Context: an optimization exercise on an open-source flow, tuned for small area. The choices shown serve that exercise and are no tape-out recipe. RTL that was checked went through simulation tests only; none was proved equivalent to the original. Some runs may be left out. An edit can pass the tests and still lose a function that they never use. Function not checked in runs 9 and 15: the RTL went through the layout flow alone. In runs 8 to 18 the design's own scripts or RTL, not TritonCTS, make the clock network. The clock port is modelled as an ideal driver, which makes a skipped or thinned clock tree look cheaper than it is; a real chip needs a root buffer or a tree.

===== design/flow/run.sh =====
#!/bin/bash
# synth_recipe.tcl (not shown) runs the flow's synth.tcl, then flattens the netlist and writes it again
# the make line also repeats each setting of config.mk as NAME=value (left out here)
make -C /OpenROAD-flow-scripts/flow DESIGN_CONFIG=/design/flow/config.mk WORK_HOME=/design/flow/orfs CLKGATE_MAP_FILE= SYNTH_SCRIPT=/design/flow/synth_recipe.tcl finish

===== design/flow/config.mk =====
export PLATFORM = sky130hd
export DESIGN_NAME = Elevator
export DESIGN_NICKNAME = Elevator
export VERILOG_FILES = /design/flow/design.v
export SDC_FILE = /design/flow/constraint.sdc
export NUM_CORES = 4
export LEC_CHECK = 0
export CAP_MARGIN = 20
export CORE_MARGIN = 2
export CORE_UTILIZATION = 40
export SLEW_MARGIN = 20

===== design/flow/constraint.sdc =====
create_clock -name core_clock -period 18.0 [get_ports {CLK}]
set_input_delay 3.6000 -clock core_clock [delete_from_list [all_inputs] [get_ports {CLK}]]
set_output_delay 3.6000 -clock core_clock [all_outputs]
set_load 0.01 [all_outputs]

===== design/flow/design.v =====
`timescale 1ns / 1ps
module Elevator(input CLK,
					input rst,
					input [1:0] mode,
					input [3:0] request,
					output reg[3:0] currentFloor1,
					output reg[3:0] currentFloor2,
					output reg doorOpen1, 
					output reg doorOpen2, 
					output reg [3:0] listingLeds,
					output reg listBusy,
					output reg state);
integer taskCount; 
integer listIndex; 
integer i,j; 
reg [3:0]tasks[7:0]; 
integer task1,task2; 
integer isInList,deleted;
always@(posedge CLK)
begin
if(rst)
begin
	currentFloor1[3:0] = 1;
	currentFloor2[3:0] = 1;
	doorOpen1=1;
	doorOpen2=1;
	listingLeds=4'b0000;
	listBusy = 0;
	state = 0;
	for(i=0;i < 8;i=i+1) tasks[i]=4'b0000; 
	taskCount=0;
	task1=0;
	task2=0;
	listIndex=0;
end
else
begin
	if(mode==2'b00 && !listBusy) 
	begin
		isInList=0;
		if(taskCount!=8)
		begin
			for(j=0;j<8;j=j+1)
			begin
				if(tasks[j]==request)
				begin
					isInList=1;
				end
			end
			if(!isInList)
			begin
				tasks[taskCount]=request;
				taskCount=taskCount+1;
			end
		end
	end
	if(mode==2'b01 || listBusy) 
	begin
		listBusy=1; 
		if(listIndex==taskCount)
		begin
			listingLeds=4'b0000;
			listIndex=0;
			listBusy=0; 
		end
		else
		begin
			listingLeds=tasks[listIndex];
			listIndex=listIndex+1;
		end
	end
	if(mode==2'b10 && !listBusy) 
	begin
		j=0;
		deleted=0;
		for(i=0;i<8;i=i+1)  
		begin
			if(tasks[i]==request && request!=4'b0000)
			begin 
				j=i; 
				deleted=1;
				taskCount=taskCount-1;
			end
		end
		if(deleted)
		begin
		for(i=0;i<7;i=i+1)
		begin
				if(i>=j) tasks[i]=tasks[i+1];
		end
		tasks[7]=4'b0000;
		end
		i=0; 
	end
	if(mode==2'b11 && !listBusy) 
	begin
		state=1; 
		if(doorOpen1 && doorOpen2 && tasks[0]==0000)
		begin
			state=0;
		end
		else
		begin
			if(doorOpen1) 
			begin
				if(tasks[0]!=4'b0000) 
				begin
					task1=tasks[0];
					for(i=0;i<7;i=i+1) tasks[i]=tasks[i+1];
					tasks[7]=4'b0000;
					doorOpen1=0;
					taskCount=taskCount-1;
				end
			end
			if(!doorOpen1) 
			begin
				if(currentFloor1==task1 || currentFloor1==task1+1 || currentFloor1==task1-1) 
				begin
					doorOpen1=1;
				end
				if(currentFloor1!=task1) 
				begin
					currentFloor1=(task1>currentFloor1)? currentFloor1+1 : currentFloor1-1;
				end
			end
			if(doorOpen2) 
			begin
				if(tasks[0]!=4'b0000) 
				begin
					task2=tasks[0];
					for(i=0;i<7;i=i+1) tasks[i]=tasks[i+1];
					tasks[7]=4'b0000;
					doorOpen2=0;
					taskCount=taskCount-1;
				end
			end
			if(!doorOpen2) 
			begin
				if(currentFloor2==task2 || currentFloor2==task2+1 || currentFloor2==task2-1) 
				begin
					doorOpen2=1;
				end
				if(currentFloor2!=task2) 
				begin
					currentFloor2=(task2>currentFloor2)? currentFloor2+1 : currentFloor2-1;
				end
			end
		end
	end
end
end
endmodule

### Close-up of the layout, run 1

Window x 101 to 141, y 150 to 190 µm. Cells in grey, sequential cells in the stronger grey; small squares are vias.
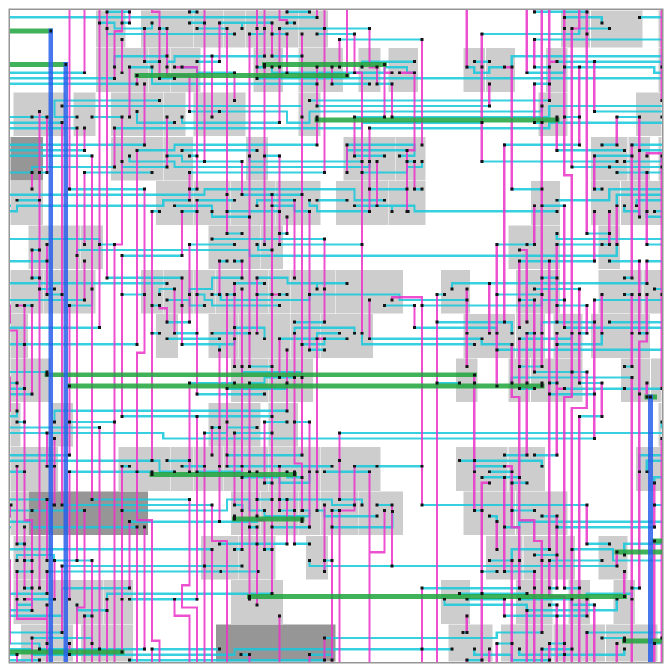
Cyan shows metal 1. Green shows metal 3. Blue shows metal 4. Magenta shows metal 2.
Sequential cells in the window: 2. Netlist names of flops here include taskCount (2). Most frequent: nor2_1 (16), xnor2_1 (14), xor2_1 (14). 121 logic cells have their middle in the window.

### Met4 routing, run 1

Bar = 50 µm.
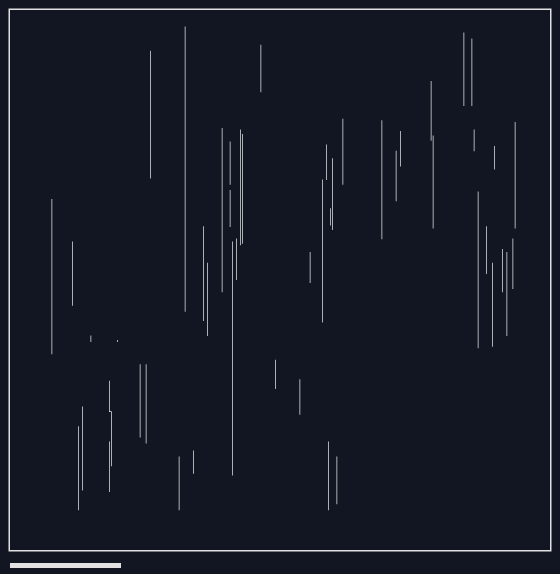
46 nets have wire on it. The longest straight run is 128 µm. The layer holds 2.1% of the routed length.
detailed-route via count: 24100
DRT Wirelength: 79700 µm

### Wiring by layer, run 1

Bar = 50 µm.
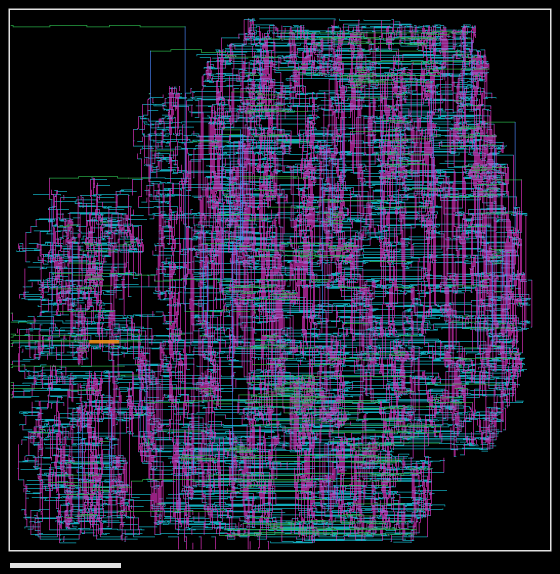
Blue shows metal 4, wire length 1690 µm. Magenta shows metal 2, wire length 35.6 mm. Orange shows metal 5, wire length 12.0 µm. Green shows metal 3, wire length 5250 µm. Cyan shows metal 1, wire length 37.2 mm.
DR WL/cell: 20.6 µm
GR Util All Layers: 26.5%

==> impl_metrics.yaml, run 1 <==
synth:
  synth-compound-area-share_pct: 22.1
  async_flop_share_pct: 0
  synth_edf_count: 0
  synth_xor_area_share_pct: 17.0
placement:
  dpl.hpwl_um: 63200
  dpl.cell_count: 3832
clock_tree:
  path_clk_slew_ns: 0.07
  root_buffer: "clkbuf_16"
worst_setup_path:
  cp_slowest_cell: "clkdlybuf4s50_1"
  crit_type: "input port to flop"
  timing.reg2reg.setup_slack_ns: 4.21
  worst_setup_path_end_kind: "flop"
  slowest_delay_ns: 0.83
outcome:
  status: "complete, no violations"
routing:
  routed.top_layer: "met5"
  wl_met3_um: 5250
sta:
  fin_skew_ns: 0.0130
  hold_slack_ns: 0.464
  setup_viol: 0
floorplanning:
  start_util_pct: 40.4
cells_and_area:
  final_common_cell: "nor2_1"
  nNonClkBuffers: 53
  buf_share_pct: 1.89
  final_core_utilization_pct: 42.8
  layout_common_cells: "nor2_1 (384), xnor2_1 (268), nand2_1 (239)"
global_route:
  antenna_found_initial: 2
==> run 2: changes to the inputs <==
==> design/flow/design.v (replaced) <==
`timescale 1ns / 1ps
module Elevator(input CLK,
					input rst,
					input [1:0] mode,
					input [3:0] request,
					output reg[3:0] currentFloor1,
					output reg[3:0] currentFloor2,
					output reg doorOpen1,
					output reg doorOpen2,
					output [3:0] listingLeds,
					output reg listBusy,
					output reg state);
reg [3:0] t0, t1, t2, t3, t4, t5, t6, t7;
reg [2:0] cur;
reg [3:0] tgt1, tgt2;
wire [7:0] e = {t7 == 0, t6 == 0, t5 == 0, t4 == 0,
                t3 == 0, t2 == 0, t1 == 0, t0 == 0};
wire [7:0] m = {t7 == request, t6 == request, t5 == request, t4 == request,
                t3 == request, t2 == request, t1 == request, t0 == request};
reg [3:0] shown;
always @* begin
	case (cur)
	3'd0: shown = t0; 3'd1: shown = t1; 3'd2: shown = t2; 3'd3: shown = t3;
	3'd4: shown = t4; 3'd5: shown = t5; 3'd6: shown = t6; default: shown = t7;
	endcase
end
assign listingLeds = listBusy ? shown : 4'd0;
wire [8:0] ex = {1'b1, e};
wire lastShown = ex[cur + 4'd1];
wire listAct = mode == 2'd1 || listBusy;
wire busyN = listBusy ? !lastShown : (mode == 2'd1 && !e[0]);
wire idle = !busyN;
wire addC = mode == 2'd0 && !listBusy && e[7] && m == 8'd0;
wire [7:0] fe = e & ~{e[6:0], 1'b0};
wire delC = mode == 2'd2 && idle && request != 4'd0;
wire [7:0] mp = {|m[7:0], |m[6:0], |m[5:0], |m[4:0], |m[3:0], |m[2:0], |m[1:0], m[0]};
wire [7:0] dsh = delC ? mp : 8'd0;
wire workC = mode == 2'd3 && idle;
wire stop = doorOpen1 && doorOpen2 && e[0];
wire take1 = workC && !stop && doorOpen1 && !e[0];
wire take2 = workC && !stop && doorOpen2 && (take1 ? !e[1] : !e[0]);
wire sh2 = take1 && take2;
wire sh1 = take1 ^ take2;
wire [3:0] tn1 = take1 ? t0 : tgt1;
wire [3:0] tn2 = take2 ? (take1 ? t1 : t0) : tgt2;
wire door1c = !doorOpen1 || take1;
wire door2c = !doorOpen2 || take2;
wire [4:0] d1 = {1'b0, tn1} - {1'b0, currentFloor1};
wire [4:0] d2 = {1'b0, tn2} - {1'b0, currentFloor2};
wire near1 = d1 == 5'd0 || d1 == 5'd1 || d1 == 5'h1f;
wire near2 = d2 == 5'd0 || d2 == 5'd1 || d2 == 5'h1f;
wire mv1 = workC && !stop && door1c && d1 != 5'd0;
wire mv2 = workC && !stop && door2c && d2 != 5'd0;
function [3:0] nxt;
	input [3:0] cur_, n1, n2;
	input s1, s2, add;
	begin
		nxt = s2 ? n2 : s1 ? n1 : add ? request : cur_;
	end
endfunction
always @(posedge CLK) begin
	if (rst) begin
		{t0, t1, t2, t3, t4, t5, t6, t7} <= 32'd0;
		cur <= 3'd0;
		listBusy <= 1'b0;
		tgt1 <= 4'd0;
		tgt2 <= 4'd0;
		currentFloor1 <= 4'd1;
		currentFloor2 <= 4'd1;
		doorOpen1 <= 1'b1;
		doorOpen2 <= 1'b1;
		state <= 1'b0;
	end else begin
		t0 <= nxt(t0, t1, t2, sh1 | dsh[0], sh2, addC & fe[0]);
		t1 <= nxt(t1, t2, t3, sh1 | dsh[1], sh2, addC & fe[1]);
		t2 <= nxt(t2, t3, t4, sh1 | dsh[2], sh2, addC & fe[2]);
		t3 <= nxt(t3, t4, t5, sh1 | dsh[3], sh2, addC & fe[3]);
		t4 <= nxt(t4, t5, t6, sh1 | dsh[4], sh2, addC & fe[4]);
		t5 <= nxt(t5, t6, t7, sh1 | dsh[5], sh2, addC & fe[5]);
		t6 <= nxt(t6, t7, 4'd0, sh1 | dsh[6], sh2, addC & fe[6]);
		t7 <= nxt(t7, 4'd0, 4'd0, sh1 | dsh[7], sh2, addC & fe[7]);
		listBusy <= busyN;
		if (listAct) cur <= listBusy ? cur + 3'd1 : 3'd0;
		if (workC) state <= !stop;
		if (take1) tgt1 <= t0;
		if (take2) tgt2 <= take1 ? t1 : t0;
		if (workC && !stop) begin
			doorOpen1 <= !door1c || near1;
			doorOpen2 <= !door2c || near2;
		end
		if (mv1) currentFloor1 <= d1[4] ? currentFloor1 - 4'd1 : currentFloor1 + 4'd1;
		if (mv2) currentFloor2 <= d2[4] ? currentFloor2 - 4'd1 : currentFloor2 + 4'd1;
	end
end
endmodule
### Wiring by layer, run 2

Bar = 20 µm.
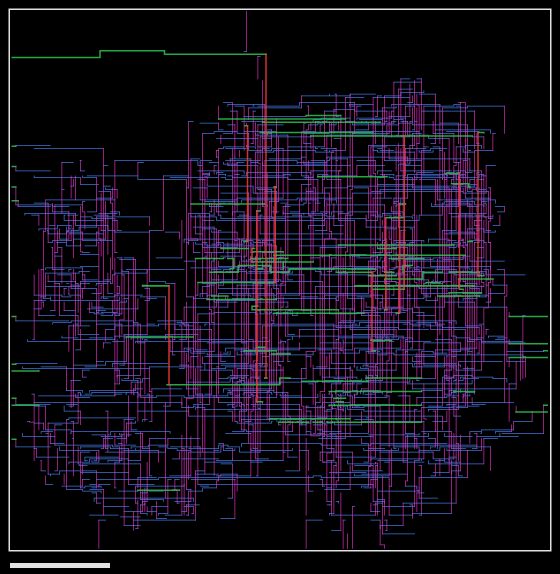
Blue shows metal 1, wire length 5460 µm. Red shows metal 4, wire length 305 µm. Magenta shows metal 2, wire length 5780 µm. Green shows metal 3, wire length 750 µm.
DR WL/cell: 19.1 µm
detailed-route via count: 3979
GR Util All Layers: 22.2%

==> run 2 against run 1 <==
Against the previous run: still clean; utilization increased by 2.1 points; critical path depth down 30; fmax grew 140%; worst setup slack improved by 10 ns; first-iteration DRC count down 87%; register-to-register slack better by 9.0 ns; design area is 81% lower; global-route usage down 4.2 points; synthesized cell count is 84% lower.
==> impl_metrics.yaml, run 2 <==
outcome:
  status: "complete, no violations"
global_route:
  gr-total-overflow: 0
  antenna_found_initial: 0
worst_setup_path:
  crit_type: "input port to flop"
  cp.buffers_inverters: 2
  setup.worst_path.end: "currentFloor2[3]"
  slowest_delay_ns: 0.52
  worst_setup_path_end_kind: "flop"
  timing.reg2reg.setup_slack_ns: 13.17
  cp_slowest_cell: "clkdlybuf4s50_1"
sta:
  timing.slew.headroom_pct: 32.8
  setup_viol: 0
  hold_slack_ns: 0.510
synth:
  synth_fa_ha_area_share_pct: 7.09
  synth_edf_count: 0
  async_flop_share_pct: 0
  synth_xor_area_share_pct: 8.54
  synth_top_family_by_area: "simple AND/OR/NAND/NOR gates"
  synthMuxAreaShare_pct: 5.52
  synth-compound-area-share_pct: 21.7
  synth.most_common_cell: "dfxtp_1"
cells_and_area:
  nNonClkBuffers: 27
  final_core_utilization_pct: 44.9
  layout_common_cells: "dfxtp_1 (55), nor2_1 (35), nand2_1 (34)"
  n_clock_buffer: 7
  buf_share_pct: 5.59
  final_common_cell: "dfxtp_1"
clock_tree:
  path_clk_slew_ns: 0.10
  root_buffer: "clkbuf_8"
  cts_setup_buffers: 0
routing:
  wl_met3_um: 750
  routed.top_layer: "met4"
  totalWireLength_um: 12300
placement:
  dpl.hpwl_um: 8660
  dpl.cell_count: 637
floorplanning:
  start_util_pct: 41.5
  fp-row-count: 37
### Close-up of the layout, run 2

Window x 34 to 74, y 55 to 95 µm. Cells in grey, sequential cells in the stronger grey; small squares are vias.
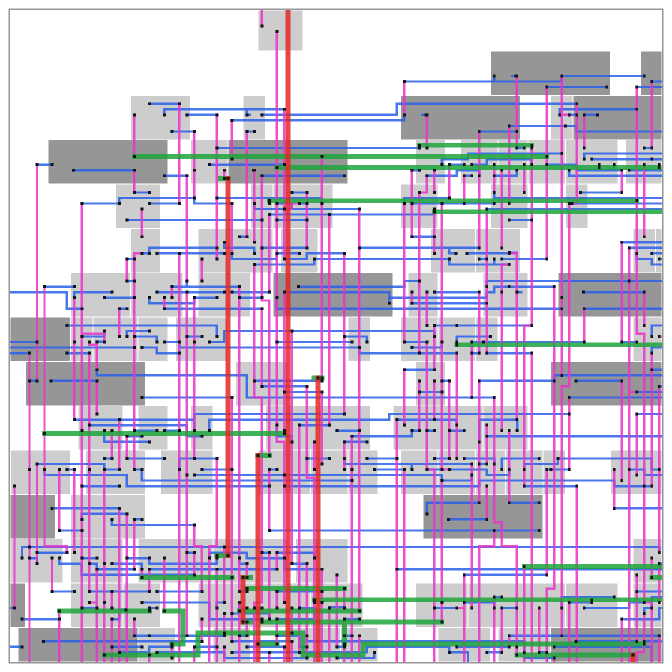
Blue shows metal 1. Magenta shows metal 2. Red shows metal 4. Green shows metal 3.
Netlist names of flops here include t2 (4), t3 (4), t4 (3). Sequential cells in the window: 13. 93 logic cells have their middle in the window. Most frequent: dfxtp_1 (13), nand3_1 (8), xnor2_1 (7).

==> run 3: changes to the inputs <==
--- a/design/flow/design.v
+++ b/design/flow/design.v
@@ -27,7 +27,6 @@
 assign listingLeds = listBusy ? shown : 4'd0;
 wire [8:0] ex = {1'b1, e};
 wire lastShown = ex[cur + 4'd1];
-wire listAct = mode == 2'd1 || listBusy;
 wire busyN = listBusy ? !lastShown : (mode == 2'd1 && !e[0]);
 wire idle = !busyN;
 wire addC = mode == 2'd0 && !listBusy && e[7] && m == 8'd0;
@@ -37,20 +36,18 @@
 wire [7:0] dsh = delC ? mp : 8'd0;
 wire workC = mode == 2'd3 && idle;
 wire stop = doorOpen1 && doorOpen2 && e[0];
-wire take1 = workC && !stop && doorOpen1 && !e[0];
-wire take2 = workC && !stop && doorOpen2 && (take1 ? !e[1] : !e[0]);
+wire take1 = workC && doorOpen1 && !e[0];
+wire take2 = workC && doorOpen2 && (doorOpen1 ? !e[1] : !e[0]);
 wire sh2 = take1 && take2;
 wire sh1 = take1 ^ take2;
-wire [3:0] tn1 = take1 ? t0 : tgt1;
-wire [3:0] tn2 = take2 ? (take1 ? t1 : t0) : tgt2;
-wire door1c = !doorOpen1 || take1;
-wire door2c = !doorOpen2 || take2;
-wire [4:0] d1 = {1'b0, tn1} - {1'b0, currentFloor1};
-wire [4:0] d2 = {1'b0, tn2} - {1'b0, currentFloor2};
-wire near1 = d1 == 5'd0 || d1 == 5'd1 || d1 == 5'h1f;
-wire near2 = d2 == 5'd0 || d2 == 5'd1 || d2 == 5'h1f;
-wire mv1 = workC && !stop && door1c && d1 != 5'd0;
-wire mv2 = workC && !stop && door2c && d2 != 5'd0;
+wire [3:0] tn1 = doorOpen1 ? t0 : tgt1;
+wire [3:0] tn2 = doorOpen2 ? (doorOpen1 ? t1 : t0) : tgt2;
+wire en1 = workC && !(doorOpen1 && e[0]);
+wire en2 = workC && !(doorOpen2 && (doorOpen1 ? e[1] : e[0]));
+wire up1 = tn1 > currentFloor1;
+wire up2 = tn2 > currentFloor2;
+wire [3:0] fn1 = tn1 == currentFloor1 ? currentFloor1 : up1 ? currentFloor1 + 4'd1 : currentFloor1 - 4'd1;
+wire [3:0] fn2 = tn2 == currentFloor2 ? currentFloor2 : up2 ? currentFloor2 + 4'd1 : currentFloor2 - 4'd1;
 function [3:0] nxt;
 	input [3:0] cur_, n1, n2;
 	input s1, s2, add;
@@ -59,12 +56,13 @@
 	end
 endfunction
 always @(posedge CLK) begin
+	tgt1 <= tn1;
+	tgt2 <= tn2;
+	if (!listBusy) cur <= 3'd0;
+	else cur <= cur + 3'd1;
 	if (rst) begin
 		{t0, t1, t2, t3, t4, t5, t6, t7} <= 32'd0;
-		cur <= 3'd0;
 		listBusy <= 1'b0;
-		tgt1 <= 4'd0;
-		tgt2 <= 4'd0;
 		currentFloor1 <= 4'd1;
 		currentFloor2 <= 4'd1;
 		doorOpen1 <= 1'b1;
@@ -80,16 +78,15 @@
 		t6 <= nxt(t6, t7, 4'd0, sh1 | dsh[6], sh2, addC & fe[6]);
 		t7 <= nxt(t7, 4'd0, 4'd0, sh1 | dsh[7], sh2, addC & fe[7]);
 		listBusy <= busyN;
-		if (listAct) cur <= listBusy ? cur + 3'd1 : 3'd0;
 		if (workC) state <= !stop;
-		if (take1) tgt1 <= t0;
-		if (take2) tgt2 <= take1 ? t1 : t0;
-		if (workC && !stop) begin
-			doorOpen1 <= !door1c || near1;
-			doorOpen2 <= !door2c || near2;
+		if (en1) begin
+			doorOpen1 <= fn1 == tn1;
+			currentFloor1 <= fn1;
 		end
-		if (mv1) currentFloor1 <= d1[4] ? currentFloor1 - 4'd1 : currentFloor1 + 4'd1;
-		if (mv2) currentFloor2 <= d2[4] ? currentFloor2 - 4'd1 : currentFloor2 + 4'd1;
+		if (en2) begin
+			doorOpen2 <= fn2 == tn2;
+			currentFloor2 <= fn2;
+		end
 	end
 end
 endmodule
==> design/flow/flow/run.sh (new file) <==
#!/bin/bash
# Standard ORFS flow, except that synthesis maps the logic with an
# area-oriented ABC script (flow/abc_area.script) and without the full-adder
# extraction; the synthesis script itself (synth_recipe.tcl) is unchanged.
set -euo pipefail
rm -rf scripts_area
cp -r "$FLOW_HOME/scripts" scripts_area
cp flow/abc_area.script scripts_area/abc_area.script
bash standard.sh SCRIPTS_DIR="$PWD/scripts_area" ABC_AREA=1 ADDER_MAP_FILE= synth > synth.log 2>&1
bash standard.sh > layout.log 2>&1
==> design/flow/flow/abc_area.script (new file) <==
strash
&get -n
&st
&deepsyn -T 60
&dch -f
&nf -a
&put
==> design/flow/standard.sh (new file) <==
#!/bin/bash
# synth_recipe.tcl (not shown) runs the flow's synth.tcl, then flattens the netlist and writes it again
# the make line also repeats each setting of config.mk as NAME=value (left out here)
make -C /OpenROAD-flow-scripts/flow DESIGN_CONFIG=/design/flow/config.mk WORK_HOME=/design/flow/orfs CLKGATE_MAP_FILE= SYNTH_SCRIPT=/design/flow/synth_recipe.tcl "${@:-finish}"
removed: design/flow/run.sh
==> run 3 against run 2 <==
Against the previous run: still clean on timing, DRC and antenna; non-clock buffer count up 3; critical path depth down 7; global-route usage up 2.2 points; wire length down 11%; design area down 17%; synthesized cell count down 18%; cell count down 13%; sequential share of layout area up 4.8 points; register-to-register slack better by 0.60 ns; worst hold slack worse by 0.011 ns; highest routed layer unchanged.
==> impl_metrics.yaml, run 3 <==
worst_setup_path:
  setup.worst_path.end: "t1[1]"
  reg2reg_depth: 9
  cp_slowest_cell: "clkdlybuf4s50_1"
  timing.reg2reg.setup_slack_ns: 13.77
  crit_type: "input port to flop"
  slowest_delay_ns: 1.07
  timing.rr.start: "t3[0]"
  cp.buffers_inverters: 1
clock_tree:
  clock-sinks: 55
  path_clk_slew_ns: 0.10
  cts_setup_buffers: 0
  root_buffer: "clkbuf_8"
  insertion_delay_ns: 0.32
global_route:
  met1_usage_pct: 32.1
  grt_usage_pct: 24.4
  grt_max_degree: 28
  gr-total-overflow: 0
  antenna_found_initial: 0
  grt_pass1_vias: 3302
floorplanning:
  start_util_pct: 41.0
  fp-row-count: 33
routing:
  drc_errors: 0
  routed.top_layer: "met4"
  wl_met3_um: 736
  wl_per_cell_um: 19.4
synth:
  seq_area_frac_synth_pct: 32.8
  synth-compound-area-share_pct: 27.6
  synthCells: 420
  synthMuxAreaShare_pct: 2.09
  synth_fa_ha_area_share_pct: 0.299
  synth_edf_count: 0
  synth_top_family_by_area: "compound AO/OA/AOI/OAI gates"
  yosysTopAreaCell: "dfxtp_1"
  synth.most_common_cell: "dfxtp_1"
  async_flop_share_pct: 0
  yosys-top-cells-area: "dfxtp_1 (33%), xor2_1 (7.1%), nand2_1 (5.3%)"
  ys_warn_count: 1
  syn_area_um2: 3350
cells_and_area:
  final_common_cell: "dfxtp_1"
  n_fill_cell: 840
  layout_common_cells: "dfxtp_1 (55), nand2_1 (47), nor2_1 (31)"
  final_core_utilization_pct: 47.3
  seq_area_um2: 1100
  buf_share_pct: 7.31
  n_clock_buffer: 7
sta:
  setup_viol: 0
  fin_skew_ns: 0.00943
  tightest_slew_ns: 1.11
  timing.slew.headroom_pct: 25.2
outcome:
  status: "complete, no violations"
placement:
  dpl.hpwl_um: 7460
  dpl.cell_count: 555
  port_buffers: 23
  dp_slack_ns: 10.70
hold_path:
  whs_endpoint: "tgt1[0]"
### Routed metal per tile, run 3

The die is cut into 19 by 19 equal tiles; black is low, pale yellow is high, scaled to the fullest tile. Values are wire area over tile area, all layers added.
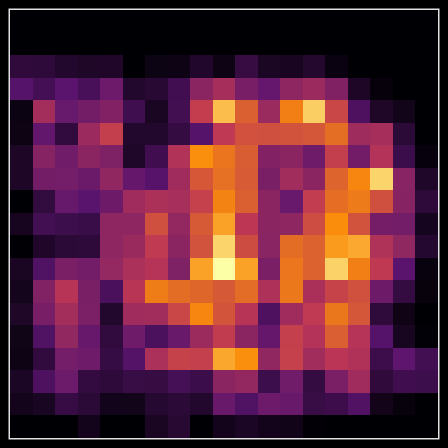
18% of the tiles are nearly empty. 21% of the tiles are over half the peak. The fullest tile reaches 0.69. The mean over all tiles is 0.20. The emptiest ninth of the die: north-west.

### Wiring by layer, run 3

Bar = 20 µm.
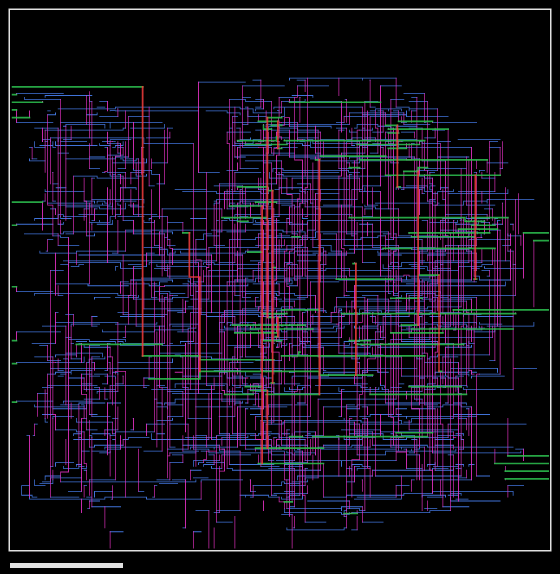
Red shows metal 4, wire length 342 µm. Magenta shows metal 2, wire length 4950 µm. Blue shows metal 1, wire length 4910 µm. Green shows metal 3, wire length 736 µm.
DRT Wirelength: 10900 µm
detailed-route via count: 3590

### Clock routing, run 3

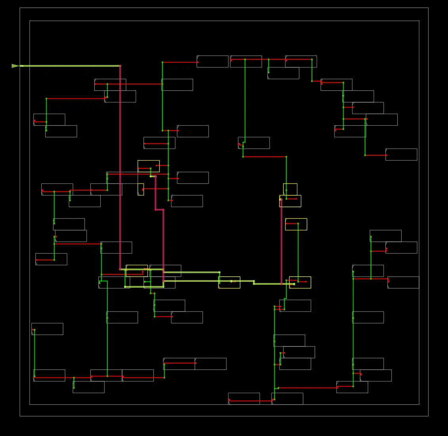

==> run 4: changes to the inputs <==
==> design/flow/flow/run.sh (replaced) <==
#!/bin/bash
# Standard ORFS flow (standard.sh) with three changes:
#  - synthesis maps the logic with an area-oriented ABC script
#    (flow/abc_area.script) and without full-adder extraction; the synthesis
#    script itself (synth_recipe.tcl) is unchanged, so are the registers;
#  - ports are buffered with the smallest buffer (buf_1);
#  - the clock tree is built from small clock buffers, without dummy loads.
set -euo pipefail
rm -rf scripts_area
cp -r "$FLOW_HOME/scripts" scripts_area
cp flow/abc_area.script scripts_area/abc_area.script
bash standard.sh SCRIPTS_DIR="$PWD/scripts_area" ABC_AREA=1 ADDER_MAP_FILE= synth > synth.log 2>&1
bash standard.sh \
  "BUFFER_PORTS_ARGS=-buffer_cell sky130_fd_sc_hd__buf_1" \
  "CTS_ARGS=-sink_clustering_enable -repair_clock_nets -dont_use_dummy_load -root_buf sky130_fd_sc_hd__clkbuf_8 -buf_list sky130_fd_sc_hd__clkbuf_8" \
  > layout.log 2>&1
--- a/design/flow/config.mk
+++ b/design/flow/config.mk
@@ -7,5 +7,6 @@
 export LEC_CHECK = 0
 export CAP_MARGIN = 20
 export CORE_MARGIN = 2
-export CORE_UTILIZATION = 40
+export CORE_UTILIZATION = 70
+export PLACE_DENSITY = 0.85
 export SLEW_MARGIN = 20
### Clock routing, run 4

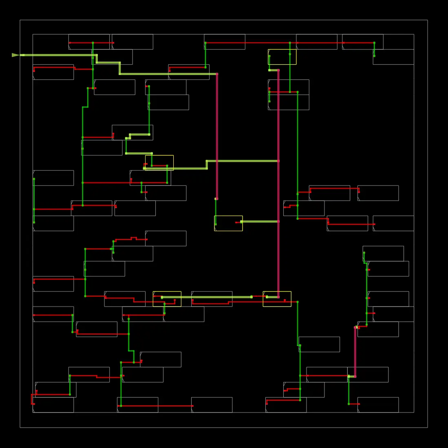
Layout Skew: 0.0190 ns
TritonCTS Buffers: 5
Clock Buffer Count: 5

### Met4 routing, run 4

Bar = 20 µm.
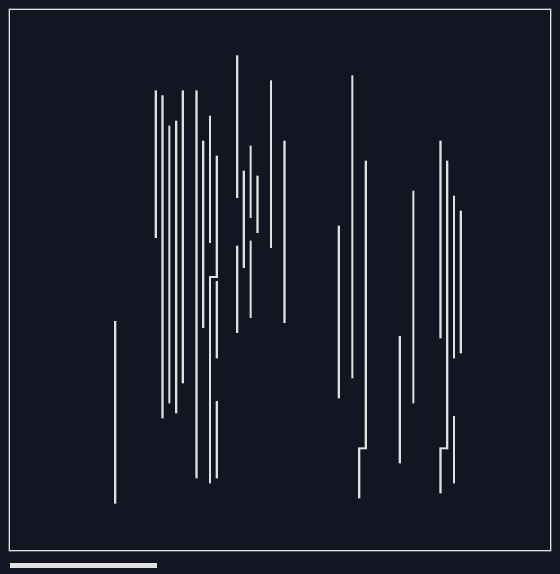
The layer carries 760 µm of wire. The wires run mostly vertical. 28 nets have wire on it.
DRT Wirelength: 10700 µm
detailed-route via count: 3780

==> run 4 against run 3 <==
Against the previous run: worst setup slack improved by 0.37 ns; critical path depth unchanged; design area decreased by 6.2%; critical endpoint is now t7[0]; cell count down 7.8%; non-clock buffer count decreased by 1.
==> impl_metrics.yaml, run 4 <==
routing:
  wl_per_cell_um: 20.5
  routed.top_layer: "met4"
  wl_met3_um: 1150
synth:
  synth-compound-area-share_pct: 26.3
  synth_fa_ha_area_share_pct: 0.298
  synth_top_family_by_area: "simple AND/OR/NAND/NOR gates"
  synth.most_common_cell: "nand2_1"
  seq_area_frac_synth_pct: 32.8
  ys_warn_count: 1
  synthCells: 431
  synth_edf_count: 0
  yosysTopAreaCell: "dfxtp_1"
  yosys-top-cells-area: "dfxtp_1 (33%), nand2_1 (6.3%), xnor2_1 (5.2%)"
cells_and_area:
  layout_common_cells: "nand2_1 (56), dfxtp_1 (55), nor2_1 (42)"
  final_core_utilization_pct: 77.9
  nNonClkBuffers: 29
  n_fill_cell: 355
clock_tree:
  cts_setup_buffers: 0
  root_buffer: "clkbuf_8"
  path_clk_slew_ns: 0.10
sta:
  hold_slack_ns: 0.472
  tightest_slew_ns: 1.03
  setup_viol: 0
  timing.slew.headroom_pct: 30.8
outcome:
  status: "complete, no violations"
worst_setup_path:
  setup.worst_path.end: "t7[0]"
  crit_type: "input port to flop"
  slowest_delay_ns: 0.83
  timing.reg2reg.setup_slack_ns: 13.78
  cp.buffers_inverters: 2
  worst_setup_path_end_kind: "flop"
placement:
  dp_slack_ns: 11.13
hold_path:
  whs_endpoint: "state"
floorplanning:
  start_util_pct: 72.1
global_route:
  grt_max_degree: 28
  antenna_found_initial: 0
==> run 5: changes to the inputs <==
--- a/design/flow/config.mk
+++ b/design/flow/config.mk
@@ -5,8 +5,9 @@
 export SDC_FILE = /design/flow/constraint.sdc
 export NUM_CORES = 4
 export LEC_CHECK = 0
-export CAP_MARGIN = 20
+export CAP_MARGIN = 0
 export CORE_MARGIN = 2
 export CORE_UTILIZATION = 70
+export GPL_TIMING_DRIVEN = 0
 export PLACE_DENSITY = 0.85
-export SLEW_MARGIN = 20
+export SLEW_MARGIN = 0
### Close-up of the layout, run 5

Window x 17 to 57, y 31 to 71 µm. Cells in grey, sequential cells in the stronger grey; small squares are vias.
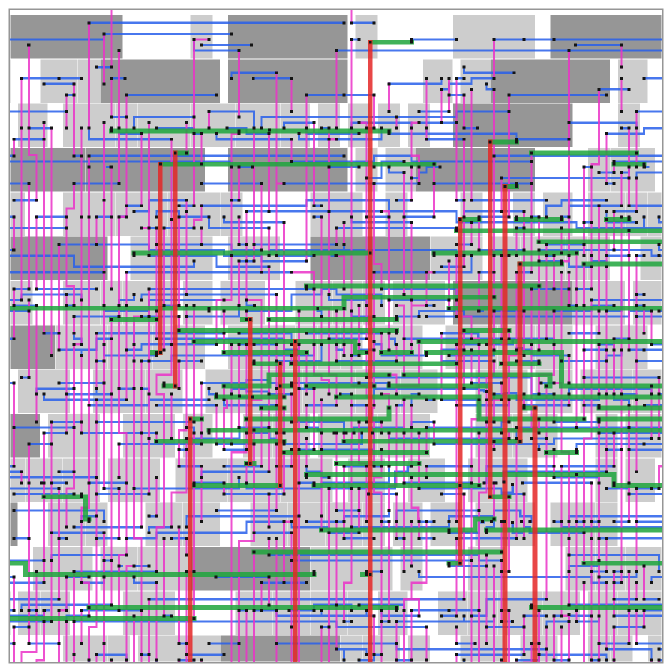
Blue shows metal 1. Red shows metal 4. Magenta shows metal 2. Green shows metal 3.
Sequential cells in the window: 16. Most frequent: nand2_1 (20), dfxtp_1 (16), nor2_1 (14). 167 logic cells have their middle in the window. Netlist names of flops here include t0 (4), t1 (4), t2 (3).

### Met4 routing, run 5

Bar = 20 µm.
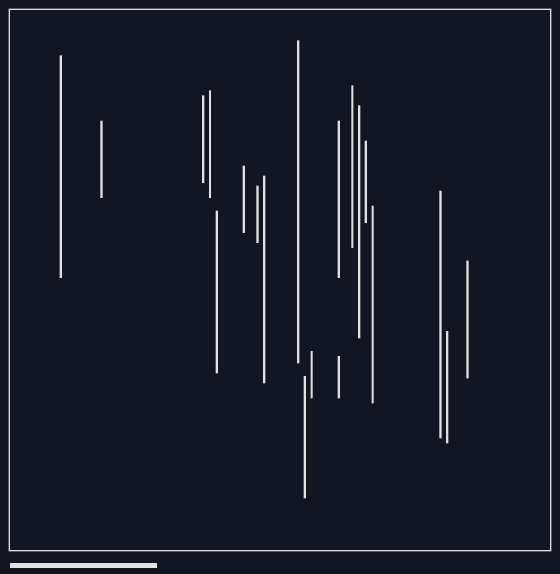
The layer carries 379 µm of wire. 19 nets have wire on it. The layer holds 3.8% of the routed length. The longest straight run is 43.5 µm. The wires run mostly vertical.
detailed-route via count: 3680
DRT Wirelength: 10000 µm

==> run 5 against run 4 <==
Against the previous run: non-clock buffer count shrank 5; synthesized cell count is the same; register-to-register slack lost 0.16 ns; critical endpoint is now t6[1].
==> impl_metrics.yaml, run 5 <==
synth:
  synth_top_family_by_area: "simple AND/OR/NAND/NOR gates"
  synthCells: 431
  ys_warn_count: 1
  synthMuxAreaShare_pct: 2.12
  seq_area_frac_synth_pct: 32.8
  synth.most_common_cell: "nand2_1"
  synth_xor_area_share_pct: 8.86
  synth_edf_count: 0
  syn_area_um2: 3360
  yosys-top-cells-area: "dfxtp_1 (33%), nand2_1 (6.3%), xnor2_1 (5.2%)"
  synth-compound-area-share_pct: 26.3
  async_flop_share_pct: 0
  synth_fa_ha_area_share_pct: 0.298
clock_tree:
  cts_setup_buffers: 0
  path_clk_slew_ns: 0.10
  root_buffer: "clkbuf_8"
  numCtsBuffers: 5
sta:
  timing.slew.headroom_pct: 6.66
  tightest_slew_ns: 1.40
  setup_viol: 0
  hold_slack_ns: 0.464
  fin_skew_ns: 0.0150
worst_setup_path:
  timing.reg2reg.setup_slack_ns: 13.62
  cp.buffers_inverters: 2
  slowest_delay_ns: 0.83
  worst_setup_path_end_kind: "flop"
  reg2reg_depth: 9
  crit_type: "input port to flop"
cells_and_area:
  nNonClkBuffers: 24
  buf_share_pct: 2.71
  n_clock_buffer: 5
  final_core_utilization_pct: 77.2
  layout_common_cells: "nand2_1 (56), dfxtp_1 (55), nor2_1 (43)"
  seq_area_um2: 1100
  final_common_cell: "nand2_1"
  n_fill_cell: 365
placement:
  dp_slack_ns: 11.14
  dpl.cell_count: 509
  port_buffers: 23
  dpl.hpwl_um: 6800
global_route:
  grt_pass1_vias: 3374
  met1_usage_pct: 49.6
  gr-total-overflow: 0
  grt_max_degree: 28
  grt_usage_pct: 38.3
outcome:
  status: "complete, no violations"
routing:
  wl_per_cell_um: 19.5
  wl_met3_um: 1090
  routed.top_layer: "met4"
floorplanning:
  start_util_pct: 72.1
==> run 6: changes to the inputs <==
==> design/flow/flow/abc_area.script (replaced) <==
strash
&get -n
&st
&deepsyn -T 60
&dch -f
&nf -a -R 1000 -C 32 -F 8 -A 8
&put
### Wiring by layer, run 6

Bar = 20 µm.
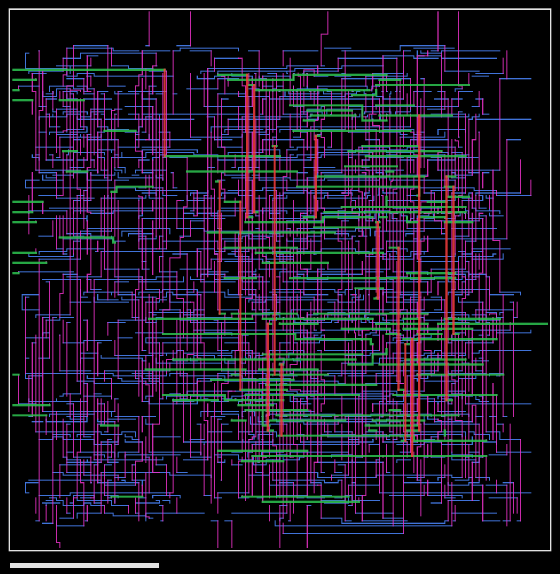
Red shows metal 4, wire length 305 µm. Green shows metal 3, wire length 1010 µm. Magenta shows metal 2, wire length 4270 µm. Blue shows metal 1, wire length 3740 µm.

==> run 6 against run 5 <==
Against the previous run: critical path depth increased by 4; synthesized area shrank 2.9%; worst setup slack got worse by 0.82 ns; worst hold slack better by 0.042 ns; still clean on timing, DRC and antenna; via count decreased by 3.7%; first-iteration DRC count increased by 10%; global-route usage shrank 2.2 points; clock-buffer cell count stayed put; synthesized cell count is 3.5% lower; sequential share of layout area rose by 0.98 points; non-clock buffer count fell by 1; cell count is 3.5% lower.
==> impl_metrics.yaml, run 6 <==
sta:
  timing.slew.headroom_pct: 24.3
global_route:
  grt_usage_pct: 36.2
  grt_max_degree: 33
  antenna_found_initial: 0
worst_setup_path:
  cp_slowest_cell: "buf_1"
  slowest_delay_ns: 0.81
  timing.rr.start: "t3[3]"
  setup.worst_path.end: "t1[1]"
  timing.reg2reg.setup_slack_ns: 13.32
  cp.buffers_inverters: 1
placement:
  dp_slack_ns: 10.27
  dpl.hpwl_um: 6430
  dpl.cell_count: 491
synth:
  synthCells: 416
  yosysTopAreaCell: "dfxtp_1"
  synth_fa_ha_area_share_pct: 0.307
  synthMuxAreaShare_pct: 1.84
  synth_edf_count: 0
  synth_xor_area_share_pct: 9.93
  synth-compound-area-share_pct: 29.0
hold_path:
  whs_endpoint: "tgt1[0]"
routing:
  totalWireLength_um: 9320
  routed.top_layer: "met4"
  wl_met3_um: 1010
cells_and_area:
  final_core_utilization_pct: 79.0
  layout_common_cells: "nand2_1 (55), dfxtp_1 (55), nor2_1 (46)"
  nNonClkBuffers: 23
clock_tree:
  numCtsBuffers: 5
  path_clk_slew_ns: 0.11
outcome:
  status: "complete, no violations"
floorplanning:
  fp-row-count: 24
  start_util_pct: 73.9
### Met4 routing, run 6

Bar = 20 µm.
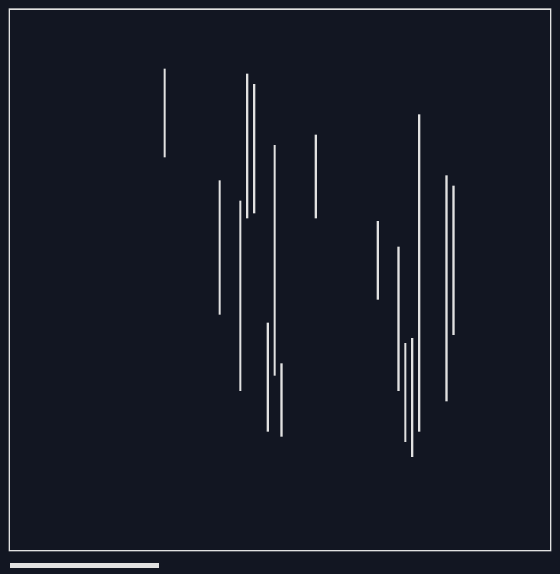
16 nets have wire on it. The layer carries 305 µm of wire.

==> run 7: changes to the inputs <==
--- a/design/flow/design.v
+++ b/design/flow/design.v
@@ -49,19 +49,27 @@
 wire [3:0] fn1 = tn1 == currentFloor1 ? currentFloor1 : up1 ? currentFloor1 + 4'd1 : currentFloor1 - 4'd1;
 wire [3:0] fn2 = tn2 == currentFloor2 ? currentFloor2 : up2 ? currentFloor2 + 4'd1 : currentFloor2 - 4'd1;
 function [3:0] nxt;
+	input r;
 	input [3:0] cur_, n1, n2;
 	input s1, s2, add;
 	begin
-		nxt = s2 ? n2 : s1 ? n1 : add ? request : cur_;
+		nxt = {4{!r}} & (({4{!s1 && !s2}} & (cur_ | {4{add}} & request)) | ({4{s1}} & n1) | ({4{s2}} & n2));
 	end
 endfunction
 always @(posedge CLK) begin
 	tgt1 <= tn1;
+	t0 <= nxt(rst, t0, t1, t2, sh1 | dsh[0], sh2, addC & fe[0]);
+	t1 <= nxt(rst, t1, t2, t3, sh1 | dsh[1], sh2, addC & fe[1]);
+	t2 <= nxt(rst, t2, t3, t4, sh1 | dsh[2], sh2, addC & fe[2]);
+	t3 <= nxt(rst, t3, t4, t5, sh1 | dsh[3], sh2, addC & fe[3]);
+	t4 <= nxt(rst, t4, t5, t6, sh1 | dsh[4], sh2, addC & fe[4]);
+	t5 <= nxt(rst, t5, t6, t7, sh1 | dsh[5], sh2, addC & fe[5]);
+	t6 <= nxt(rst, t6, t7, 4'd0, sh1 | dsh[6], sh2, addC & fe[6]);
+	t7 <= nxt(rst, t7, 4'd0, 4'd0, sh1 | dsh[7], sh2, addC & fe[7]);
 	tgt2 <= tn2;
 	if (!listBusy) cur <= 3'd0;
 	else cur <= cur + 3'd1;
 	if (rst) begin
-		{t0, t1, t2, t3, t4, t5, t6, t7} <= 32'd0;
 		listBusy <= 1'b0;
 		currentFloor1 <= 4'd1;
 		currentFloor2 <= 4'd1;
@@ -69,14 +77,6 @@
 		doorOpen2 <= 1'b1;
 		state <= 1'b0;
 	end else begin
-		t0 <= nxt(t0, t1, t2, sh1 | dsh[0], sh2, addC & fe[0]);
-		t1 <= nxt(t1, t2, t3, sh1 | dsh[1], sh2, addC & fe[1]);
-		t2 <= nxt(t2, t3, t4, sh1 | dsh[2], sh2, addC & fe[2]);
-		t3 <= nxt(t3, t4, t5, sh1 | dsh[3], sh2, addC & fe[3]);
-		t4 <= nxt(t4, t5, t6, sh1 | dsh[4], sh2, addC & fe[4]);
-		t5 <= nxt(t5, t6, t7, sh1 | dsh[5], sh2, addC & fe[5]);
-		t6 <= nxt(t6, t7, 4'd0, sh1 | dsh[6], sh2, addC & fe[6]);
-		t7 <= nxt(t7, 4'd0, 4'd0, sh1 | dsh[7], sh2, addC & fe[7]);
 		listBusy <= busyN;
 		if (workC) state <= !stop;
 		if (en1) begin
### Clock routing, run 7

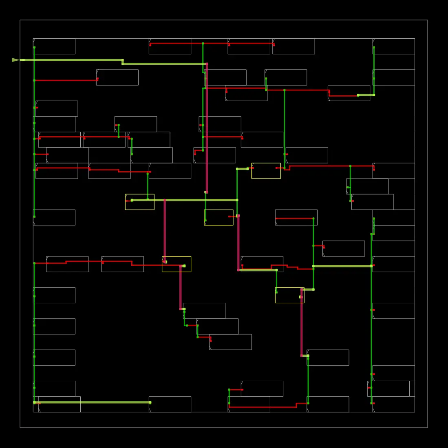
Clock Latency Late Sink: 0.31 ns
Layout Skew: 0.0237 ns

### Wiring by layer, run 7

Bar = 20 µm.
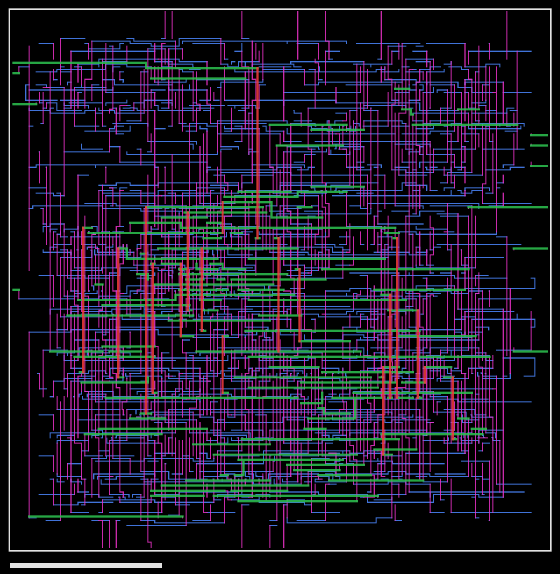
Magenta shows metal 2, wire length 3950 µm. Blue shows metal 1, wire length 3680 µm. Red shows metal 4, wire length 240 µm. Green shows metal 3, wire length 1080 µm.

==> run 7 against run 6 <==
Against the previous run: sequential share of layout area up 0.93 points; worst setup slack worse by 0.052 ns; non-clock buffer count unchanged; sequential cell count unchanged; synthesized cell count down 5.3%; highest routed layer unchanged.
==> impl_metrics.yaml, run 7 <==
sta:
  timing.slew.headroom_pct: 15.5
  hold_slack_ns: 0.510
  tightest_slew_ns: 1.26
outcome:
  status: "complete, no violations"
synth:
  synth_top_family_by_area: "compound AO/OA/AOI/OAI gates"
  synthCells: 394
  synth_xor_area_share_pct: 10.8
  yosysTopAreaCell: "dfxtp_1"
  syn_area_um2: 3170
  synth.most_common_cell: "nand2_1"
  synth_fa_ha_area_share_pct: 0.316
  synth-compound-area-share_pct: 27.6
  synthMuxAreaShare_pct: 1.26
  yosys-top-cells-area: "dfxtp_1 (35%), a222oi_1 (11%), nand2_1 (8.9%)"
  ys_warn_count: 1
  seq_area_frac_synth_pct: 34.8
global_route:
  gr-total-overflow: 0
  antenna_found_initial: 0
  grt_pass1_vias: 3071
cells_and_area:
  seq_area_um2: 1100
  n_clock_buffer: 5
  buf_share_pct: 2.55
  nNonClkBuffers: 23
  layout_common_cells: "nand2_1 (75), dfxtp_1 (55), a222oi_1 (36)"
  final_core_utilization_pct: 77.8
  n_fill_cell: 325
worst_setup_path:
  worst_setup_path_end_kind: "flop"
  reg2reg_depth: 11
  timing.rr.start: "t1[3]"
  slowest_delay_ns: 1.04
  setup.worst_path.end: "t2[1]"
  crit_type: "input port to flop"
  cp_slowest_cell: "nor4_1"
floorplanning:
  fp-row-count: 24
routing:
  totalWireLength_um: 8950
  routed.top_layer: "met4"
  wl_per_cell_um: 18.9
  wl_met3_um: 1080
  drc_errors: 0
hold_path:
  whs_endpoint: "state"
clock_tree:
  clock-sinks: 55
  path_clk_slew_ns: 0.10
  cts_setup_buffers: 0
  root_buffer: "clkbuf_8"
  numCtsBuffers: 5
placement:
  dpl.cell_count: 469
==> run 8: changes to the inputs <==
==> design/flow/flow/run.sh (replaced) <==
#!/bin/bash
# Standard ORFS flow (standard.sh) with these changes:
#  - synthesis maps the logic with an area-oriented ABC script
#    (flow/abc_area.script) and without full-adder extraction; the synthesis
#    script itself (synth_recipe.tcl) is unchanged, so are the registers;
#  - ports are buffered with the smallest buffer (buf_1);
#  - the clock is distributed by two clkbuf_16, each fed by the clock port
#    and driving one half of the registers (flow/clock_tree.tcl, run after
#    CTS), in place of the tree that CTS builds.
set -euo pipefail
rm -rf scripts_area
cp -r "$FLOW_HOME/scripts" scripts_area
cp flow/abc_area.script scripts_area/abc_area.script
bash standard.sh SCRIPTS_DIR="$PWD/scripts_area" ABC_AREA=1 ADDER_MAP_FILE= synth > synth.log 2>&1
CLOCK_CLUSTERS=2 CLOCK_BUFFER=sky130_fd_sc_hd__clkbuf_16 bash standard.sh \
  "BUFFER_PORTS_ARGS=-buffer_cell sky130_fd_sc_hd__buf_1" \
  "CTS_ARGS=-sink_clustering_enable -repair_clock_nets -dont_use_dummy_load -root_buf sky130_fd_sc_hd__clkbuf_8 -buf_list sky130_fd_sc_hd__clkbuf_8" \
  "POST_CTS_TCL=$PWD/flow/clock_tree.tcl"  \
  > layout.log 2>&1
==> design/flow/flow/clock_tree.tcl (new file) <==
# Post-CTS hook: replace the clock tree that CTS built with CLOCK_CLUSTERS
# buffers of type CLOCK_BUFFER, each driven by the clock port and driving the
# clock pins of one cluster of registers.
set block [ord::get_db_block]
set db [ord::get_db]
set master [$db findMaster $::env(CLOCK_BUFFER)]
set root_net [[$block findBTerm CLK] getNet]

proc is_clock_buffer { inst } {
  return [string match "sky130_fd_sc_hd__clkbuf_*" [[$inst getMaster] getName]]
}

# Walk the clock tree from the port: collect its buffers, nets and sinks.
set nets [list $root_net]
set bufs {}
set tree_nets {}
set sinks {}
while { [llength $nets] > 0 } {
  set net [lindex $nets 0]
  set nets [lrange $nets 1 end]
  foreach it [$net getITerms] {
    if { [$it isOutputSignal] } { continue }
    set inst [$it getInst]
    if { [is_clock_buffer $inst] } {
      lappend bufs $inst
      foreach o [$inst getITerms] {
        if { [$o isOutputSignal] && [$o getNet] != "NULL" } {
          lappend nets [$o getNet]
          lappend tree_nets [$o getNet]
        }
      }
    } else {
      lappend sinks $it
    }
  }
}
puts "clock_single: [llength $bufs] clock buffers, [llength $sinks] sinks"

# Split the sinks into clusters by position (k-means on x), one buffer each.
set pts {}
foreach it $sinks {
  set box [[$it getInst] getBBox]
  lappend pts [list $it [expr { ([$box xMin] + [$box xMax]) / 2 }] [expr { ([$box yMin] + [$box yMax]) / 2 }]]
}
set K $::env(CLOCK_CLUSTERS)
set cx {}
set cy {}
set sorted [lsort -real -index 1 $pts]
for { set k 0 } { $k < $K } { incr k } {
  set p [lindex $sorted [expr { int(($k + 0.5) * [llength $sorted] / $K) }]]
  lappend cx [lindex $p 1]
  lappend cy [lindex $p 2]
}
for { set iter 0 } { $iter < 20 } { incr iter } {
  set members {}
  for { set k 0 } { $k < $K } { incr k } { lappend members {} }
  foreach p $pts {
    set best 0
    set bd 1e30
    for { set k 0 } { $k < $K } { incr k } {
      set d [expr { abs([lindex $p 1] - [lindex $cx $k]) + abs([lindex $p 2] - [lindex $cy $k]) }]
      if { $d < $bd } { set bd $d; set best $k }
    }
    lset members $best [concat [lindex $members $best] [list $p]]
  }
  for { set k 0 } { $k < $K } { incr k } {
    set m [lindex $members $k]
    if { [llength $m] == 0 } { continue }
    set sx 0
    set sy 0
    foreach p $m { set sx [expr { $sx + [lindex $p 1] }]; set sy [expr { $sy + [lindex $p 2] }] }
    lset cx $k [expr { $sx / [llength $m] }]
    lset cy $k [expr { $sy / [llength $m] }]
  }
}
foreach b $bufs {
  odb::dbInst_destroy $b
}
foreach n $tree_nets {
  if { [llength [$n getITerms]] == 0 } {
    odb::dbNet_destroy $n
  }
}
for { set k 0 } { $k < $K } { incr k } {
  set m [lindex $members $k]
  if { [llength $m] == 0 } { continue }
  set leaf [odb::dbNet_create $block clknet_leaf_$k]
  $leaf setSigType CLOCK
  foreach p $m {
    set it [lindex $p 0]
    $it disconnect
    $it connect $leaf
  }
  set nb [odb::dbInst_create $block $master clkbuf_leaf_$k]
  [$nb findITerm A] connect $root_net
  [$nb findITerm X] connect $leaf
  $nb setLocation [expr { int([lindex $cx $k]) }] [expr { int([lindex $cy $k]) }]
  $nb setPlacementStatus PLACED
  puts "clock_single: buffer $k drives [llength $m] sinks"
}
global_connect
detailed_placement
check_placement -verbose
estimate_parasitics -placement
==> run 8 against run 7 <==
Against the previous run: still clean on timing, DRC and antenna; design area shrank 0.55%; sequential cell count is the same; synthesized cell count is the same; critical path depth is the same; cell count shrank 0.63%; utilization shrank 0.43 points; first-iteration DRC count shrank 1.9%; die area is the same; critical path type unchanged; largest cell class unchanged; highest routed layer unchanged.
==> impl_metrics.yaml, run 8 <==
outcome:
  status: "complete, no violations"
worst_setup_path:
  crit_type: "input port to flop"
  slowest_delay_ns: 1.02
  cp.buffers_inverters: 1
  setup.worst_path.end: "t2[3]"
  timing.rr.start: "t1[3]"
  reg2reg_depth: 11
  cp_slowest_cell: "nor4_1"
global_route:
  grt_max_degree: 29
  gr-total-overflow: 0
  met1_usage_pct: 52.1
  antenna_found_initial: 0
cells_and_area:
  layout_common_cells: "nand2_1 (75), dfxtp_1 (55), a222oi_1 (36)"
  seq_area_um2: 1100
  final_core_utilization_pct: 77.4
  final_common_cell: "nand2_1"
sta:
  setup_viol: 0
  tightest_slew_ns: 1.23
  timing.slew.headroom_pct: 17.0
  hold_slack_ns: 0.511
synth:
  synth-compound-area-share_pct: 27.6
  synth_top_family_by_area: "compound AO/OA/AOI/OAI gates"
  syn_area_um2: 3170
  ys_warn_count: 1
  seq_area_frac_synth_pct: 34.8
  synthMuxAreaShare_pct: 1.26
  synth.most_common_cell: "nand2_1"
  yosys-top-cells-area: "dfxtp_1 (35%), a222oi_1 (11%), nand2_1 (8.9%)"
  synthCells: 394
  yosysTopAreaCell: "dfxtp_1"
  synth_xor_area_share_pct: 10.8
  synth_fa_ha_area_share_pct: 0.316
placement:
  dpl.cell_count: 469
  dp_slack_ns: 10.42
  port_buffers: 23
  dpl.hpwl_um: 6010
clock_tree:
  path_clk_slew_ns: 0.10
floorplanning:
  start_util_pct: 72.7
routing:
  wl_met3_um: 1060
hold_path:
  whs_endpoint: "state"
### Clock routing, run 8

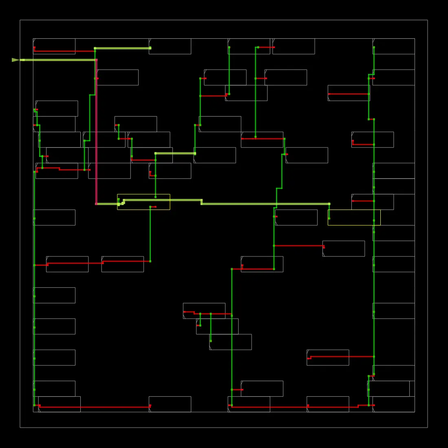
FF+latch count: 55
clk sinks: 55
Clock Latency Late Sink: 0.17 ns

### Wiring by layer, run 8

Bar = 20 µm.
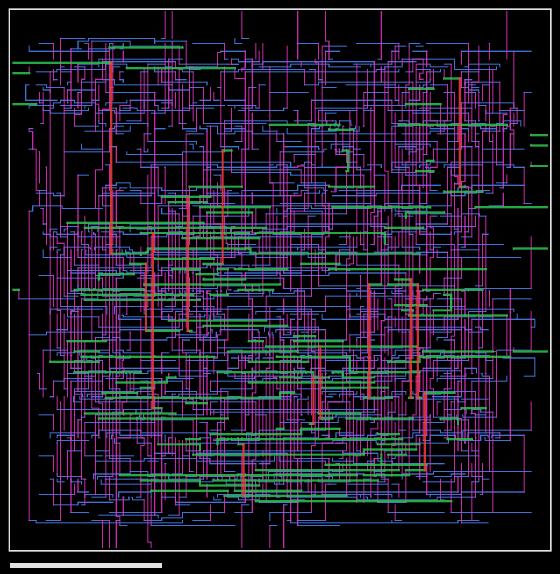
Red shows metal 4, wire length 182 µm. Magenta shows metal 2, wire length 4080 µm. Green shows metal 3, wire length 1060 µm. Blue shows metal 1, wire length 3720 µm.
detailed-route via count: 3386
DRT Wirelength: 9040 µm
DR WL/cell: 19.2 µm

### Close-up of the layout, run 8

Window x 16 to 56, y 30 to 70 µm. Cells in grey, sequential cells in the stronger grey; small squares are vias.
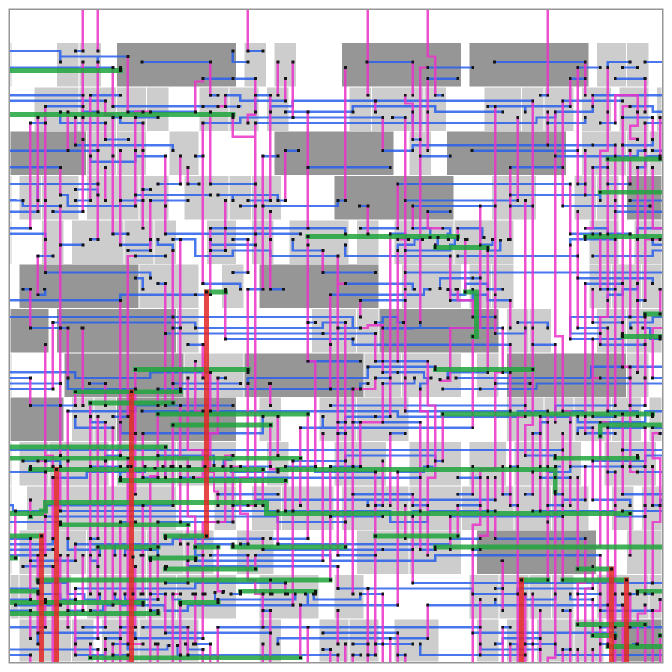

==> run 9: changes to the inputs <==
--- a/design/flow/design.v
+++ b/design/flow/design.v
@@ -29,9 +29,9 @@
 wire lastShown = ex[cur + 4'd1];
 wire busyN = listBusy ? !lastShown : (mode == 2'd1 && !e[0]);
 wire idle = !busyN;
-wire addC = mode == 2'd0 && !listBusy && e[7] && m == 8'd0;
+wire addC = mode == 2'd0 && !listBusy && m == 8'd0;
 wire [7:0] fe = e & ~{e[6:0], 1'b0};
-wire delC = mode == 2'd2 && idle && request != 4'd0;
+wire delC = mode == 2'd2 && idle;
 wire [7:0] mp = {|m[7:0], |m[6:0], |m[5:0], |m[4:0], |m[3:0], |m[2:0], |m[1:0], m[0]};
 wire [7:0] dsh = delC ? mp : 8'd0;
 wire workC = mode == 2'd3 && idle;
==> design/flow/flow/run.sh (replaced) <==
#!/bin/bash
# Standard ORFS flow (standard.sh) with these changes:
#  - synthesis maps the logic with an area-oriented ABC script (deepsyn, then
#    amap or nf) and without full-adder extraction. Several ABC random seeds
#    are tried, each in a synthesis run of its own (cand/N), and the seed with
#    the smallest cell area is used for the layout. The synthesis script
#    itself (synth_recipe.tcl) is unchanged, and so are the registers;
#  - ports are buffered with the smallest buffer (buf_1);
#  - the clock is distributed by two clkbuf_16, each fed by the clock port
#    and driving one half of the registers (flow/clock_tree.tcl, run after
#    CTS), in place of the tree that CTS builds.
set -euo pipefail

abc_script() {  # abc_script SEED MAPPER
  printf 'strash\n&get -n\n&st\n&deepsyn -T 60 -S %s\n' "$1"
  if [[ $2 == amap ]]; then
    printf '&put\namap\n'
  else
    printf '&dch -f\n&nf -a -R 1000 -C 32 -F 8 -A 8\n&put\n'
  fi
}

candidates=("0 amap" "1 amap" "2 amap" "3 amap" "4 amap" "5 amap" "0 nf" "1 nf")
rm -rf cand
mkdir -p cand
run_candidate() {
  local i=$1 d=$PWD/cand/$1
  mkdir -p "$d"
  cp -r "$FLOW_HOME/scripts" "$d/scripts"
  abc_script ${candidates[$i]} > "$d/scripts/abc_area.script"
  sed "s#WORK_HOME=[^ ]*#WORK_HOME=$d/orfs#" standard.sh > "$d/standard.sh"
  bash "$d/standard.sh" SCRIPTS_DIR="$d/scripts" ABC_AREA=1 ADDER_MAP_FILE= synth > "$d/synth.log" 2>&1 || true
}
for i in "${!candidates[@]}"; do
  run_candidate "$i" &
  if (( i % 4 == 3 )); then wait; fi
done
wait

best=""
best_area=""
for i in "${!candidates[@]}"; do
  stat=cand/$i/orfs/reports/sky130hd/Elevator/base/synth_stat.txt
  [[ -f $stat ]] || continue
  area=$(awk '/Chip area/ {print $NF}' "$stat")
  echo "candidate $i (${candidates[$i]}): $area" >> candidates.log
  if [[ -z $best ]] || awk -v a="$area" -v b="$best_area" 'BEGIN {exit !(a < b)}'; then
    best=$i
    best_area=$area
  fi
done
echo "best: candidate $best (${candidates[$best]}): $best_area" >> candidates.log

rm -rf scripts_area
cp -r "$FLOW_HOME/scripts" scripts_area
abc_script ${candidates[$best]} > scripts_area/abc_area.script
bash standard.sh SCRIPTS_DIR="$PWD/scripts_area" ABC_AREA=1 ADDER_MAP_FILE= synth > synth.log 2>&1
echo "layout synthesis: $(awk '/Chip area/ {print $NF}' orfs/reports/sky130hd/Elevator/base/synth_stat.txt)" >> candidates.log
rm -rf cand/*/scripts

CLOCK_CLUSTERS=2 CLOCK_BUFFER=sky130_fd_sc_hd__clkbuf_16 bash standard.sh \
  "BUFFER_PORTS_ARGS=-buffer_cell sky130_fd_sc_hd__buf_1" \
  "CTS_ARGS=-sink_clustering_enable -repair_clock_nets -dont_use_dummy_load -root_buf sky130_fd_sc_hd__clkbuf_8 -buf_list sky130_fd_sc_hd__clkbuf_8" \
  "POST_CTS_TCL=$PWD/flow/clock_tree.tcl" \
  > layout.log 2>&1
removed: design/flow/flow/abc_area.script
### Close-up of the layout, run 9

Window x 15 to 55, y 30 to 70 µm. Cells in grey, sequential cells in the stronger grey; small squares are vias.
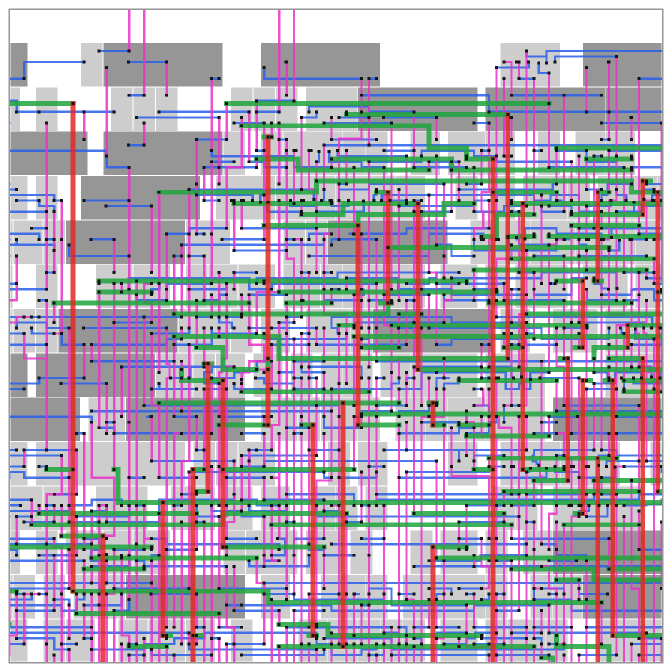
Green shows metal 3. Red shows metal 4. Blue shows metal 1. Magenta shows metal 2.
Most frequent: clkinv_1 (37), dfxtp_1 (19), o21ai_0 (17). Sequential cells in the window: 19. 169 logic cells have their middle in the window. Netlist names of flops here include t3 (4), t6 (4), t7 (4).

### Clock routing, run 9

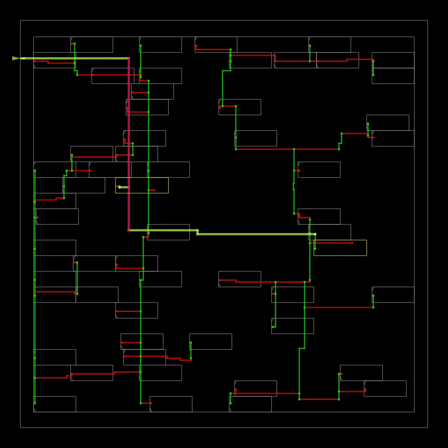
Clock Latency Late Sink: 0.18 ns
Layout Skew: 0.0196 ns

==> run 9 against run 8 <==
Against the previous run: wire length rose by 13%; worst setup slack worse by 0.11 ns; via count is 12% higher; global-route usage increased by 4.0 points; synthesized area is 1.1% lower; utilization shrank 0.30 points; critical endpoint is now t5[0].
==> impl_metrics.yaml, run 9 <==
synth:
  synth_xor_area_share_pct: 0
  synth_fa_ha_area_share_pct: 0
  ys_warn_count: 1
  synthCells: 423
  synth_top_family_by_area: "compound AO/OA/AOI/OAI gates"
  yosys-top-cells-area: "dfxtp_1 (35%), a222oi_1 (10%), clkinv_1 (9.7%)"
  synth-compound-area-share_pct: 38.9
  synth_edf_count: 0
  async_flop_share_pct: 0
  seq_area_frac_synth_pct: 35.2
  synth.most_common_cell: "clkinv_1"
  yosysTopAreaCell: "dfxtp_1"
cells_and_area:
  final_common_cell: "clkinv_1"
  final_core_utilization_pct: 77.1
  n_fill_cell: 327
  layout_common_cells: "clkinv_1 (81), dfxtp_1 (55), nor2_1 (52)"
  fin_cells: 500
  seq_area_um2: 1100
routing:
  via_count: 3780
  totalWireLength_um: 10200
  drc_errors: 0
  wl_met3_um: 1300
global_route:
  grt_usage_pct: 39.7
  grt_pass1_vias: 3450
  antenna_found_initial: 0
  met1_usage_pct: 48.9
  gr-total-overflow: 0
placement:
  dpl.cell_count: 498
  dp_slack_ns: 10.29
  port_buffers: 23
  dpl.hpwl_um: 7480
sta:
  hold_slack_ns: 0.470
  setup_viol: 0
worst_setup_path:
  reg2reg_depth: 12
  setup.worst_path.end: "t5[0]"
  slowest_delay_ns: 0.64
  timing.reg2reg.setup_slack_ns: 13.97
  cp.buffers_inverters: 2
  worst_setup_path_end_kind: "flop"
  timing.rr.start: "t1[3]"
clock_tree:
  clock-sinks: 55
hold_path:
  whs_endpoint: "cur[0]"
floorplanning:
  fp-row-count: 24
  start_util_pct: 72.4
outcome:
  status: "complete, no violations"
==> run 10: changes to the inputs <==
--- a/design/flow/design.v
+++ b/design/flow/design.v
@@ -5,14 +5,16 @@
 					input [3:0] request,
 					output reg[3:0] currentFloor1,
 					output reg[3:0] currentFloor2,
-					output reg doorOpen1,
-					output reg doorOpen2,
+					output doorOpen1,
+					output doorOpen2,
 					output [3:0] listingLeds,
 					output reg listBusy,
 					output reg state);
 reg [3:0] t0, t1, t2, t3, t4, t5, t6, t7;
 reg [2:0] cur;
 reg [3:0] tgt1, tgt2;
+assign doorOpen1 = currentFloor1 == tgt1;
+assign doorOpen2 = currentFloor2 == tgt2;
 wire [7:0] e = {t7 == 0, t6 == 0, t5 == 0, t4 == 0,
                 t3 == 0, t2 == 0, t1 == 0, t0 == 0};
 wire [7:0] m = {t7 == request, t6 == request, t5 == request, t4 == request,
@@ -57,7 +59,6 @@
 	end
 endfunction
 always @(posedge CLK) begin
-	tgt1 <= tn1;
 	t0 <= nxt(rst, t0, t1, t2, sh1 | dsh[0], sh2, addC & fe[0]);
 	t1 <= nxt(rst, t1, t2, t3, sh1 | dsh[1], sh2, addC & fe[1]);
 	t2 <= nxt(rst, t2, t3, t4, sh1 | dsh[2], sh2, addC & fe[2]);
@@ -66,25 +67,24 @@
 	t5 <= nxt(rst, t5, t6, t7, sh1 | dsh[5], sh2, addC & fe[5]);
 	t6 <= nxt(rst, t6, t7, 4'd0, sh1 | dsh[6], sh2, addC & fe[6]);
 	t7 <= nxt(rst, t7, 4'd0, 4'd0, sh1 | dsh[7], sh2, addC & fe[7]);
-	tgt2 <= tn2;
 	if (!listBusy) cur <= 3'd0;
 	else cur <= cur + 3'd1;
 	if (rst) begin
 		listBusy <= 1'b0;
 		currentFloor1 <= 4'd1;
 		currentFloor2 <= 4'd1;
-		doorOpen1 <= 1'b1;
-		doorOpen2 <= 1'b1;
+		tgt1 <= 4'd1;
+		tgt2 <= 4'd1;
 		state <= 1'b0;
 	end else begin
 		listBusy <= busyN;
 		if (workC) state <= !stop;
 		if (en1) begin
-			doorOpen1 <= fn1 == tn1;
+			tgt1 <= tn1;
 			currentFloor1 <= fn1;
 		end
 		if (en2) begin
-			doorOpen2 <= fn2 == tn2;
+			tgt2 <= tn2;
 			currentFloor2 <= fn2;
 		end
 	end
--- a/design/flow/flow/run.sh
+++ b/design/flow/flow/run.sh
@@ -20,7 +20,7 @@
   fi
 }
 
-candidates=("0 amap" "1 amap" "2 amap" "3 amap" "4 amap" "5 amap" "0 nf" "1 nf")
+candidates=("1 amap" "2 amap" "3 amap" "4 amap" "5 amap" "6 amap" "7 amap" "8 amap" "1 nf" "2 nf" "3 nf" "4 nf")
 rm -rf cand
 mkdir -p cand
 run_candidate() {
### Routed metal per tile, run 10

The die is cut into 14 by 14 equal tiles; black is low, pale yellow is high, scaled to the fullest tile. Values are wire area over tile area, all layers added.
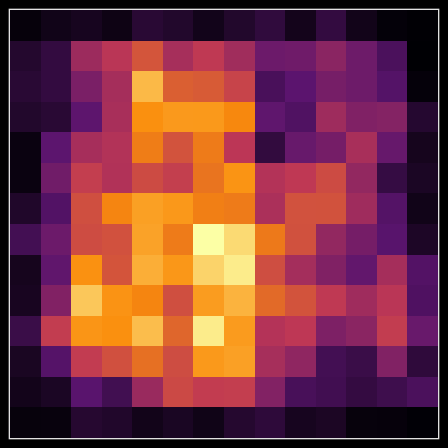
The emptiest ninth of the die: north-east. The densest ninth of the die: centre. 35% of the tiles are over half the peak. 4.6% of the tiles are nearly empty. The fullest tile reaches 1.0. The mean over all tiles is 0.38.

==> run 10 against run 9 <==
Against the previous run: still clean; cell count fell by 3.2%; worst setup slack got worse by 0.30 ns; sequential share of layout area fell by 1.2 points; die area fell by 0.61%; synthesized area fell by 0.64%; via count rose by 0.37%; design area did not move; register-to-register slack got worse by 0.62 ns; critical path depth did not move; global-route usage rose by 2.5 points.
==> impl_metrics.yaml, run 10 <==
outcome:
  status: "complete, no violations"
synth:
  seq_area_frac_synth_pct: 34.1
  synth_xor_area_share_pct: 0
  synth_top_family_by_area: "compound AO/OA/AOI/OAI gates"
  yosysTopAreaCell: "dfxtp_1"
  syn_area_um2: 3110
  synth_edf_count: 0
  synth_fa_ha_area_share_pct: 0
  yosys-top-cells-area: "dfxtp_1 (34%), a222oi_1 (11%), clkinv_1 (9.2%)"
  synth-compound-area-share_pct: 43.2
worst_setup_path:
  setup.worst_path.end: "t2[0]"
  cp.buffers_inverters: 2
  crit_type: "input port to flop"
  cp_slowest_cell: "buf_1"
  timing.reg2reg.setup_slack_ns: 13.35
routing:
  wl_per_cell_um: 21.6
  via_count: 3794
global_route:
  grt_usage_pct: 42.2
  gr-total-overflow: 0
  grt_pass1_vias: 3560
  antenna_found_initial: 0
sta:
  setup_viol: 0
  fin_skew_ns: 0.0145
  tightest_slew_ns: 1.07
clock_tree:
  insertion_delay_ns: 0.17
placement:
  dpl.cell_count: 482
  dpl.hpwl_um: 7300
cells_and_area:
  fin_cells: 484
  n_fill_cell: 322
  final_common_cell: "clkinv_1"
floorplanning:
  start_util_pct: 71.9
### Met4 routing, run 10

Bar = 20 µm.
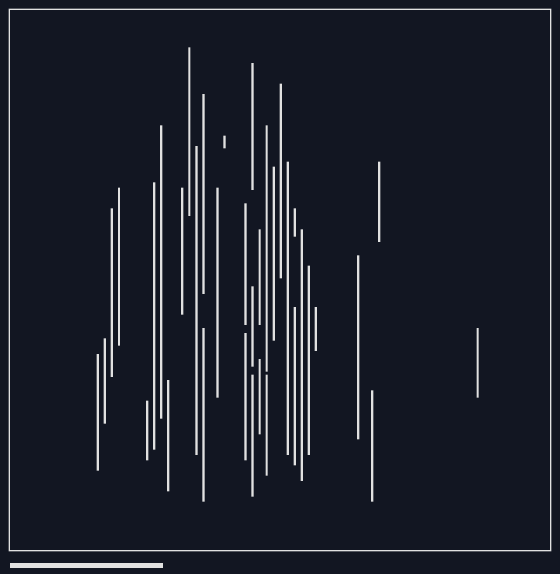
The longest straight run is 40.1 µm. The layer carries 688 µm of wire. The layer holds 6.6% of the routed length. The wires run mostly vertical.

==> run 11: changes to the inputs <==
--- a/design/flow/flow/run.sh
+++ b/design/flow/flow/run.sh
@@ -6,8 +6,8 @@
 #    the smallest cell area is used for the layout. The synthesis script
 #    itself (synth_recipe.tcl) is unchanged, and so are the registers;
 #  - ports are buffered with the smallest buffer (buf_1);
-#  - the clock is distributed by two clkbuf_16, each fed by the clock port
-#    and driving one half of the registers (flow/clock_tree.tcl, run after
+#  - the clock is distributed by four clkbuf_8, each fed by the clock port
+#    and driving a quarter of the registers (flow/clock_tree.tcl, run after
 #    CTS), in place of the tree that CTS builds.
 set -euo pipefail
 
@@ -58,7 +58,7 @@
 echo "layout synthesis: $(awk '/Chip area/ {print $NF}' orfs/reports/sky130hd/Elevator/base/synth_stat.txt)" >> candidates.log
 rm -rf cand/*/scripts
 
-CLOCK_CLUSTERS=2 CLOCK_BUFFER=sky130_fd_sc_hd__clkbuf_16 bash standard.sh \
+CLOCK_CLUSTERS=4 CLOCK_BUFFER=sky130_fd_sc_hd__clkbuf_8 bash standard.sh \
   "BUFFER_PORTS_ARGS=-buffer_cell sky130_fd_sc_hd__buf_1" \
   "CTS_ARGS=-sink_clustering_enable -repair_clock_nets -dont_use_dummy_load -root_buf sky130_fd_sc_hd__clkbuf_8 -buf_list sky130_fd_sc_hd__clkbuf_8" \
   "POST_CTS_TCL=$PWD/flow/clock_tree.tcl" \
### Met4 routing, run 11

Bar = 20 µm.
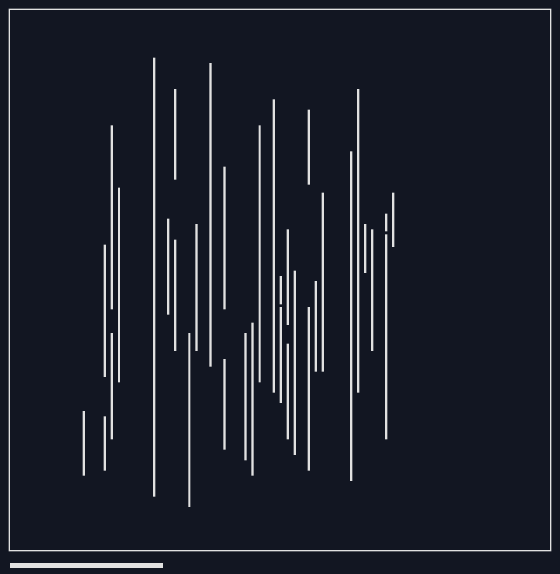
The layer carries 674 µm of wire. The wires run mostly vertical. 31 nets have wire on it. The layer holds 6.4% of the routed length. The longest straight run is 57.1 µm.
DRT Wirelength: 10500 µm
detailed-route via count: 3764

==> run 11 against run 10 <==
Against the previous run: still clean; sequential cell count unchanged; register-to-register slack improved by 0.03 ns; global-route usage increased by 0.26 points; first-iteration DRC count is 9.3% higher; die area unchanged; wire length up 0.16%; synthesized area did not move; fmax grew 0.76%; highest routed layer unchanged.
==> impl_metrics.yaml, run 11 <==
worst_setup_path:
  reg2reg_depth: 15
  slowest_delay_ns: 0.63
  setup.worst_path.end: "t3[0]"
  timing.reg2reg.setup_slack_ns: 13.38
  crit_type: "input port to flop"
synth:
  syn_area_um2: 3110
  synth.most_common_cell: "clkinv_1"
  synthMuxAreaShare_pct: 0
  ys_warn_count: 1
  synth-compound-area-share_pct: 43.2
clock_tree:
  insertion_delay_ns: 0.16
  path_clk_slew_ns: 0.07
cells_and_area:
  n_fill_cell: 322
  seq_area_um2: 1060
  final_core_utilization_pct: 77.2
  layout_common_cells: "clkinv_1 (76), dfxtp_1 (53), o21ai_0 (46)"
  final_common_cell: "clkinv_1"
placement:
  dpl.hpwl_um: 7300
  dpl.cell_count: 482
sta:
  hold_slack_ns: 0.476
  fin_skew_ns: 0.0265
  tightest_slew_ns: 1.08
routing:
  wl_met3_um: 1400
  drc_errors: 0
  wl_per_cell_um: 21.6
global_route:
  met1_usage_pct: 53.4
outcome:
  status: "complete, no violations"
### Routed metal per tile, run 11

The die is cut into 14 by 14 equal tiles; black is low, pale yellow is high, scaled to the fullest tile. Values are wire area over tile area, all layers added.
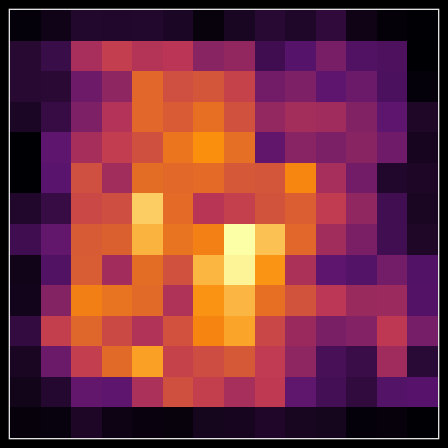
6.6% of the tiles are nearly empty. The fullest tile reaches 1.0. The mean over all tiles is 0.38.

==> run 12: changes to the inputs <==
--- a/design/flow/design.v
+++ b/design/flow/design.v
@@ -48,8 +48,10 @@
 wire en2 = workC && !(doorOpen2 && (doorOpen1 ? e[1] : e[0]));
 wire up1 = tn1 > currentFloor1;
 wire up2 = tn2 > currentFloor2;
-wire [3:0] fn1 = tn1 == currentFloor1 ? currentFloor1 : up1 ? currentFloor1 + 4'd1 : currentFloor1 - 4'd1;
-wire [3:0] fn2 = tn2 == currentFloor2 ? currentFloor2 : up2 ? currentFloor2 + 4'd1 : currentFloor2 - 4'd1;
+wire stay1 = doorOpen1 && t0 == currentFloor1;
+wire stay2 = doorOpen2 && (doorOpen1 ? t1 : t0) == currentFloor2;
+wire [3:0] fn1 = stay1 ? currentFloor1 : up1 ? currentFloor1 + 4'd1 : currentFloor1 - 4'd1;
+wire [3:0] fn2 = stay2 ? currentFloor2 : up2 ? currentFloor2 + 4'd1 : currentFloor2 - 4'd1;
 function [3:0] nxt;
 	input r;
 	input [3:0] cur_, n1, n2;
--- a/design/flow/flow/run.sh
+++ b/design/flow/flow/run.sh
@@ -6,8 +6,8 @@
 #    the smallest cell area is used for the layout. The synthesis script
 #    itself (synth_recipe.tcl) is unchanged, and so are the registers;
 #  - ports are buffered with the smallest buffer (buf_1);
-#  - the clock is distributed by four clkbuf_8, each fed by the clock port
-#    and driving a quarter of the registers (flow/clock_tree.tcl, run after
+#  - the clock is distributed by two clkbuf_16, each fed by the clock port
+#    and driving one half of the registers (flow/clock_tree.tcl, run after
 #    CTS), in place of the tree that CTS builds.
 set -euo pipefail
 
@@ -20,7 +20,7 @@
   fi
 }
 
-candidates=("1 amap" "2 amap" "3 amap" "4 amap" "5 amap" "6 amap" "7 amap" "8 amap" "1 nf" "2 nf" "3 nf" "4 nf")
+candidates=("1 amap" "2 amap" "3 amap" "4 amap" "5 amap" "6 amap" "7 amap" "8 amap" "9 amap" "10 amap" "1 nf" "2 nf" "3 nf" "4 nf" "5 nf" "6 nf")
 rm -rf cand
 mkdir -p cand
 run_candidate() {
@@ -58,7 +58,7 @@
 echo "layout synthesis: $(awk '/Chip area/ {print $NF}' orfs/reports/sky130hd/Elevator/base/synth_stat.txt)" >> candidates.log
 rm -rf cand/*/scripts
 
-CLOCK_CLUSTERS=4 CLOCK_BUFFER=sky130_fd_sc_hd__clkbuf_8 bash standard.sh \
+CLOCK_CLUSTERS=2 CLOCK_BUFFER=sky130_fd_sc_hd__clkbuf_16 bash standard.sh \
   "BUFFER_PORTS_ARGS=-buffer_cell sky130_fd_sc_hd__buf_1" \
   "CTS_ARGS=-sink_clustering_enable -repair_clock_nets -dont_use_dummy_load -root_buf sky130_fd_sc_hd__clkbuf_8 -buf_list sky130_fd_sc_hd__clkbuf_8" \
   "POST_CTS_TCL=$PWD/flow/clock_tree.tcl" \
==> run 12 against run 11 <==
Against the previous run: utilization hardly changed; worst hold slack better by 0.0082 ns; die area is 0.34% lower; highest routed layer unchanged; worst setup slack better by 0.34 ns; critical path depth stayed put; wire length is 2.5% lower; critical endpoint is now t4[1]; still clean on timing, DRC and antenna; design area is 0.67% lower.
==> impl_metrics.yaml, run 12 <==
cells_and_area:
  seq_cell_count: 53
  n_fill_cell: 327
  final_core_utilization_pct: 77.2
  layout_common_cells: "clkinv_1 (85), o21ai_0 (55), dfxtp_1 (53)"
  fin_cells: 494
synth:
  yosysTopAreaCell: "dfxtp_1"
  synth-compound-area-share_pct: 41.8
  seq_area_frac_synth_pct: 34.2
  synth.most_common_cell: "clkinv_1"
  ys_warn_count: 1
  syn_area_um2: 3100
  async_flop_share_pct: 0
  yosys-top-cells-area: "dfxtp_1 (34%), a222oi_1 (11%), clkinv_1 (10%)"
hold_path:
  whs_endpoint: "tgt1[3]"
global_route:
  gr-total-overflow: 0
  antenna_found_initial: 0
worst_setup_path:
  reg2reg_depth: 14
  cp.buffers_inverters: 2
  timing.reg2reg.setup_slack_ns: 13.46
  worst_setup_path_end_kind: "flop"
  cp_slowest_cell: "buf_1"
placement:
  dp_slack_ns: 10.54
  dpl.hpwl_um: 7180
  port_buffers: 23
  dpl.cell_count: 492
sta:
  timing.slew.headroom_pct: 12.8
  setup_viol: 0
routing:
  routed.top_layer: "met4"
  drc_errors: 0
  wl_per_cell_um: 20.7
clock_tree:
  insertion_delay_ns: 0.16
  clock-sinks: 53
outcome:
  status: "complete, no violations"
floorplanning:
  fp-row-count: 24
### Routed metal per tile, run 12

The die is cut into 14 by 14 equal tiles; black is low, pale yellow is high, scaled to the fullest tile. Values are wire area over tile area, all layers added.
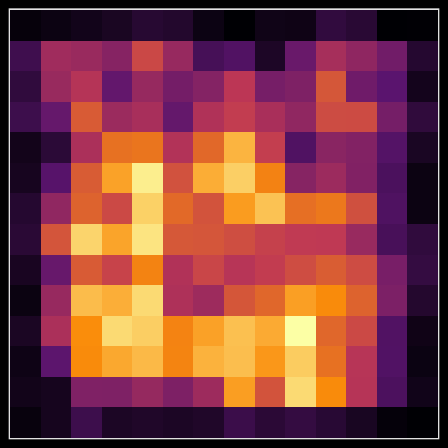
The fullest tile reaches 0.90. The densest ninth of the die: centre. 3.1% of the tiles are nearly empty. The emptiest ninth of the die: north-east. 39% of the tiles are over half the peak. The mean over all tiles is 0.38.

### Met4 routing, run 12

Bar = 20 µm.
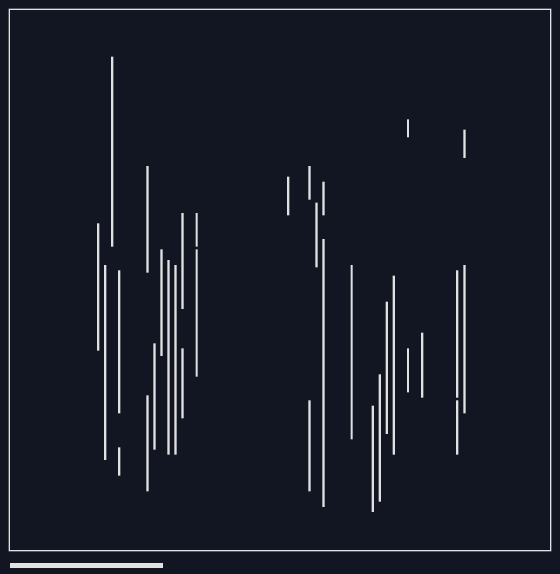
The layer holds 4.4% of the routed length. The layer carries 453 µm of wire. 29 nets have wire on it. The longest straight run is 34.7 µm.

==> run 13: changes to the inputs <==
--- a/design/flow/design.v
+++ b/design/flow/design.v
@@ -52,23 +52,24 @@
 wire stay2 = doorOpen2 && (doorOpen1 ? t1 : t0) == currentFloor2;
 wire [3:0] fn1 = stay1 ? currentFloor1 : up1 ? currentFloor1 + 4'd1 : currentFloor1 - 4'd1;
 wire [3:0] fn2 = stay2 ? currentFloor2 : up2 ? currentFloor2 + 4'd1 : currentFloor2 - 4'd1;
+wire [3:0] addReq = addC ? request : 4'd0;
 function [3:0] nxt;
 	input r;
 	input [3:0] cur_, n1, n2;
-	input s1, s2, add;
+	input s1, s2;
 	begin
-		nxt = {4{!r}} & (({4{!s1 && !s2}} & (cur_ | {4{add}} & request)) | ({4{s1}} & n1) | ({4{s2}} & n2));
+		nxt = {4{!r}} & (({4{!s1 && !s2}} & cur_) | ({4{s1}} & (n1 | addReq)) | ({4{s2}} & n2));
 	end
 endfunction
 always @(posedge CLK) begin
-	t0 <= nxt(rst, t0, t1, t2, sh1 | dsh[0], sh2, addC & fe[0]);
-	t1 <= nxt(rst, t1, t2, t3, sh1 | dsh[1], sh2, addC & fe[1]);
-	t2 <= nxt(rst, t2, t3, t4, sh1 | dsh[2], sh2, addC & fe[2]);
-	t3 <= nxt(rst, t3, t4, t5, sh1 | dsh[3], sh2, addC & fe[3]);
-	t4 <= nxt(rst, t4, t5, t6, sh1 | dsh[4], sh2, addC & fe[4]);
-	t5 <= nxt(rst, t5, t6, t7, sh1 | dsh[5], sh2, addC & fe[5]);
-	t6 <= nxt(rst, t6, t7, 4'd0, sh1 | dsh[6], sh2, addC & fe[6]);
-	t7 <= nxt(rst, t7, 4'd0, 4'd0, sh1 | dsh[7], sh2, addC & fe[7]);
+	t0 <= nxt(rst, t0, t1, t2, sh1 | dsh[0] | addC & fe[0], sh2);
+	t1 <= nxt(rst, t1, t2, t3, sh1 | dsh[1] | addC & fe[1], sh2);
+	t2 <= nxt(rst, t2, t3, t4, sh1 | dsh[2] | addC & fe[2], sh2);
+	t3 <= nxt(rst, t3, t4, t5, sh1 | dsh[3] | addC & fe[3], sh2);
+	t4 <= nxt(rst, t4, t5, t6, sh1 | dsh[4] | addC & fe[4], sh2);
+	t5 <= nxt(rst, t5, t6, t7, sh1 | dsh[5] | addC & fe[5], sh2);
+	t6 <= nxt(rst, t6, t7, 4'd0, sh1 | dsh[6] | addC & fe[6], sh2);
+	t7 <= nxt(rst, t7, 4'd0, 4'd0, sh1 | dsh[7] | addC & fe[7], sh2);
 	if (!listBusy) cur <= 3'd0;
 	else cur <= cur + 3'd1;
 	if (rst) begin
==> run 13 against run 12 <==
Against the previous run: worst setup slack got worse by 0.023 ns; wire length increased by 1.6%; critical path depth unchanged; critical path type unchanged.
==> impl_metrics.yaml, run 13 <==
clock_tree:
  clock-sinks: 53
  insertion_delay_ns: 0.17
  path_clk_slew_ns: 0.11
synth:
  async_flop_share_pct: 0
  syn_area_um2: 3080
  yosys-top-cells-area: "dfxtp_1 (34%), clkinv_1 (10%), o21ai_0 (8.6%)"
  yosysTopAreaCell: "dfxtp_1"
  synth_xor_area_share_pct: 0
  seq_area_frac_synth_pct: 34.4
  synth_top_family_by_area: "compound AO/OA/AOI/OAI gates"
  synth_fa_ha_area_share_pct: 0
  ys_warn_count: 1
  synthMuxAreaShare_pct: 0
  synth_edf_count: 0
placement:
  dpl.hpwl_um: 7380
  place_congestion: 1.04
  dp_slack_ns: 10.53
cells_and_area:
  seq_cell_count: 53
  multi_input_area_um2: 1720
  fin_cells: 494
  final_core_utilization_pct: 76.5
  final_common_cell: "clkinv_1"
sta:
  hold_slack_ns: 0.489
  setup_viol: 0
  timing.slew.headroom_pct: 31.3
  tightest_slew_ns: 1.03
  fin_skew_ns: 0.00821
routing:
  wl_met3_um: 1480
  wl_per_cell_um: 21.0
  routed.top_layer: "met4"
  drc_errors: 0
worst_setup_path:
  slowest_delay_ns: 0.66
  worst_setup_path_end_kind: "flop"
  cp.buffers_inverters: 2
  cp_slowest_cell: "nor2_1"
  crit_type: "input port to flop"
  timing.reg2reg.setup_slack_ns: 12.69
  timing.rr.start: "currentFloor1[0]"
  reg2reg_depth: 13
  setup.worst_path.end: "t5[2]"
floorplanning:
  start_util_pct: 71.8
  die_h_um: 70.4
  fp-row-count: 24
global_route:
  antenna_found_initial: 0
  grt_pass1_vias: 3390
  grt_usage_pct: 42.2
outcome:
  status: "complete, no violations"
hold_path:
  whs_endpoint: "cur[0]"
### Routed metal per tile, run 13

The die is cut into 14 by 14 equal tiles; black is low, pale yellow is high, scaled to the fullest tile. Values are wire area over tile area, all layers added.
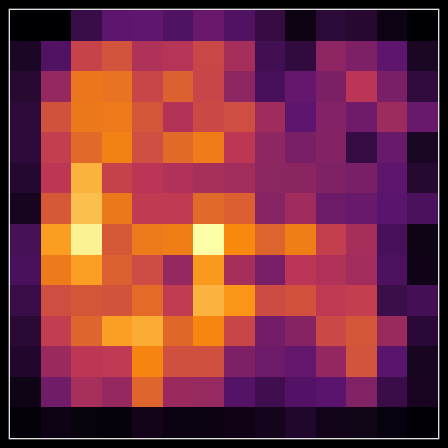
36% of the tiles are over half the peak. The mean over all tiles is 0.38. 3.1% of the tiles are nearly empty.

### Wiring by layer, run 13

Bar = 20 µm.
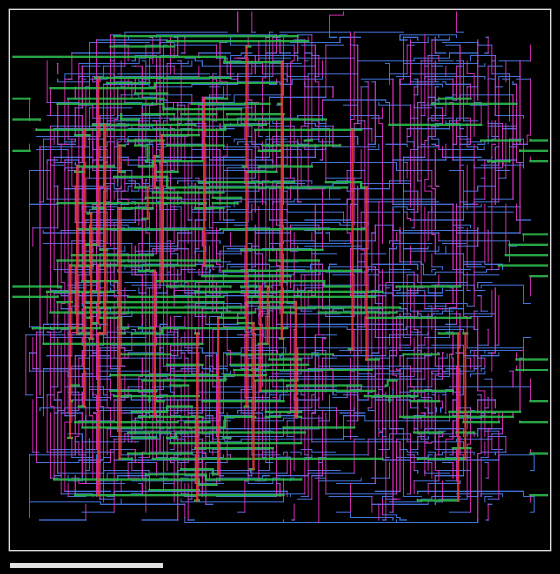
Magenta shows metal 2, wire length 4520 µm. Green shows metal 3, wire length 1480 µm. Red shows metal 4, wire length 548 µm. Blue shows metal 1, wire length 3850 µm.
detailed-route via count: 3762
DRT Wirelength: 10400 µm

### Clock routing, run 13

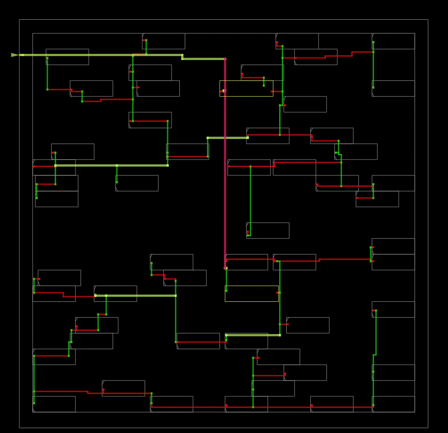

==> run 14: changes to the inputs <==
--- a/design/flow/design.v
+++ b/design/flow/design.v
@@ -22,11 +22,11 @@
 reg [3:0] shown;
 always @* begin
 	case (cur)
-	3'd0: shown = t0; 3'd1: shown = t1; 3'd2: shown = t2; 3'd3: shown = t3;
+	3'd0: shown = listBusy ? t0 : 4'd0; 3'd1: shown = t1; 3'd2: shown = t2; 3'd3: shown = t3;
 	3'd4: shown = t4; 3'd5: shown = t5; 3'd6: shown = t6; default: shown = t7;
 	endcase
 end
-assign listingLeds = listBusy ? shown : 4'd0;
+assign listingLeds = shown;
 wire [8:0] ex = {1'b1, e};
 wire lastShown = ex[cur + 4'd1];
 wire busyN = listBusy ? !lastShown : (mode == 2'd1 && !e[0]);
@@ -70,7 +70,7 @@
 	t5 <= nxt(rst, t5, t6, t7, sh1 | dsh[5] | addC & fe[5], sh2);
 	t6 <= nxt(rst, t6, t7, 4'd0, sh1 | dsh[6] | addC & fe[6], sh2);
 	t7 <= nxt(rst, t7, 4'd0, 4'd0, sh1 | dsh[7] | addC & fe[7], sh2);
-	if (!listBusy) cur <= 3'd0;
+	if (rst || !listBusy || !busyN) cur <= 3'd0;
 	else cur <= cur + 3'd1;
 	if (rst) begin
 		listBusy <= 1'b0;
### Clock routing, run 14

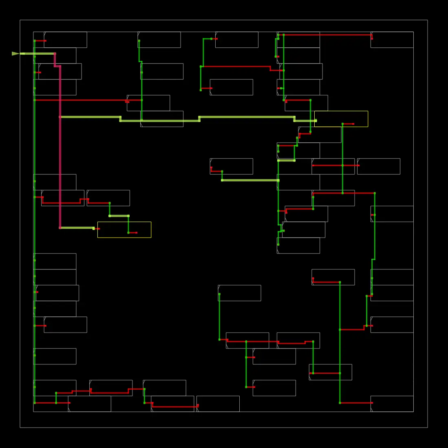
FF+latch count: 53
Layout Skew: 0.0300 ns
clk sinks: 53

### Met4 routing, run 14

Bar = 20 µm.
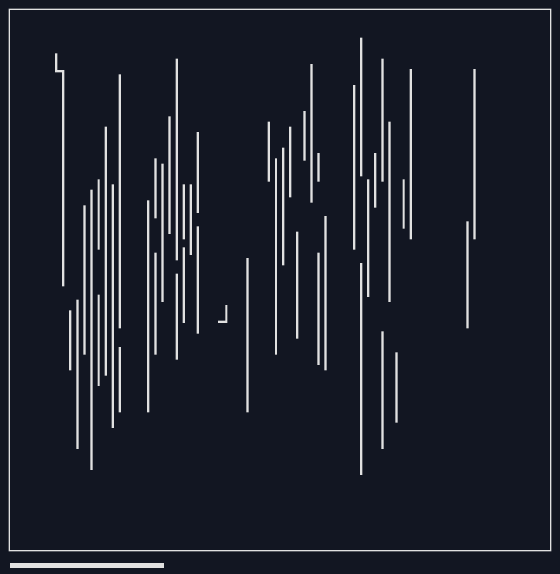
The layer holds 7.2% of the routed length. The longest straight run is 36.0 µm. The wires run mostly vertical. 40 nets have wire on it.
DRT Wirelength: 10700 µm
detailed-route via count: 3819

==> run 14 against run 13 <==
Against the previous run: global-route usage is 0.46 points higher; wire length is 2.8% higher; first-iteration DRC count is 7.1% higher; synthesized cell count is 1.4% lower; fmax is 2.9% higher; cell count is 1.2% lower; clock skew is 0.022 ns higher; via count is 1.5% higher; synthesized area is 1.0% lower; largest cell class unchanged.
==> impl_metrics.yaml, run 14 <==
worst_setup_path:
  slowest_delay_ns: 0.57
  crit_type: "input port to flop"
synth:
  yosysTopAreaCell: "dfxtp_1"
  async_flop_share_pct: 0
  synthMuxAreaShare_pct: 0
  syn_area_um2: 3050
  seq_area_frac_synth_pct: 34.8
  ys_warn_count: 1
  synth_xor_area_share_pct: 0
  synth.most_common_cell: "clkinv_1"
cells_and_area:
  fin_cells: 488
  layout_common_cells: "clkinv_1 (69), dfxtp_1 (53), nor2_1 (50)"
  final_common_cell: "clkinv_1"
  multi_input_area_um2: 1730
placement:
  port_buffers: 23
  place_congestion: 1.02
  dpl.hpwl_um: 7300
  dp_slack_ns: 10.64
routing:
  wl_per_cell_um: 21.9
  routed.top_layer: "met4"
sta:
  timing.slew.headroom_pct: 34.7
  tightest_slew_ns: 0.979
hold_path:
  whs_endpoint: "cur[0]"
outcome:
  status: "complete, no violations"
global_route:
  grt_max_degree: 31
==> run 15: changes to the inputs <==
--- a/design/flow/design.v
+++ b/design/flow/design.v
@@ -40,8 +40,8 @@
 wire stop = doorOpen1 && doorOpen2 && e[0];
 wire take1 = workC && doorOpen1 && !e[0];
 wire take2 = workC && doorOpen2 && (doorOpen1 ? !e[1] : !e[0]);
-wire sh2 = take1 && take2;
-wire sh1 = take1 ^ take2;
+wire sh2 = workC && doorOpen1 && doorOpen2;
+wire sh1 = workC && (doorOpen1 ^ doorOpen2);
 wire [3:0] tn1 = doorOpen1 ? t0 : tgt1;
 wire [3:0] tn2 = doorOpen2 ? (doorOpen1 ? t1 : t0) : tgt2;
 wire en1 = workC && !(doorOpen1 && e[0]);
==> design/flow/flow/run.sh (replaced) <==
#!/bin/bash
# Standard ORFS flow (standard.sh) with these changes:
#  - synthesis maps the logic with an area-oriented ABC script (deepsyn, then
#    amap or nf) and without full-adder extraction. Several ABC random seeds
#    are tried, each in a synthesis run of its own (cand/N, all with the standard flow's
#    synthesis script synth_recipe.tcl, so with the same registers), and the
#    results of the run with the smallest cell area are used for the layout;
#  - ports are buffered with the smallest buffer (buf_1);
#  - the clock is distributed by two clkbuf_16, each fed by the clock port
#    and driving one half of the registers (flow/clock_tree.tcl, run after
#    CTS), in place of the tree that CTS builds.
set -euo pipefail

abc_script() {  # abc_script SEED MAPPER
  printf 'strash\n&get -n\n&st\n&deepsyn -T 60 -S %s\n' "$1"
  if [[ $2 == amap ]]; then
    printf '&put\namap\n'
  else
    printf '&dch -f\n&nf -a -R 1000 -C 32 -F 8 -A 8\n&put\n'
  fi
}

candidates=()
for s in $(seq 1 20); do candidates+=("$s amap"); done
for s in $(seq 1 4); do candidates+=("$s nf"); done
rm -rf cand
mkdir -p cand
run_candidate() {
  local i=$1 d=$PWD/cand/$1
  mkdir -p "$d"
  cp -r "$FLOW_HOME/scripts" "$d/scripts"
  abc_script ${candidates[$i]} > "$d/scripts/abc_area.script"
  sed "s#WORK_HOME=[^ ]*#WORK_HOME=$d/orfs#" standard.sh > "$d/standard.sh"
  bash "$d/standard.sh" SCRIPTS_DIR="$d/scripts" ABC_AREA=1 ADDER_MAP_FILE= synth > "$d/synth.log" 2>&1 || true
}
for i in "${!candidates[@]}"; do
  run_candidate "$i" &
  if (( i % 4 == 3 )); then wait; fi
done
wait

best=""
best_area=""
for i in "${!candidates[@]}"; do
  stat=cand/$i/orfs/reports/sky130hd/Elevator/base/synth_stat.txt
  [[ -f $stat && -f cand/$i/orfs/results/sky130hd/Elevator/base/1_synth.odb ]] || continue
  area=$(awk '/Chip area/ {print $NF}' "$stat")
  echo "candidate $i (${candidates[$i]}): $area" >> candidates.log
  if [[ -z $best ]] || awk -v a="$area" -v b="$best_area" 'BEGIN {exit !(a < b)}'; then
    best=$i
    best_area=$area
  fi
done
echo "best: candidate $best (${candidates[$best]}): $best_area" >> candidates.log

# Use the best run's synthesis as the layout's, timestamps kept so that make
# treats it as up to date.
mkdir -p orfs
for sub in results logs reports objects; do
  rm -rf "orfs/$sub"
  cp -a "cand/$best/orfs/$sub" "orfs/$sub"
done
cp "cand/$best/scripts/abc_area.script" abc_area_used.script
rm -rf cand/*/scripts

CLOCK_CLUSTERS=2 CLOCK_BUFFER=sky130_fd_sc_hd__clkbuf_16 bash standard.sh \
  "BUFFER_PORTS_ARGS=-buffer_cell sky130_fd_sc_hd__buf_1" \
  "CTS_ARGS=-sink_clustering_enable -repair_clock_nets -dont_use_dummy_load -root_buf sky130_fd_sc_hd__clkbuf_8 -buf_list sky130_fd_sc_hd__clkbuf_8" \
  "POST_CTS_TCL=$PWD/flow/clock_tree.tcl" \
  > layout.log 2>&1
echo "layout synthesis: $(awk '/Chip area/ {print $NF}' orfs/reports/sky130hd/Elevator/base/synth_stat.txt)" >> candidates.log
==> run 15 against run 14 <==
Against the previous run: cell count up 0.61%; critical path depth down 1; sequential share of layout area about the same; sequential cell count unchanged; worst setup slack worse by 1.4 ns; global-route usage up 0.16 points; largest cell class unchanged.
==> impl_metrics.yaml, run 15 <==
outcome:
  status: "complete, no violations"
floorplanning:
  die_h_um: 70.0
  start_util_pct: 71.5
routing:
  wl_per_cell_um: 21.2
  drc_errors: 0
worst_setup_path:
  setup.worst_path.end: "t3[0]"
  timing.rr.start: "t0[0]"
  timing.reg2reg.setup_slack_ns: 13.03
  cp.buffers_inverters: 4
  worst_setup_path_end_kind: "flop"
  cp_slowest_cell: "nor4_2"
  slowest_delay_ns: 0.73
cells_and_area:
  final_core_utilization_pct: 76.4
  multi_input_area_um2: 1730
global_route:
  met1_usage_pct: 55.7
  antenna_found_initial: 0
  gr-total-overflow: 0
  grt_max_degree: 32
  grt_pass1_vias: 3356
sta:
  fin_skew_ns: 0.0290
  setup_viol: 0
synth:
  synthCells: 414
  synth_edf_count: 0
  yosysTopAreaCell: "dfxtp_1"
  ys_warn_count: 1
  synth_fa_ha_area_share_pct: 0
  synth_top_family_by_area: "compound AO/OA/AOI/OAI gates"
clock_tree:
  clock-sinks: 53
  insertion_delay_ns: 0.18
placement:
  port_buffers: 23
  dp_slack_ns: 8.97
  place_congestion: 1.03
### Close-up of the layout, run 15

Window x 15 to 55, y 29 to 69 µm. Cells in grey, sequential cells in the stronger grey; small squares are vias.
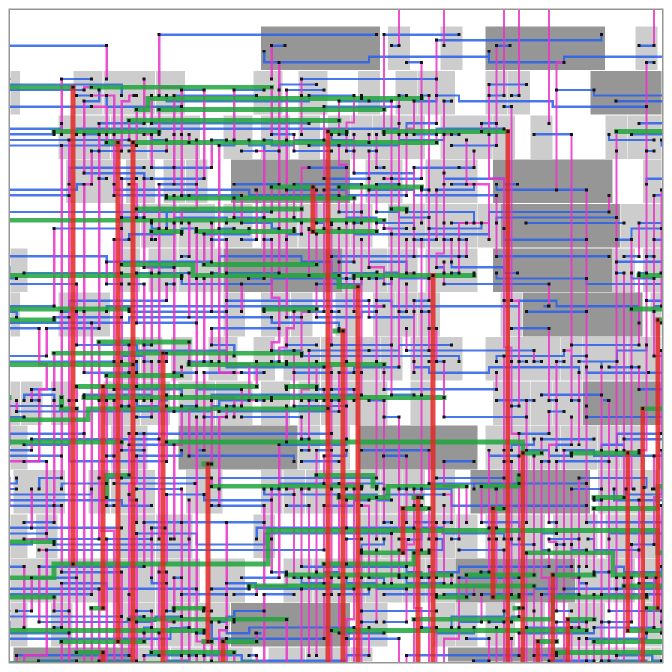
Blue shows metal 1. Green shows metal 3. Red shows metal 4. Magenta shows metal 2.
Netlist names of flops here include t6 (4), t7 (4), cur (2). 163 logic cells have their middle in the window. Sequential cells in the window: 15. Most frequent: clkinv_1 (28).

### Routed metal per tile, run 15

The die is cut into 14 by 14 equal tiles; black is low, pale yellow is high, scaled to the fullest tile. Values are wire area over tile area, all layers added.
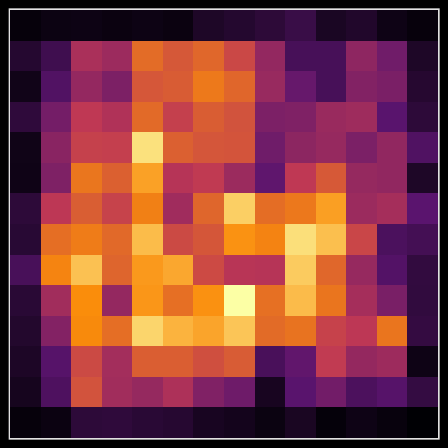
The fullest tile reaches 0.96. The emptiest ninth of the die: north-east. 39% of the tiles are over half the peak. 2.6% of the tiles are nearly empty. The mean over all tiles is 0.39. The densest ninth of the die: centre.

==> run 16: changes to the inputs <==
--- a/design/flow/design.v
+++ b/design/flow/design.v
@@ -40,8 +40,8 @@
 wire stop = doorOpen1 && doorOpen2 && e[0];
 wire take1 = workC && doorOpen1 && !e[0];
 wire take2 = workC && doorOpen2 && (doorOpen1 ? !e[1] : !e[0]);
-wire sh2 = workC && doorOpen1 && doorOpen2;
-wire sh1 = workC && (doorOpen1 ^ doorOpen2);
+wire sh2 = take1 && take2;
+wire sh1 = take1 ^ take2;
 wire [3:0] tn1 = doorOpen1 ? t0 : tgt1;
 wire [3:0] tn2 = doorOpen2 ? (doorOpen1 ? t1 : t0) : tgt2;
 wire en1 = workC && !(doorOpen1 && e[0]);
--- a/design/flow/flow/run.sh
+++ b/design/flow/flow/run.sh
@@ -1,13 +1,13 @@
 #!/bin/bash
 # Standard ORFS flow (standard.sh) with these changes:
 #  - synthesis maps the logic with an area-oriented ABC script (deepsyn, then
-#    amap or nf) and without full-adder extraction. Several ABC random seeds
+#    amap) and without full-adder extraction. Several ABC random seeds
 #    are tried, each in a synthesis run of its own (cand/N, all with the standard flow's
 #    synthesis script synth_recipe.tcl, so with the same registers), and the
 #    results of the run with the smallest cell area are used for the layout;
 #  - ports are buffered with the smallest buffer (buf_1);
-#  - the clock is distributed by two clkbuf_16, each fed by the clock port
-#    and driving one half of the registers (flow/clock_tree.tcl, run after
+#  - the clock is distributed by four clkbuf_8, each fed by the clock port
+#    and driving a quarter of the registers (flow/clock_tree.tcl, run after
 #    CTS), in place of the tree that CTS builds.
 set -euo pipefail
 
@@ -21,8 +21,7 @@
 }
 
 candidates=()
-for s in $(seq 1 20); do candidates+=("$s amap"); done
-for s in $(seq 1 4); do candidates+=("$s nf"); done
+for s in $(seq 1 32); do candidates+=("$s amap"); done
 rm -rf cand
 mkdir -p cand
 run_candidate() {
@@ -63,7 +62,7 @@
 cp "cand/$best/scripts/abc_area.script" abc_area_used.script
 rm -rf cand/*/scripts
 
-CLOCK_CLUSTERS=2 CLOCK_BUFFER=sky130_fd_sc_hd__clkbuf_16 bash standard.sh \
+CLOCK_CLUSTERS=4 CLOCK_BUFFER=sky130_fd_sc_hd__clkbuf_8 bash standard.sh \
   "BUFFER_PORTS_ARGS=-buffer_cell sky130_fd_sc_hd__buf_1" \
   "CTS_ARGS=-sink_clustering_enable -repair_clock_nets -dont_use_dummy_load -root_buf sky130_fd_sc_hd__clkbuf_8 -buf_list sky130_fd_sc_hd__clkbuf_8" \
   "POST_CTS_TCL=$PWD/flow/clock_tree.tcl" \
### Met4 routing, run 16

Bar = 20 µm.
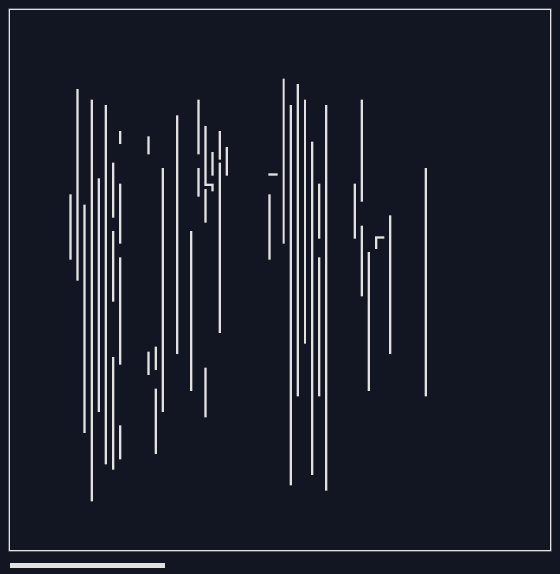
The longest straight run is 51.7 µm. The wires run mostly vertical.
DRT Wirelength: 10600 µm
detailed-route via count: 3826

### Routed metal per tile, run 16

The die is cut into 14 by 14 equal tiles; black is low, pale yellow is high, scaled to the fullest tile. Values are wire area over tile area, all layers added.
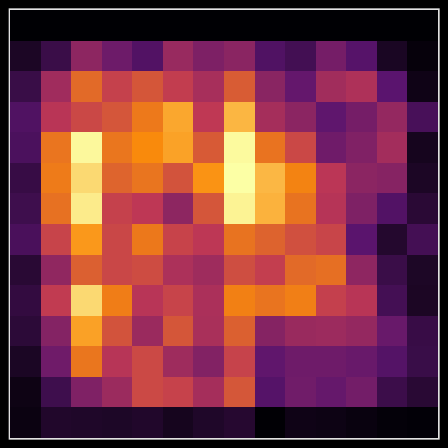
The densest ninth of the die: centre. The fullest tile reaches 1.0. 9.2% of the tiles are nearly empty. 36% of the tiles are over half the peak. The mean over all tiles is 0.40.

==> run 16 against run 15 <==
Against the previous run: critical endpoint is now t1[1]; worst hold slack worse by 0.032 ns; synthesized cell count decreased by 0.48%; sequential cell count unchanged; largest cell class unchanged; still clean on timing, DRC and antenna; utilization up 3.0 points; synthesized area is 0.37% lower; critical path type unchanged; design area is 0.46% lower.
==> impl_metrics.yaml, run 16 <==
worst_setup_path:
  crit_type: "input port to flop"
  setup.worst_path.end: "t1[1]"
  timing.rr.start: "t1[3]"
  slowest_delay_ns: 0.70
  worst_setup_path_end_kind: "flop"
  cp.buffers_inverters: 2
sta:
  fin_skew_ns: 0.0218
  timing.slew.headroom_pct: 33.1
  hold_slack_ns: 0.490
  setup_viol: 0
  tightest_slew_ns: 1.00
clock_tree:
  insertion_delay_ns: 0.15
  clock-sinks: 53
  path_clk_slew_ns: 0.10
cells_and_area:
  final_core_utilization_pct: 79.4
  seq_area_um2: 1060
  fin_cells: 489
  layout_common_cells: "clkinv_1 (73), o21ai_0 (53), dfxtp_1 (53)"
  multi_input_area_um2: 1700
  n_fill_cell: 314
global_route:
  gr-total-overflow: 0
  grt_max_degree: 25
  met1_usage_pct: 54.7
  antenna_found_initial: 0
  grt_pass1_vias: 3526
floorplanning:
  fp-row-count: 23
  die_h_um: 69.9
  start_util_pct: 74.4
routing:
  wl_met3_um: 1530
  routed.top_layer: "met4"
  wl_per_cell_um: 21.7
  drc_errors: 0
placement:
  dpl.hpwl_um: 7350
  place_congestion: 1.03
  port_buffers: 23
  dp_slack_ns: 10.59
synth:
  async_flop_share_pct: 0
  yosys-top-cells-area: "dfxtp_1 (35%), clkinv_1 (9.0%), o21ai_0 (8.7%)"
  synth-compound-area-share_pct: 42.1
  synthCells: 412
  synth.most_common_cell: "clkinv_1"
  seq_area_frac_synth_pct: 34.9
  syn_area_um2: 3040
  synth_top_family_by_area: "compound AO/OA/AOI/OAI gates"
  synth_fa_ha_area_share_pct: 0
outcome:
  status: "complete, no violations"
hold_path:
  whs_endpoint: "cur[0]"
==> run 17: changes to the inputs <==
--- a/design/flow/flow/run.sh
+++ b/design/flow/flow/run.sh
@@ -21,7 +21,7 @@
 }
 
 candidates=()
-for s in $(seq 1 32); do candidates+=("$s amap"); done
+for s in $(seq 1 48); do candidates+=("$s amap"); done
 rm -rf cand
 mkdir -p cand
 run_candidate() {
### Wiring by layer, run 17

Bar = 20 µm.
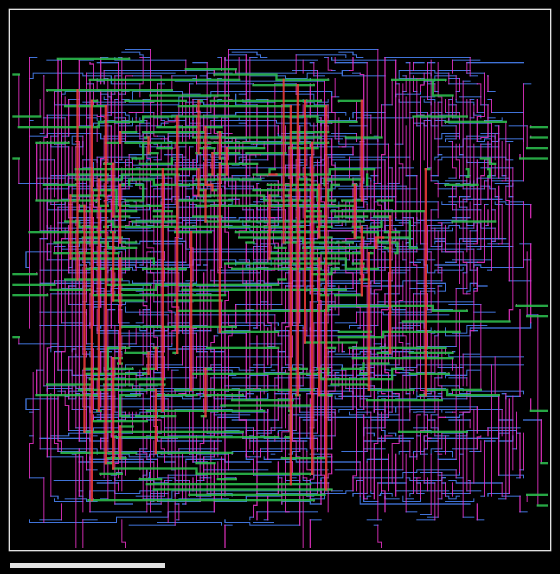
Blue shows metal 1, wire length 3690 µm. Red shows metal 4, wire length 768 µm. Magenta shows metal 2, wire length 4650 µm. Green shows metal 3, wire length 1530 µm.
DR WL/cell: 21.7 µm
GR Util All Layers: 44.0%

==> run 17 against run 16 <==
Against the previous run: global-route usage stayed put; via count stayed put; design area stayed put; first-iteration DRC count stayed put; still clean; worst setup slack stayed put; worst hold slack stayed put; critical endpoint unchanged; highest routed layer unchanged; synthesized cell count stayed put; critical path depth stayed put; synthesized area stayed put.
==> impl_metrics.yaml, run 17 <==
sta:
  hold_slack_ns: 0.490
  fin_skew_ns: 0.0218
floorplanning:
  fp-row-count: 23
  die_h_um: 69.9
synth:
  yosysTopAreaCell: "dfxtp_1"
  synthMuxAreaShare_pct: 0
  synth_xor_area_share_pct: 0
  syn_area_um2: 3040
  ys_warn_count: 1
  async_flop_share_pct: 0
  synth.most_common_cell: "clkinv_1"
  synth_top_family_by_area: "compound AO/OA/AOI/OAI gates"
cells_and_area:
  fin_cells: 489
  seq_area_um2: 1060
  n_fill_cell: 314
global_route:
  grt_pass1_vias: 3526
  grt_max_degree: 25
  antenna_found_initial: 0
clock_tree:
  path_clk_slew_ns: 0.10
  insertion_delay_ns: 0.15
hold_path:
  whs_endpoint: "cur[0]"
worst_setup_path:
  cp_slowest_cell: "nor2_1"
  timing.rr.start: "t1[3]"
  cp.buffers_inverters: 2
  slowest_delay_ns: 0.70
routing:
  via_count: 3826
placement:
  dpl.hpwl_um: 7350
outcome:
  status: "complete, no violations"
### Close-up of the layout, run 17

Window x 15 to 55, y 29 to 69 µm. Cells in grey, sequential cells in the stronger grey; small squares are vias.
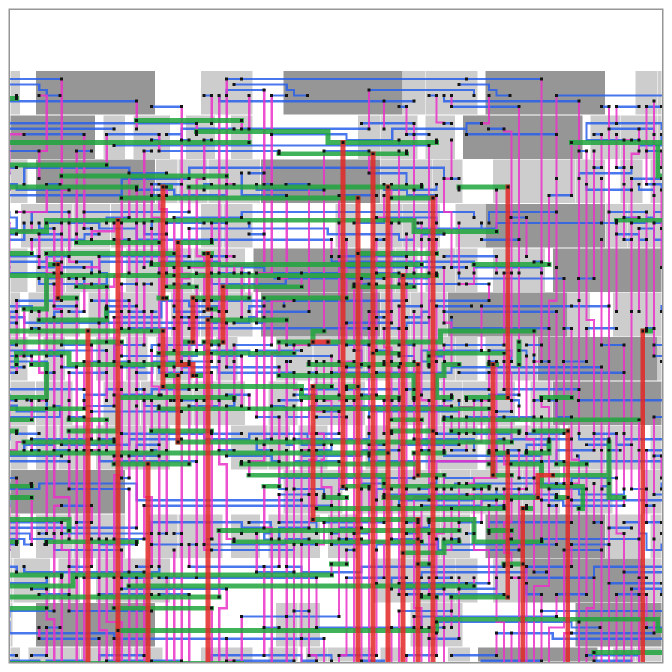
Green shows metal 3. Red shows metal 4. Blue shows metal 1. Magenta shows metal 2.
139 logic cells have their middle in the window. Most frequent: o21ai_0 (21), dfxtp_1 (19), clkinv_1 (18). Sequential cells in the window: 19. Netlist names of flops here include t1 (4), t2 (4), t3 (4).

==> run 18: changes to the inputs <==
--- a/design/flow/flow/run.sh
+++ b/design/flow/flow/run.sh
@@ -34,7 +34,7 @@
 }
 for i in "${!candidates[@]}"; do
   run_candidate "$i" &
-  if (( i % 4 == 3 )); then wait; fi
+  if (( i % 6 == 5 )); then wait; fi
 done
 wait
 
==> run 18 against run 17 <==
Against the previous run: critical path depth rose by 2; synthesized area rose by 0.12%; highest routed layer unchanged; clock skew grew 0.010 ns; wire length is 1.1% higher; critical endpoint is now t0[0]; fmax is 0.92% higher; sequential cell count stayed put; global-route usage fell by 0.070 points; utilization rose by 0.25 points; design area up 0.31%; still clean.
==> impl_metrics.yaml, run 18 <==
outcome:
  status: "complete, no violations"
placement:
  place_congestion: 1.05
  dpl.cell_count: 479
  dp_slack_ns: 10.55
clock_tree:
  clock-sinks: 53
  insertion_delay_ns: 0.16
global_route:
  antenna_found_initial: 0
  gr-total-overflow: 0
  met1_usage_pct: 53.8
  grt_pass1_vias: 3642
cells_and_area:
  seq_cell_count: 53
  multi_input_area_um2: 1710
  seq_area_um2: 1060
synth:
  synth_xor_area_share_pct: 0
  synth_top_family_by_area: "compound AO/OA/AOI/OAI gates"
  yosysTopAreaCell: "dfxtp_1"
  synth_fa_ha_area_share_pct: 0
  ys_warn_count: 1
  synthCells: 405
  seq_area_frac_synth_pct: 34.9
  synth_edf_count: 0
  async_flop_share_pct: 0
worst_setup_path:
  timing.reg2reg.setup_slack_ns: 13.04
  reg2reg_depth: 13
  crit_type: "input port to flop"
  worst_setup_path_end_kind: "flop"
  cp_slowest_cell: "clkinv_1"
routing:
  wl_met3_um: 1580
  drc_errors: 0
sta:
  hold_slack_ns: 0.496
  tightest_slew_ns: 1.01
  fin_skew_ns: 0.0321
  timing.slew.headroom_pct: 32.6
floorplanning:
  start_util_pct: 74.5
### Routed metal per tile, run 18

The die is cut into 14 by 14 equal tiles; black is low, pale yellow is high, scaled to the fullest tile. Values are wire area over tile area, all layers added.
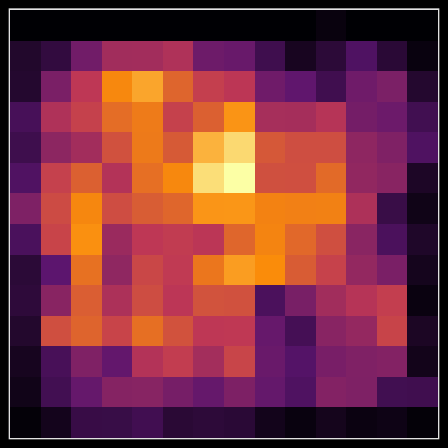
The densest ninth of the die: centre. 34% of the tiles are over half the peak. 7.7% of the tiles are nearly empty. The mean over all tiles is 0.41.
GR Util All Layers: 43.9%
DR WL/cell: 22.2 µm
DRT Wirelength: 10700 µm
detailed-route via count: 3857

### Close-up of the layout, run 18

Window x 15 to 55, y 29 to 69 µm. Cells in grey, sequential cells in the stronger grey; small squares are vias.
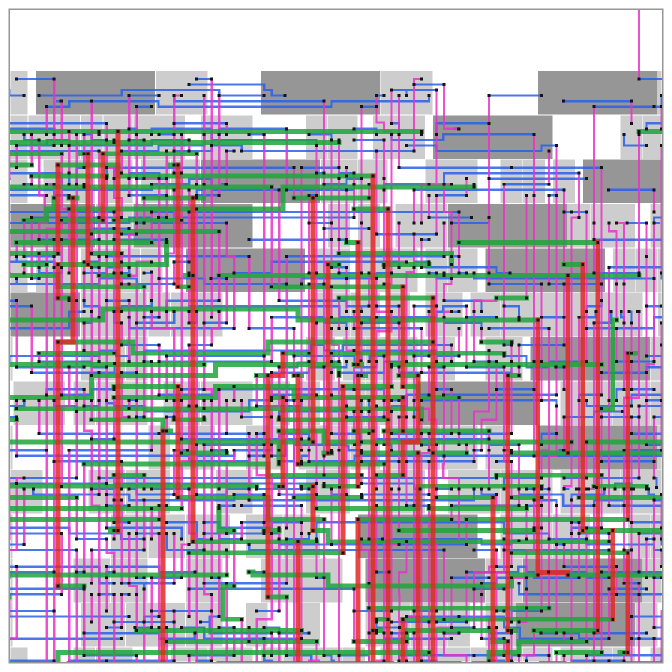
Magenta shows metal 2. Red shows metal 4. Blue shows metal 1. Green shows metal 3.
Netlist names of flops here include t0 (4), t1 (4), t2 (4). Most frequent: o22ai_1 (21), clkinv_1 (20), dfxtp_1 (19). Sequential cells in the window: 19. 134 logic cells have their middle in the window.


==> layout pictures side by side <==
Routed metal per tile.
shot_01.png
The die is cut into 14 by 14 equal tiles; black is low, pale yellow is high, scaled to the fullest tile. Values are wire area over tile area, all layers added.
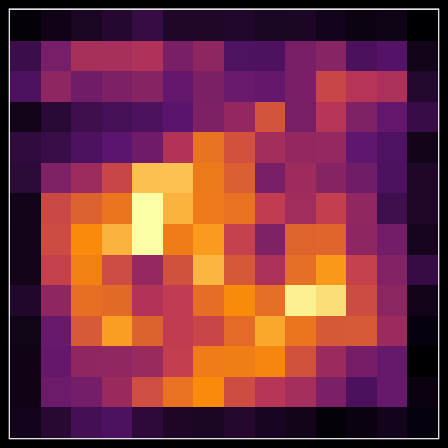
shot_02.png
The die is cut into 15 by 15 equal tiles; black is low, pale yellow is high, scaled to the fullest tile. Values are wire area over tile area, all layers added.
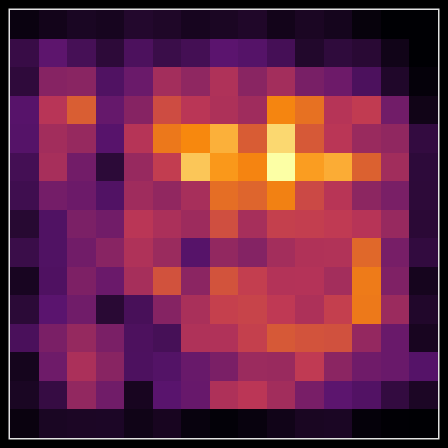
shot_03.png
The die is cut into 15 by 15 equal tiles; black is low, pale yellow is high, scaled to the fullest tile. Values are wire area over tile area, all layers added.
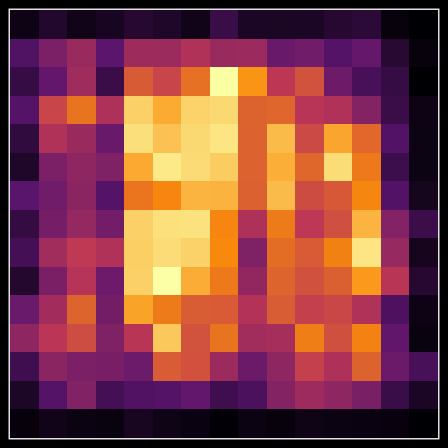
shot_04.png
The die is cut into 14 by 14 equal tiles; black is low, pale yellow is high, scaled to the fullest tile. Values are wire area over tile area, all layers added.
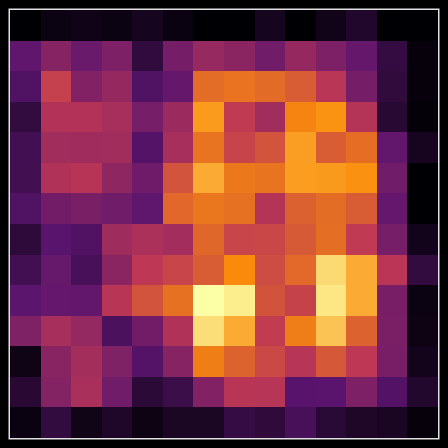
shot_05.png
The die is cut into 24 by 24 equal tiles; black is low, pale yellow is high, scaled to the fullest tile. Values are wire area over tile area, all layers added.
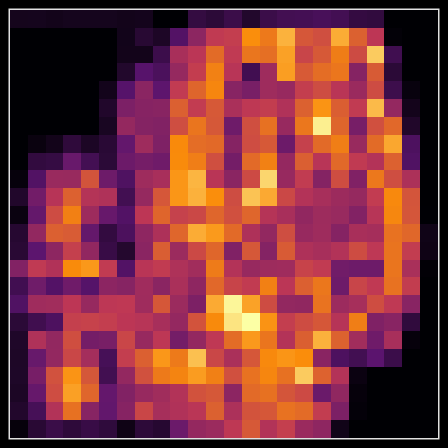
shot_06.png
The die is cut into 22 by 22 equal tiles; black is low, pale yellow is high, scaled to the fullest tile. Values are wire area over tile area, all layers added.
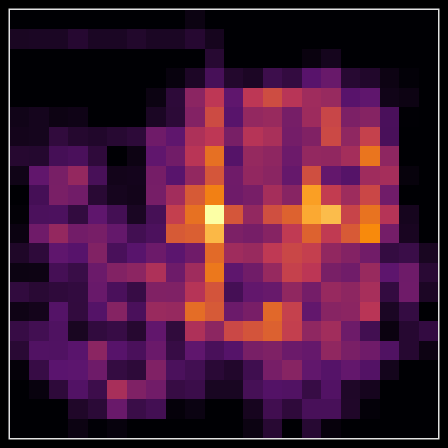
shot_03.png comes from run 4.
shot_04.png comes from run 6.
shot_06.png comes from run 2.
shot_05.png comes from run 1.
shot_02.png comes from run 5.
shot_01.png comes from run 7.


==> notes/layouts.md <==
Pictures saved along the way, in no particular order.

Met4 routing.
Bar = 20 µm.
picture 1
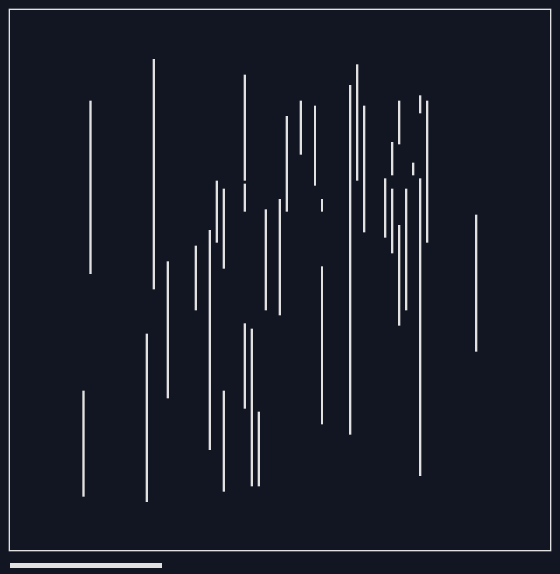
picture 2
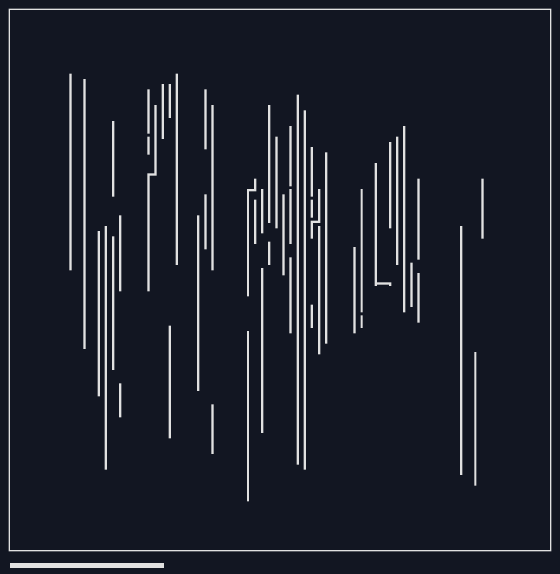
picture 3
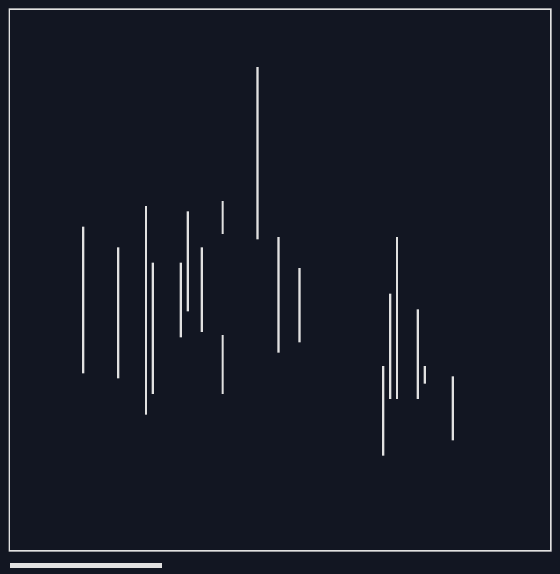
picture 4
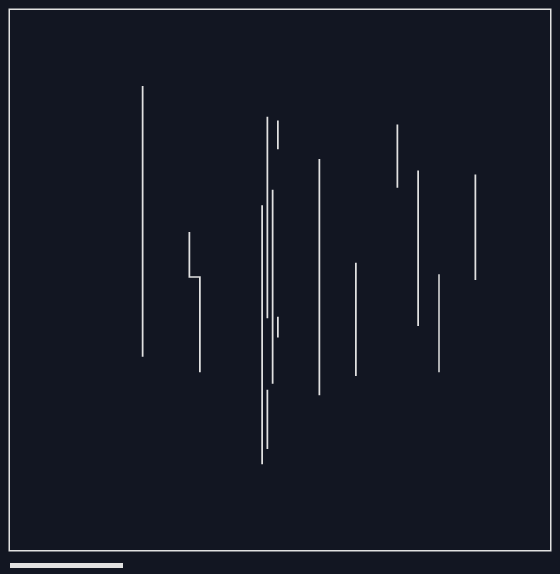
picture 5
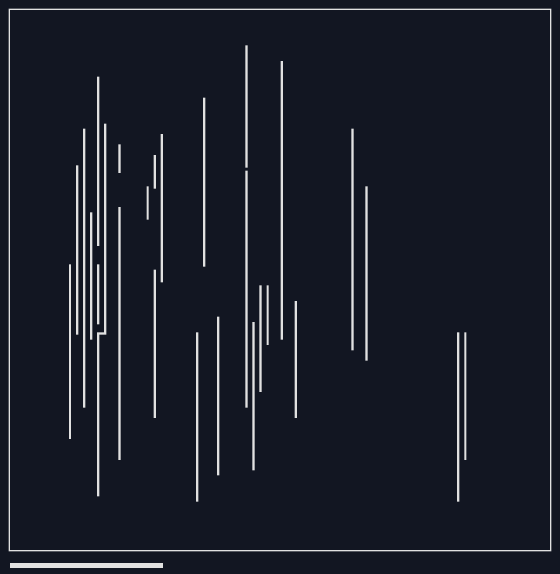
picture 6
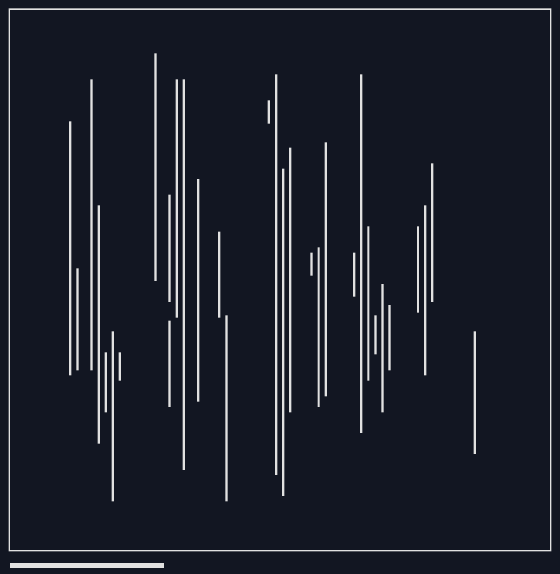
run 15: picture 6
run 7: picture 3
run 13: picture 5
run 9: picture 1
run 18: picture 2
run 3: picture 4
The one with the largest die is picture 4.

port drivers added, routing unchanged:
How much do the figures lean on ideal ports? The routed layouts below were timed once more, with nothing changed but the port constraints. Step 1: set_driving_cell puts a clkbuf_16 on CLK and a buf_2 on each other input, an assumption about the parent block. Step 2 times the ports against the registers' clock, not the clock port: input delays grow and output delays shrink by t, the midpoint of the rising clock arrivals with the driver on. a / b / c = no drivers / after step 1 / after step 2; a / b = the first two.
run | t (ns) | setup WS [ns] | worst setup path after step 2
run 1 | 0.536 | 0.888 / 0.920 / 0.384 | input to register
run 2 | 0.353 | 10.886 / 10.899 / 10.545 | input to register
run 3 | 0.348 | 10.892 / 10.897 / 10.550 | input to register
run 4 | 0.340 | 11.265 / 11.267 / 10.927 | input to register
run 5 | 0.338 | 11.185 / 11.181 / 10.844 | input to register
run 6 | 0.336 | 10.366 / 10.365 / 10.029 | input to register
run 7 | 0.324 | 10.314 / 10.313 / 9.989 | input to register
run 8 | 0.211 | 10.292 / 10.310 / 10.099 | input to register
run 9 | 0.214 | 10.179 / 10.199 / 9.984 | input to register
run 10 | 0.211 | 9.881 / 9.904 / 9.693 | input to register
run 11 | 0.210 | 9.942 / 9.977 / 9.767 | input to register
run 12 | 0.207 | 10.279 / 10.301 / 10.094 | input to register
run 13 | 0.211 | 10.255 / 10.277 / 10.066 | input to register
run 14 | 0.212 | 10.476 / 10.503 / 10.291 | input to register
run 15 | 0.215 | 9.116 / 9.144 / 8.930 | input to register
run 16 | 0.202 | 10.297 / 10.324 / 10.122 | input to register
run 17 | 0.202 | 10.297 / 10.324 / 10.122 | input to register
run 18 | 0.206 | 10.367 / 10.402 / 10.196 | input to register
After both steps setup and hold are still met in every run listed. The setup slack of run 1, which loses most, moves by +0.032 ns with the drivers and by -0.504 ns with both steps.
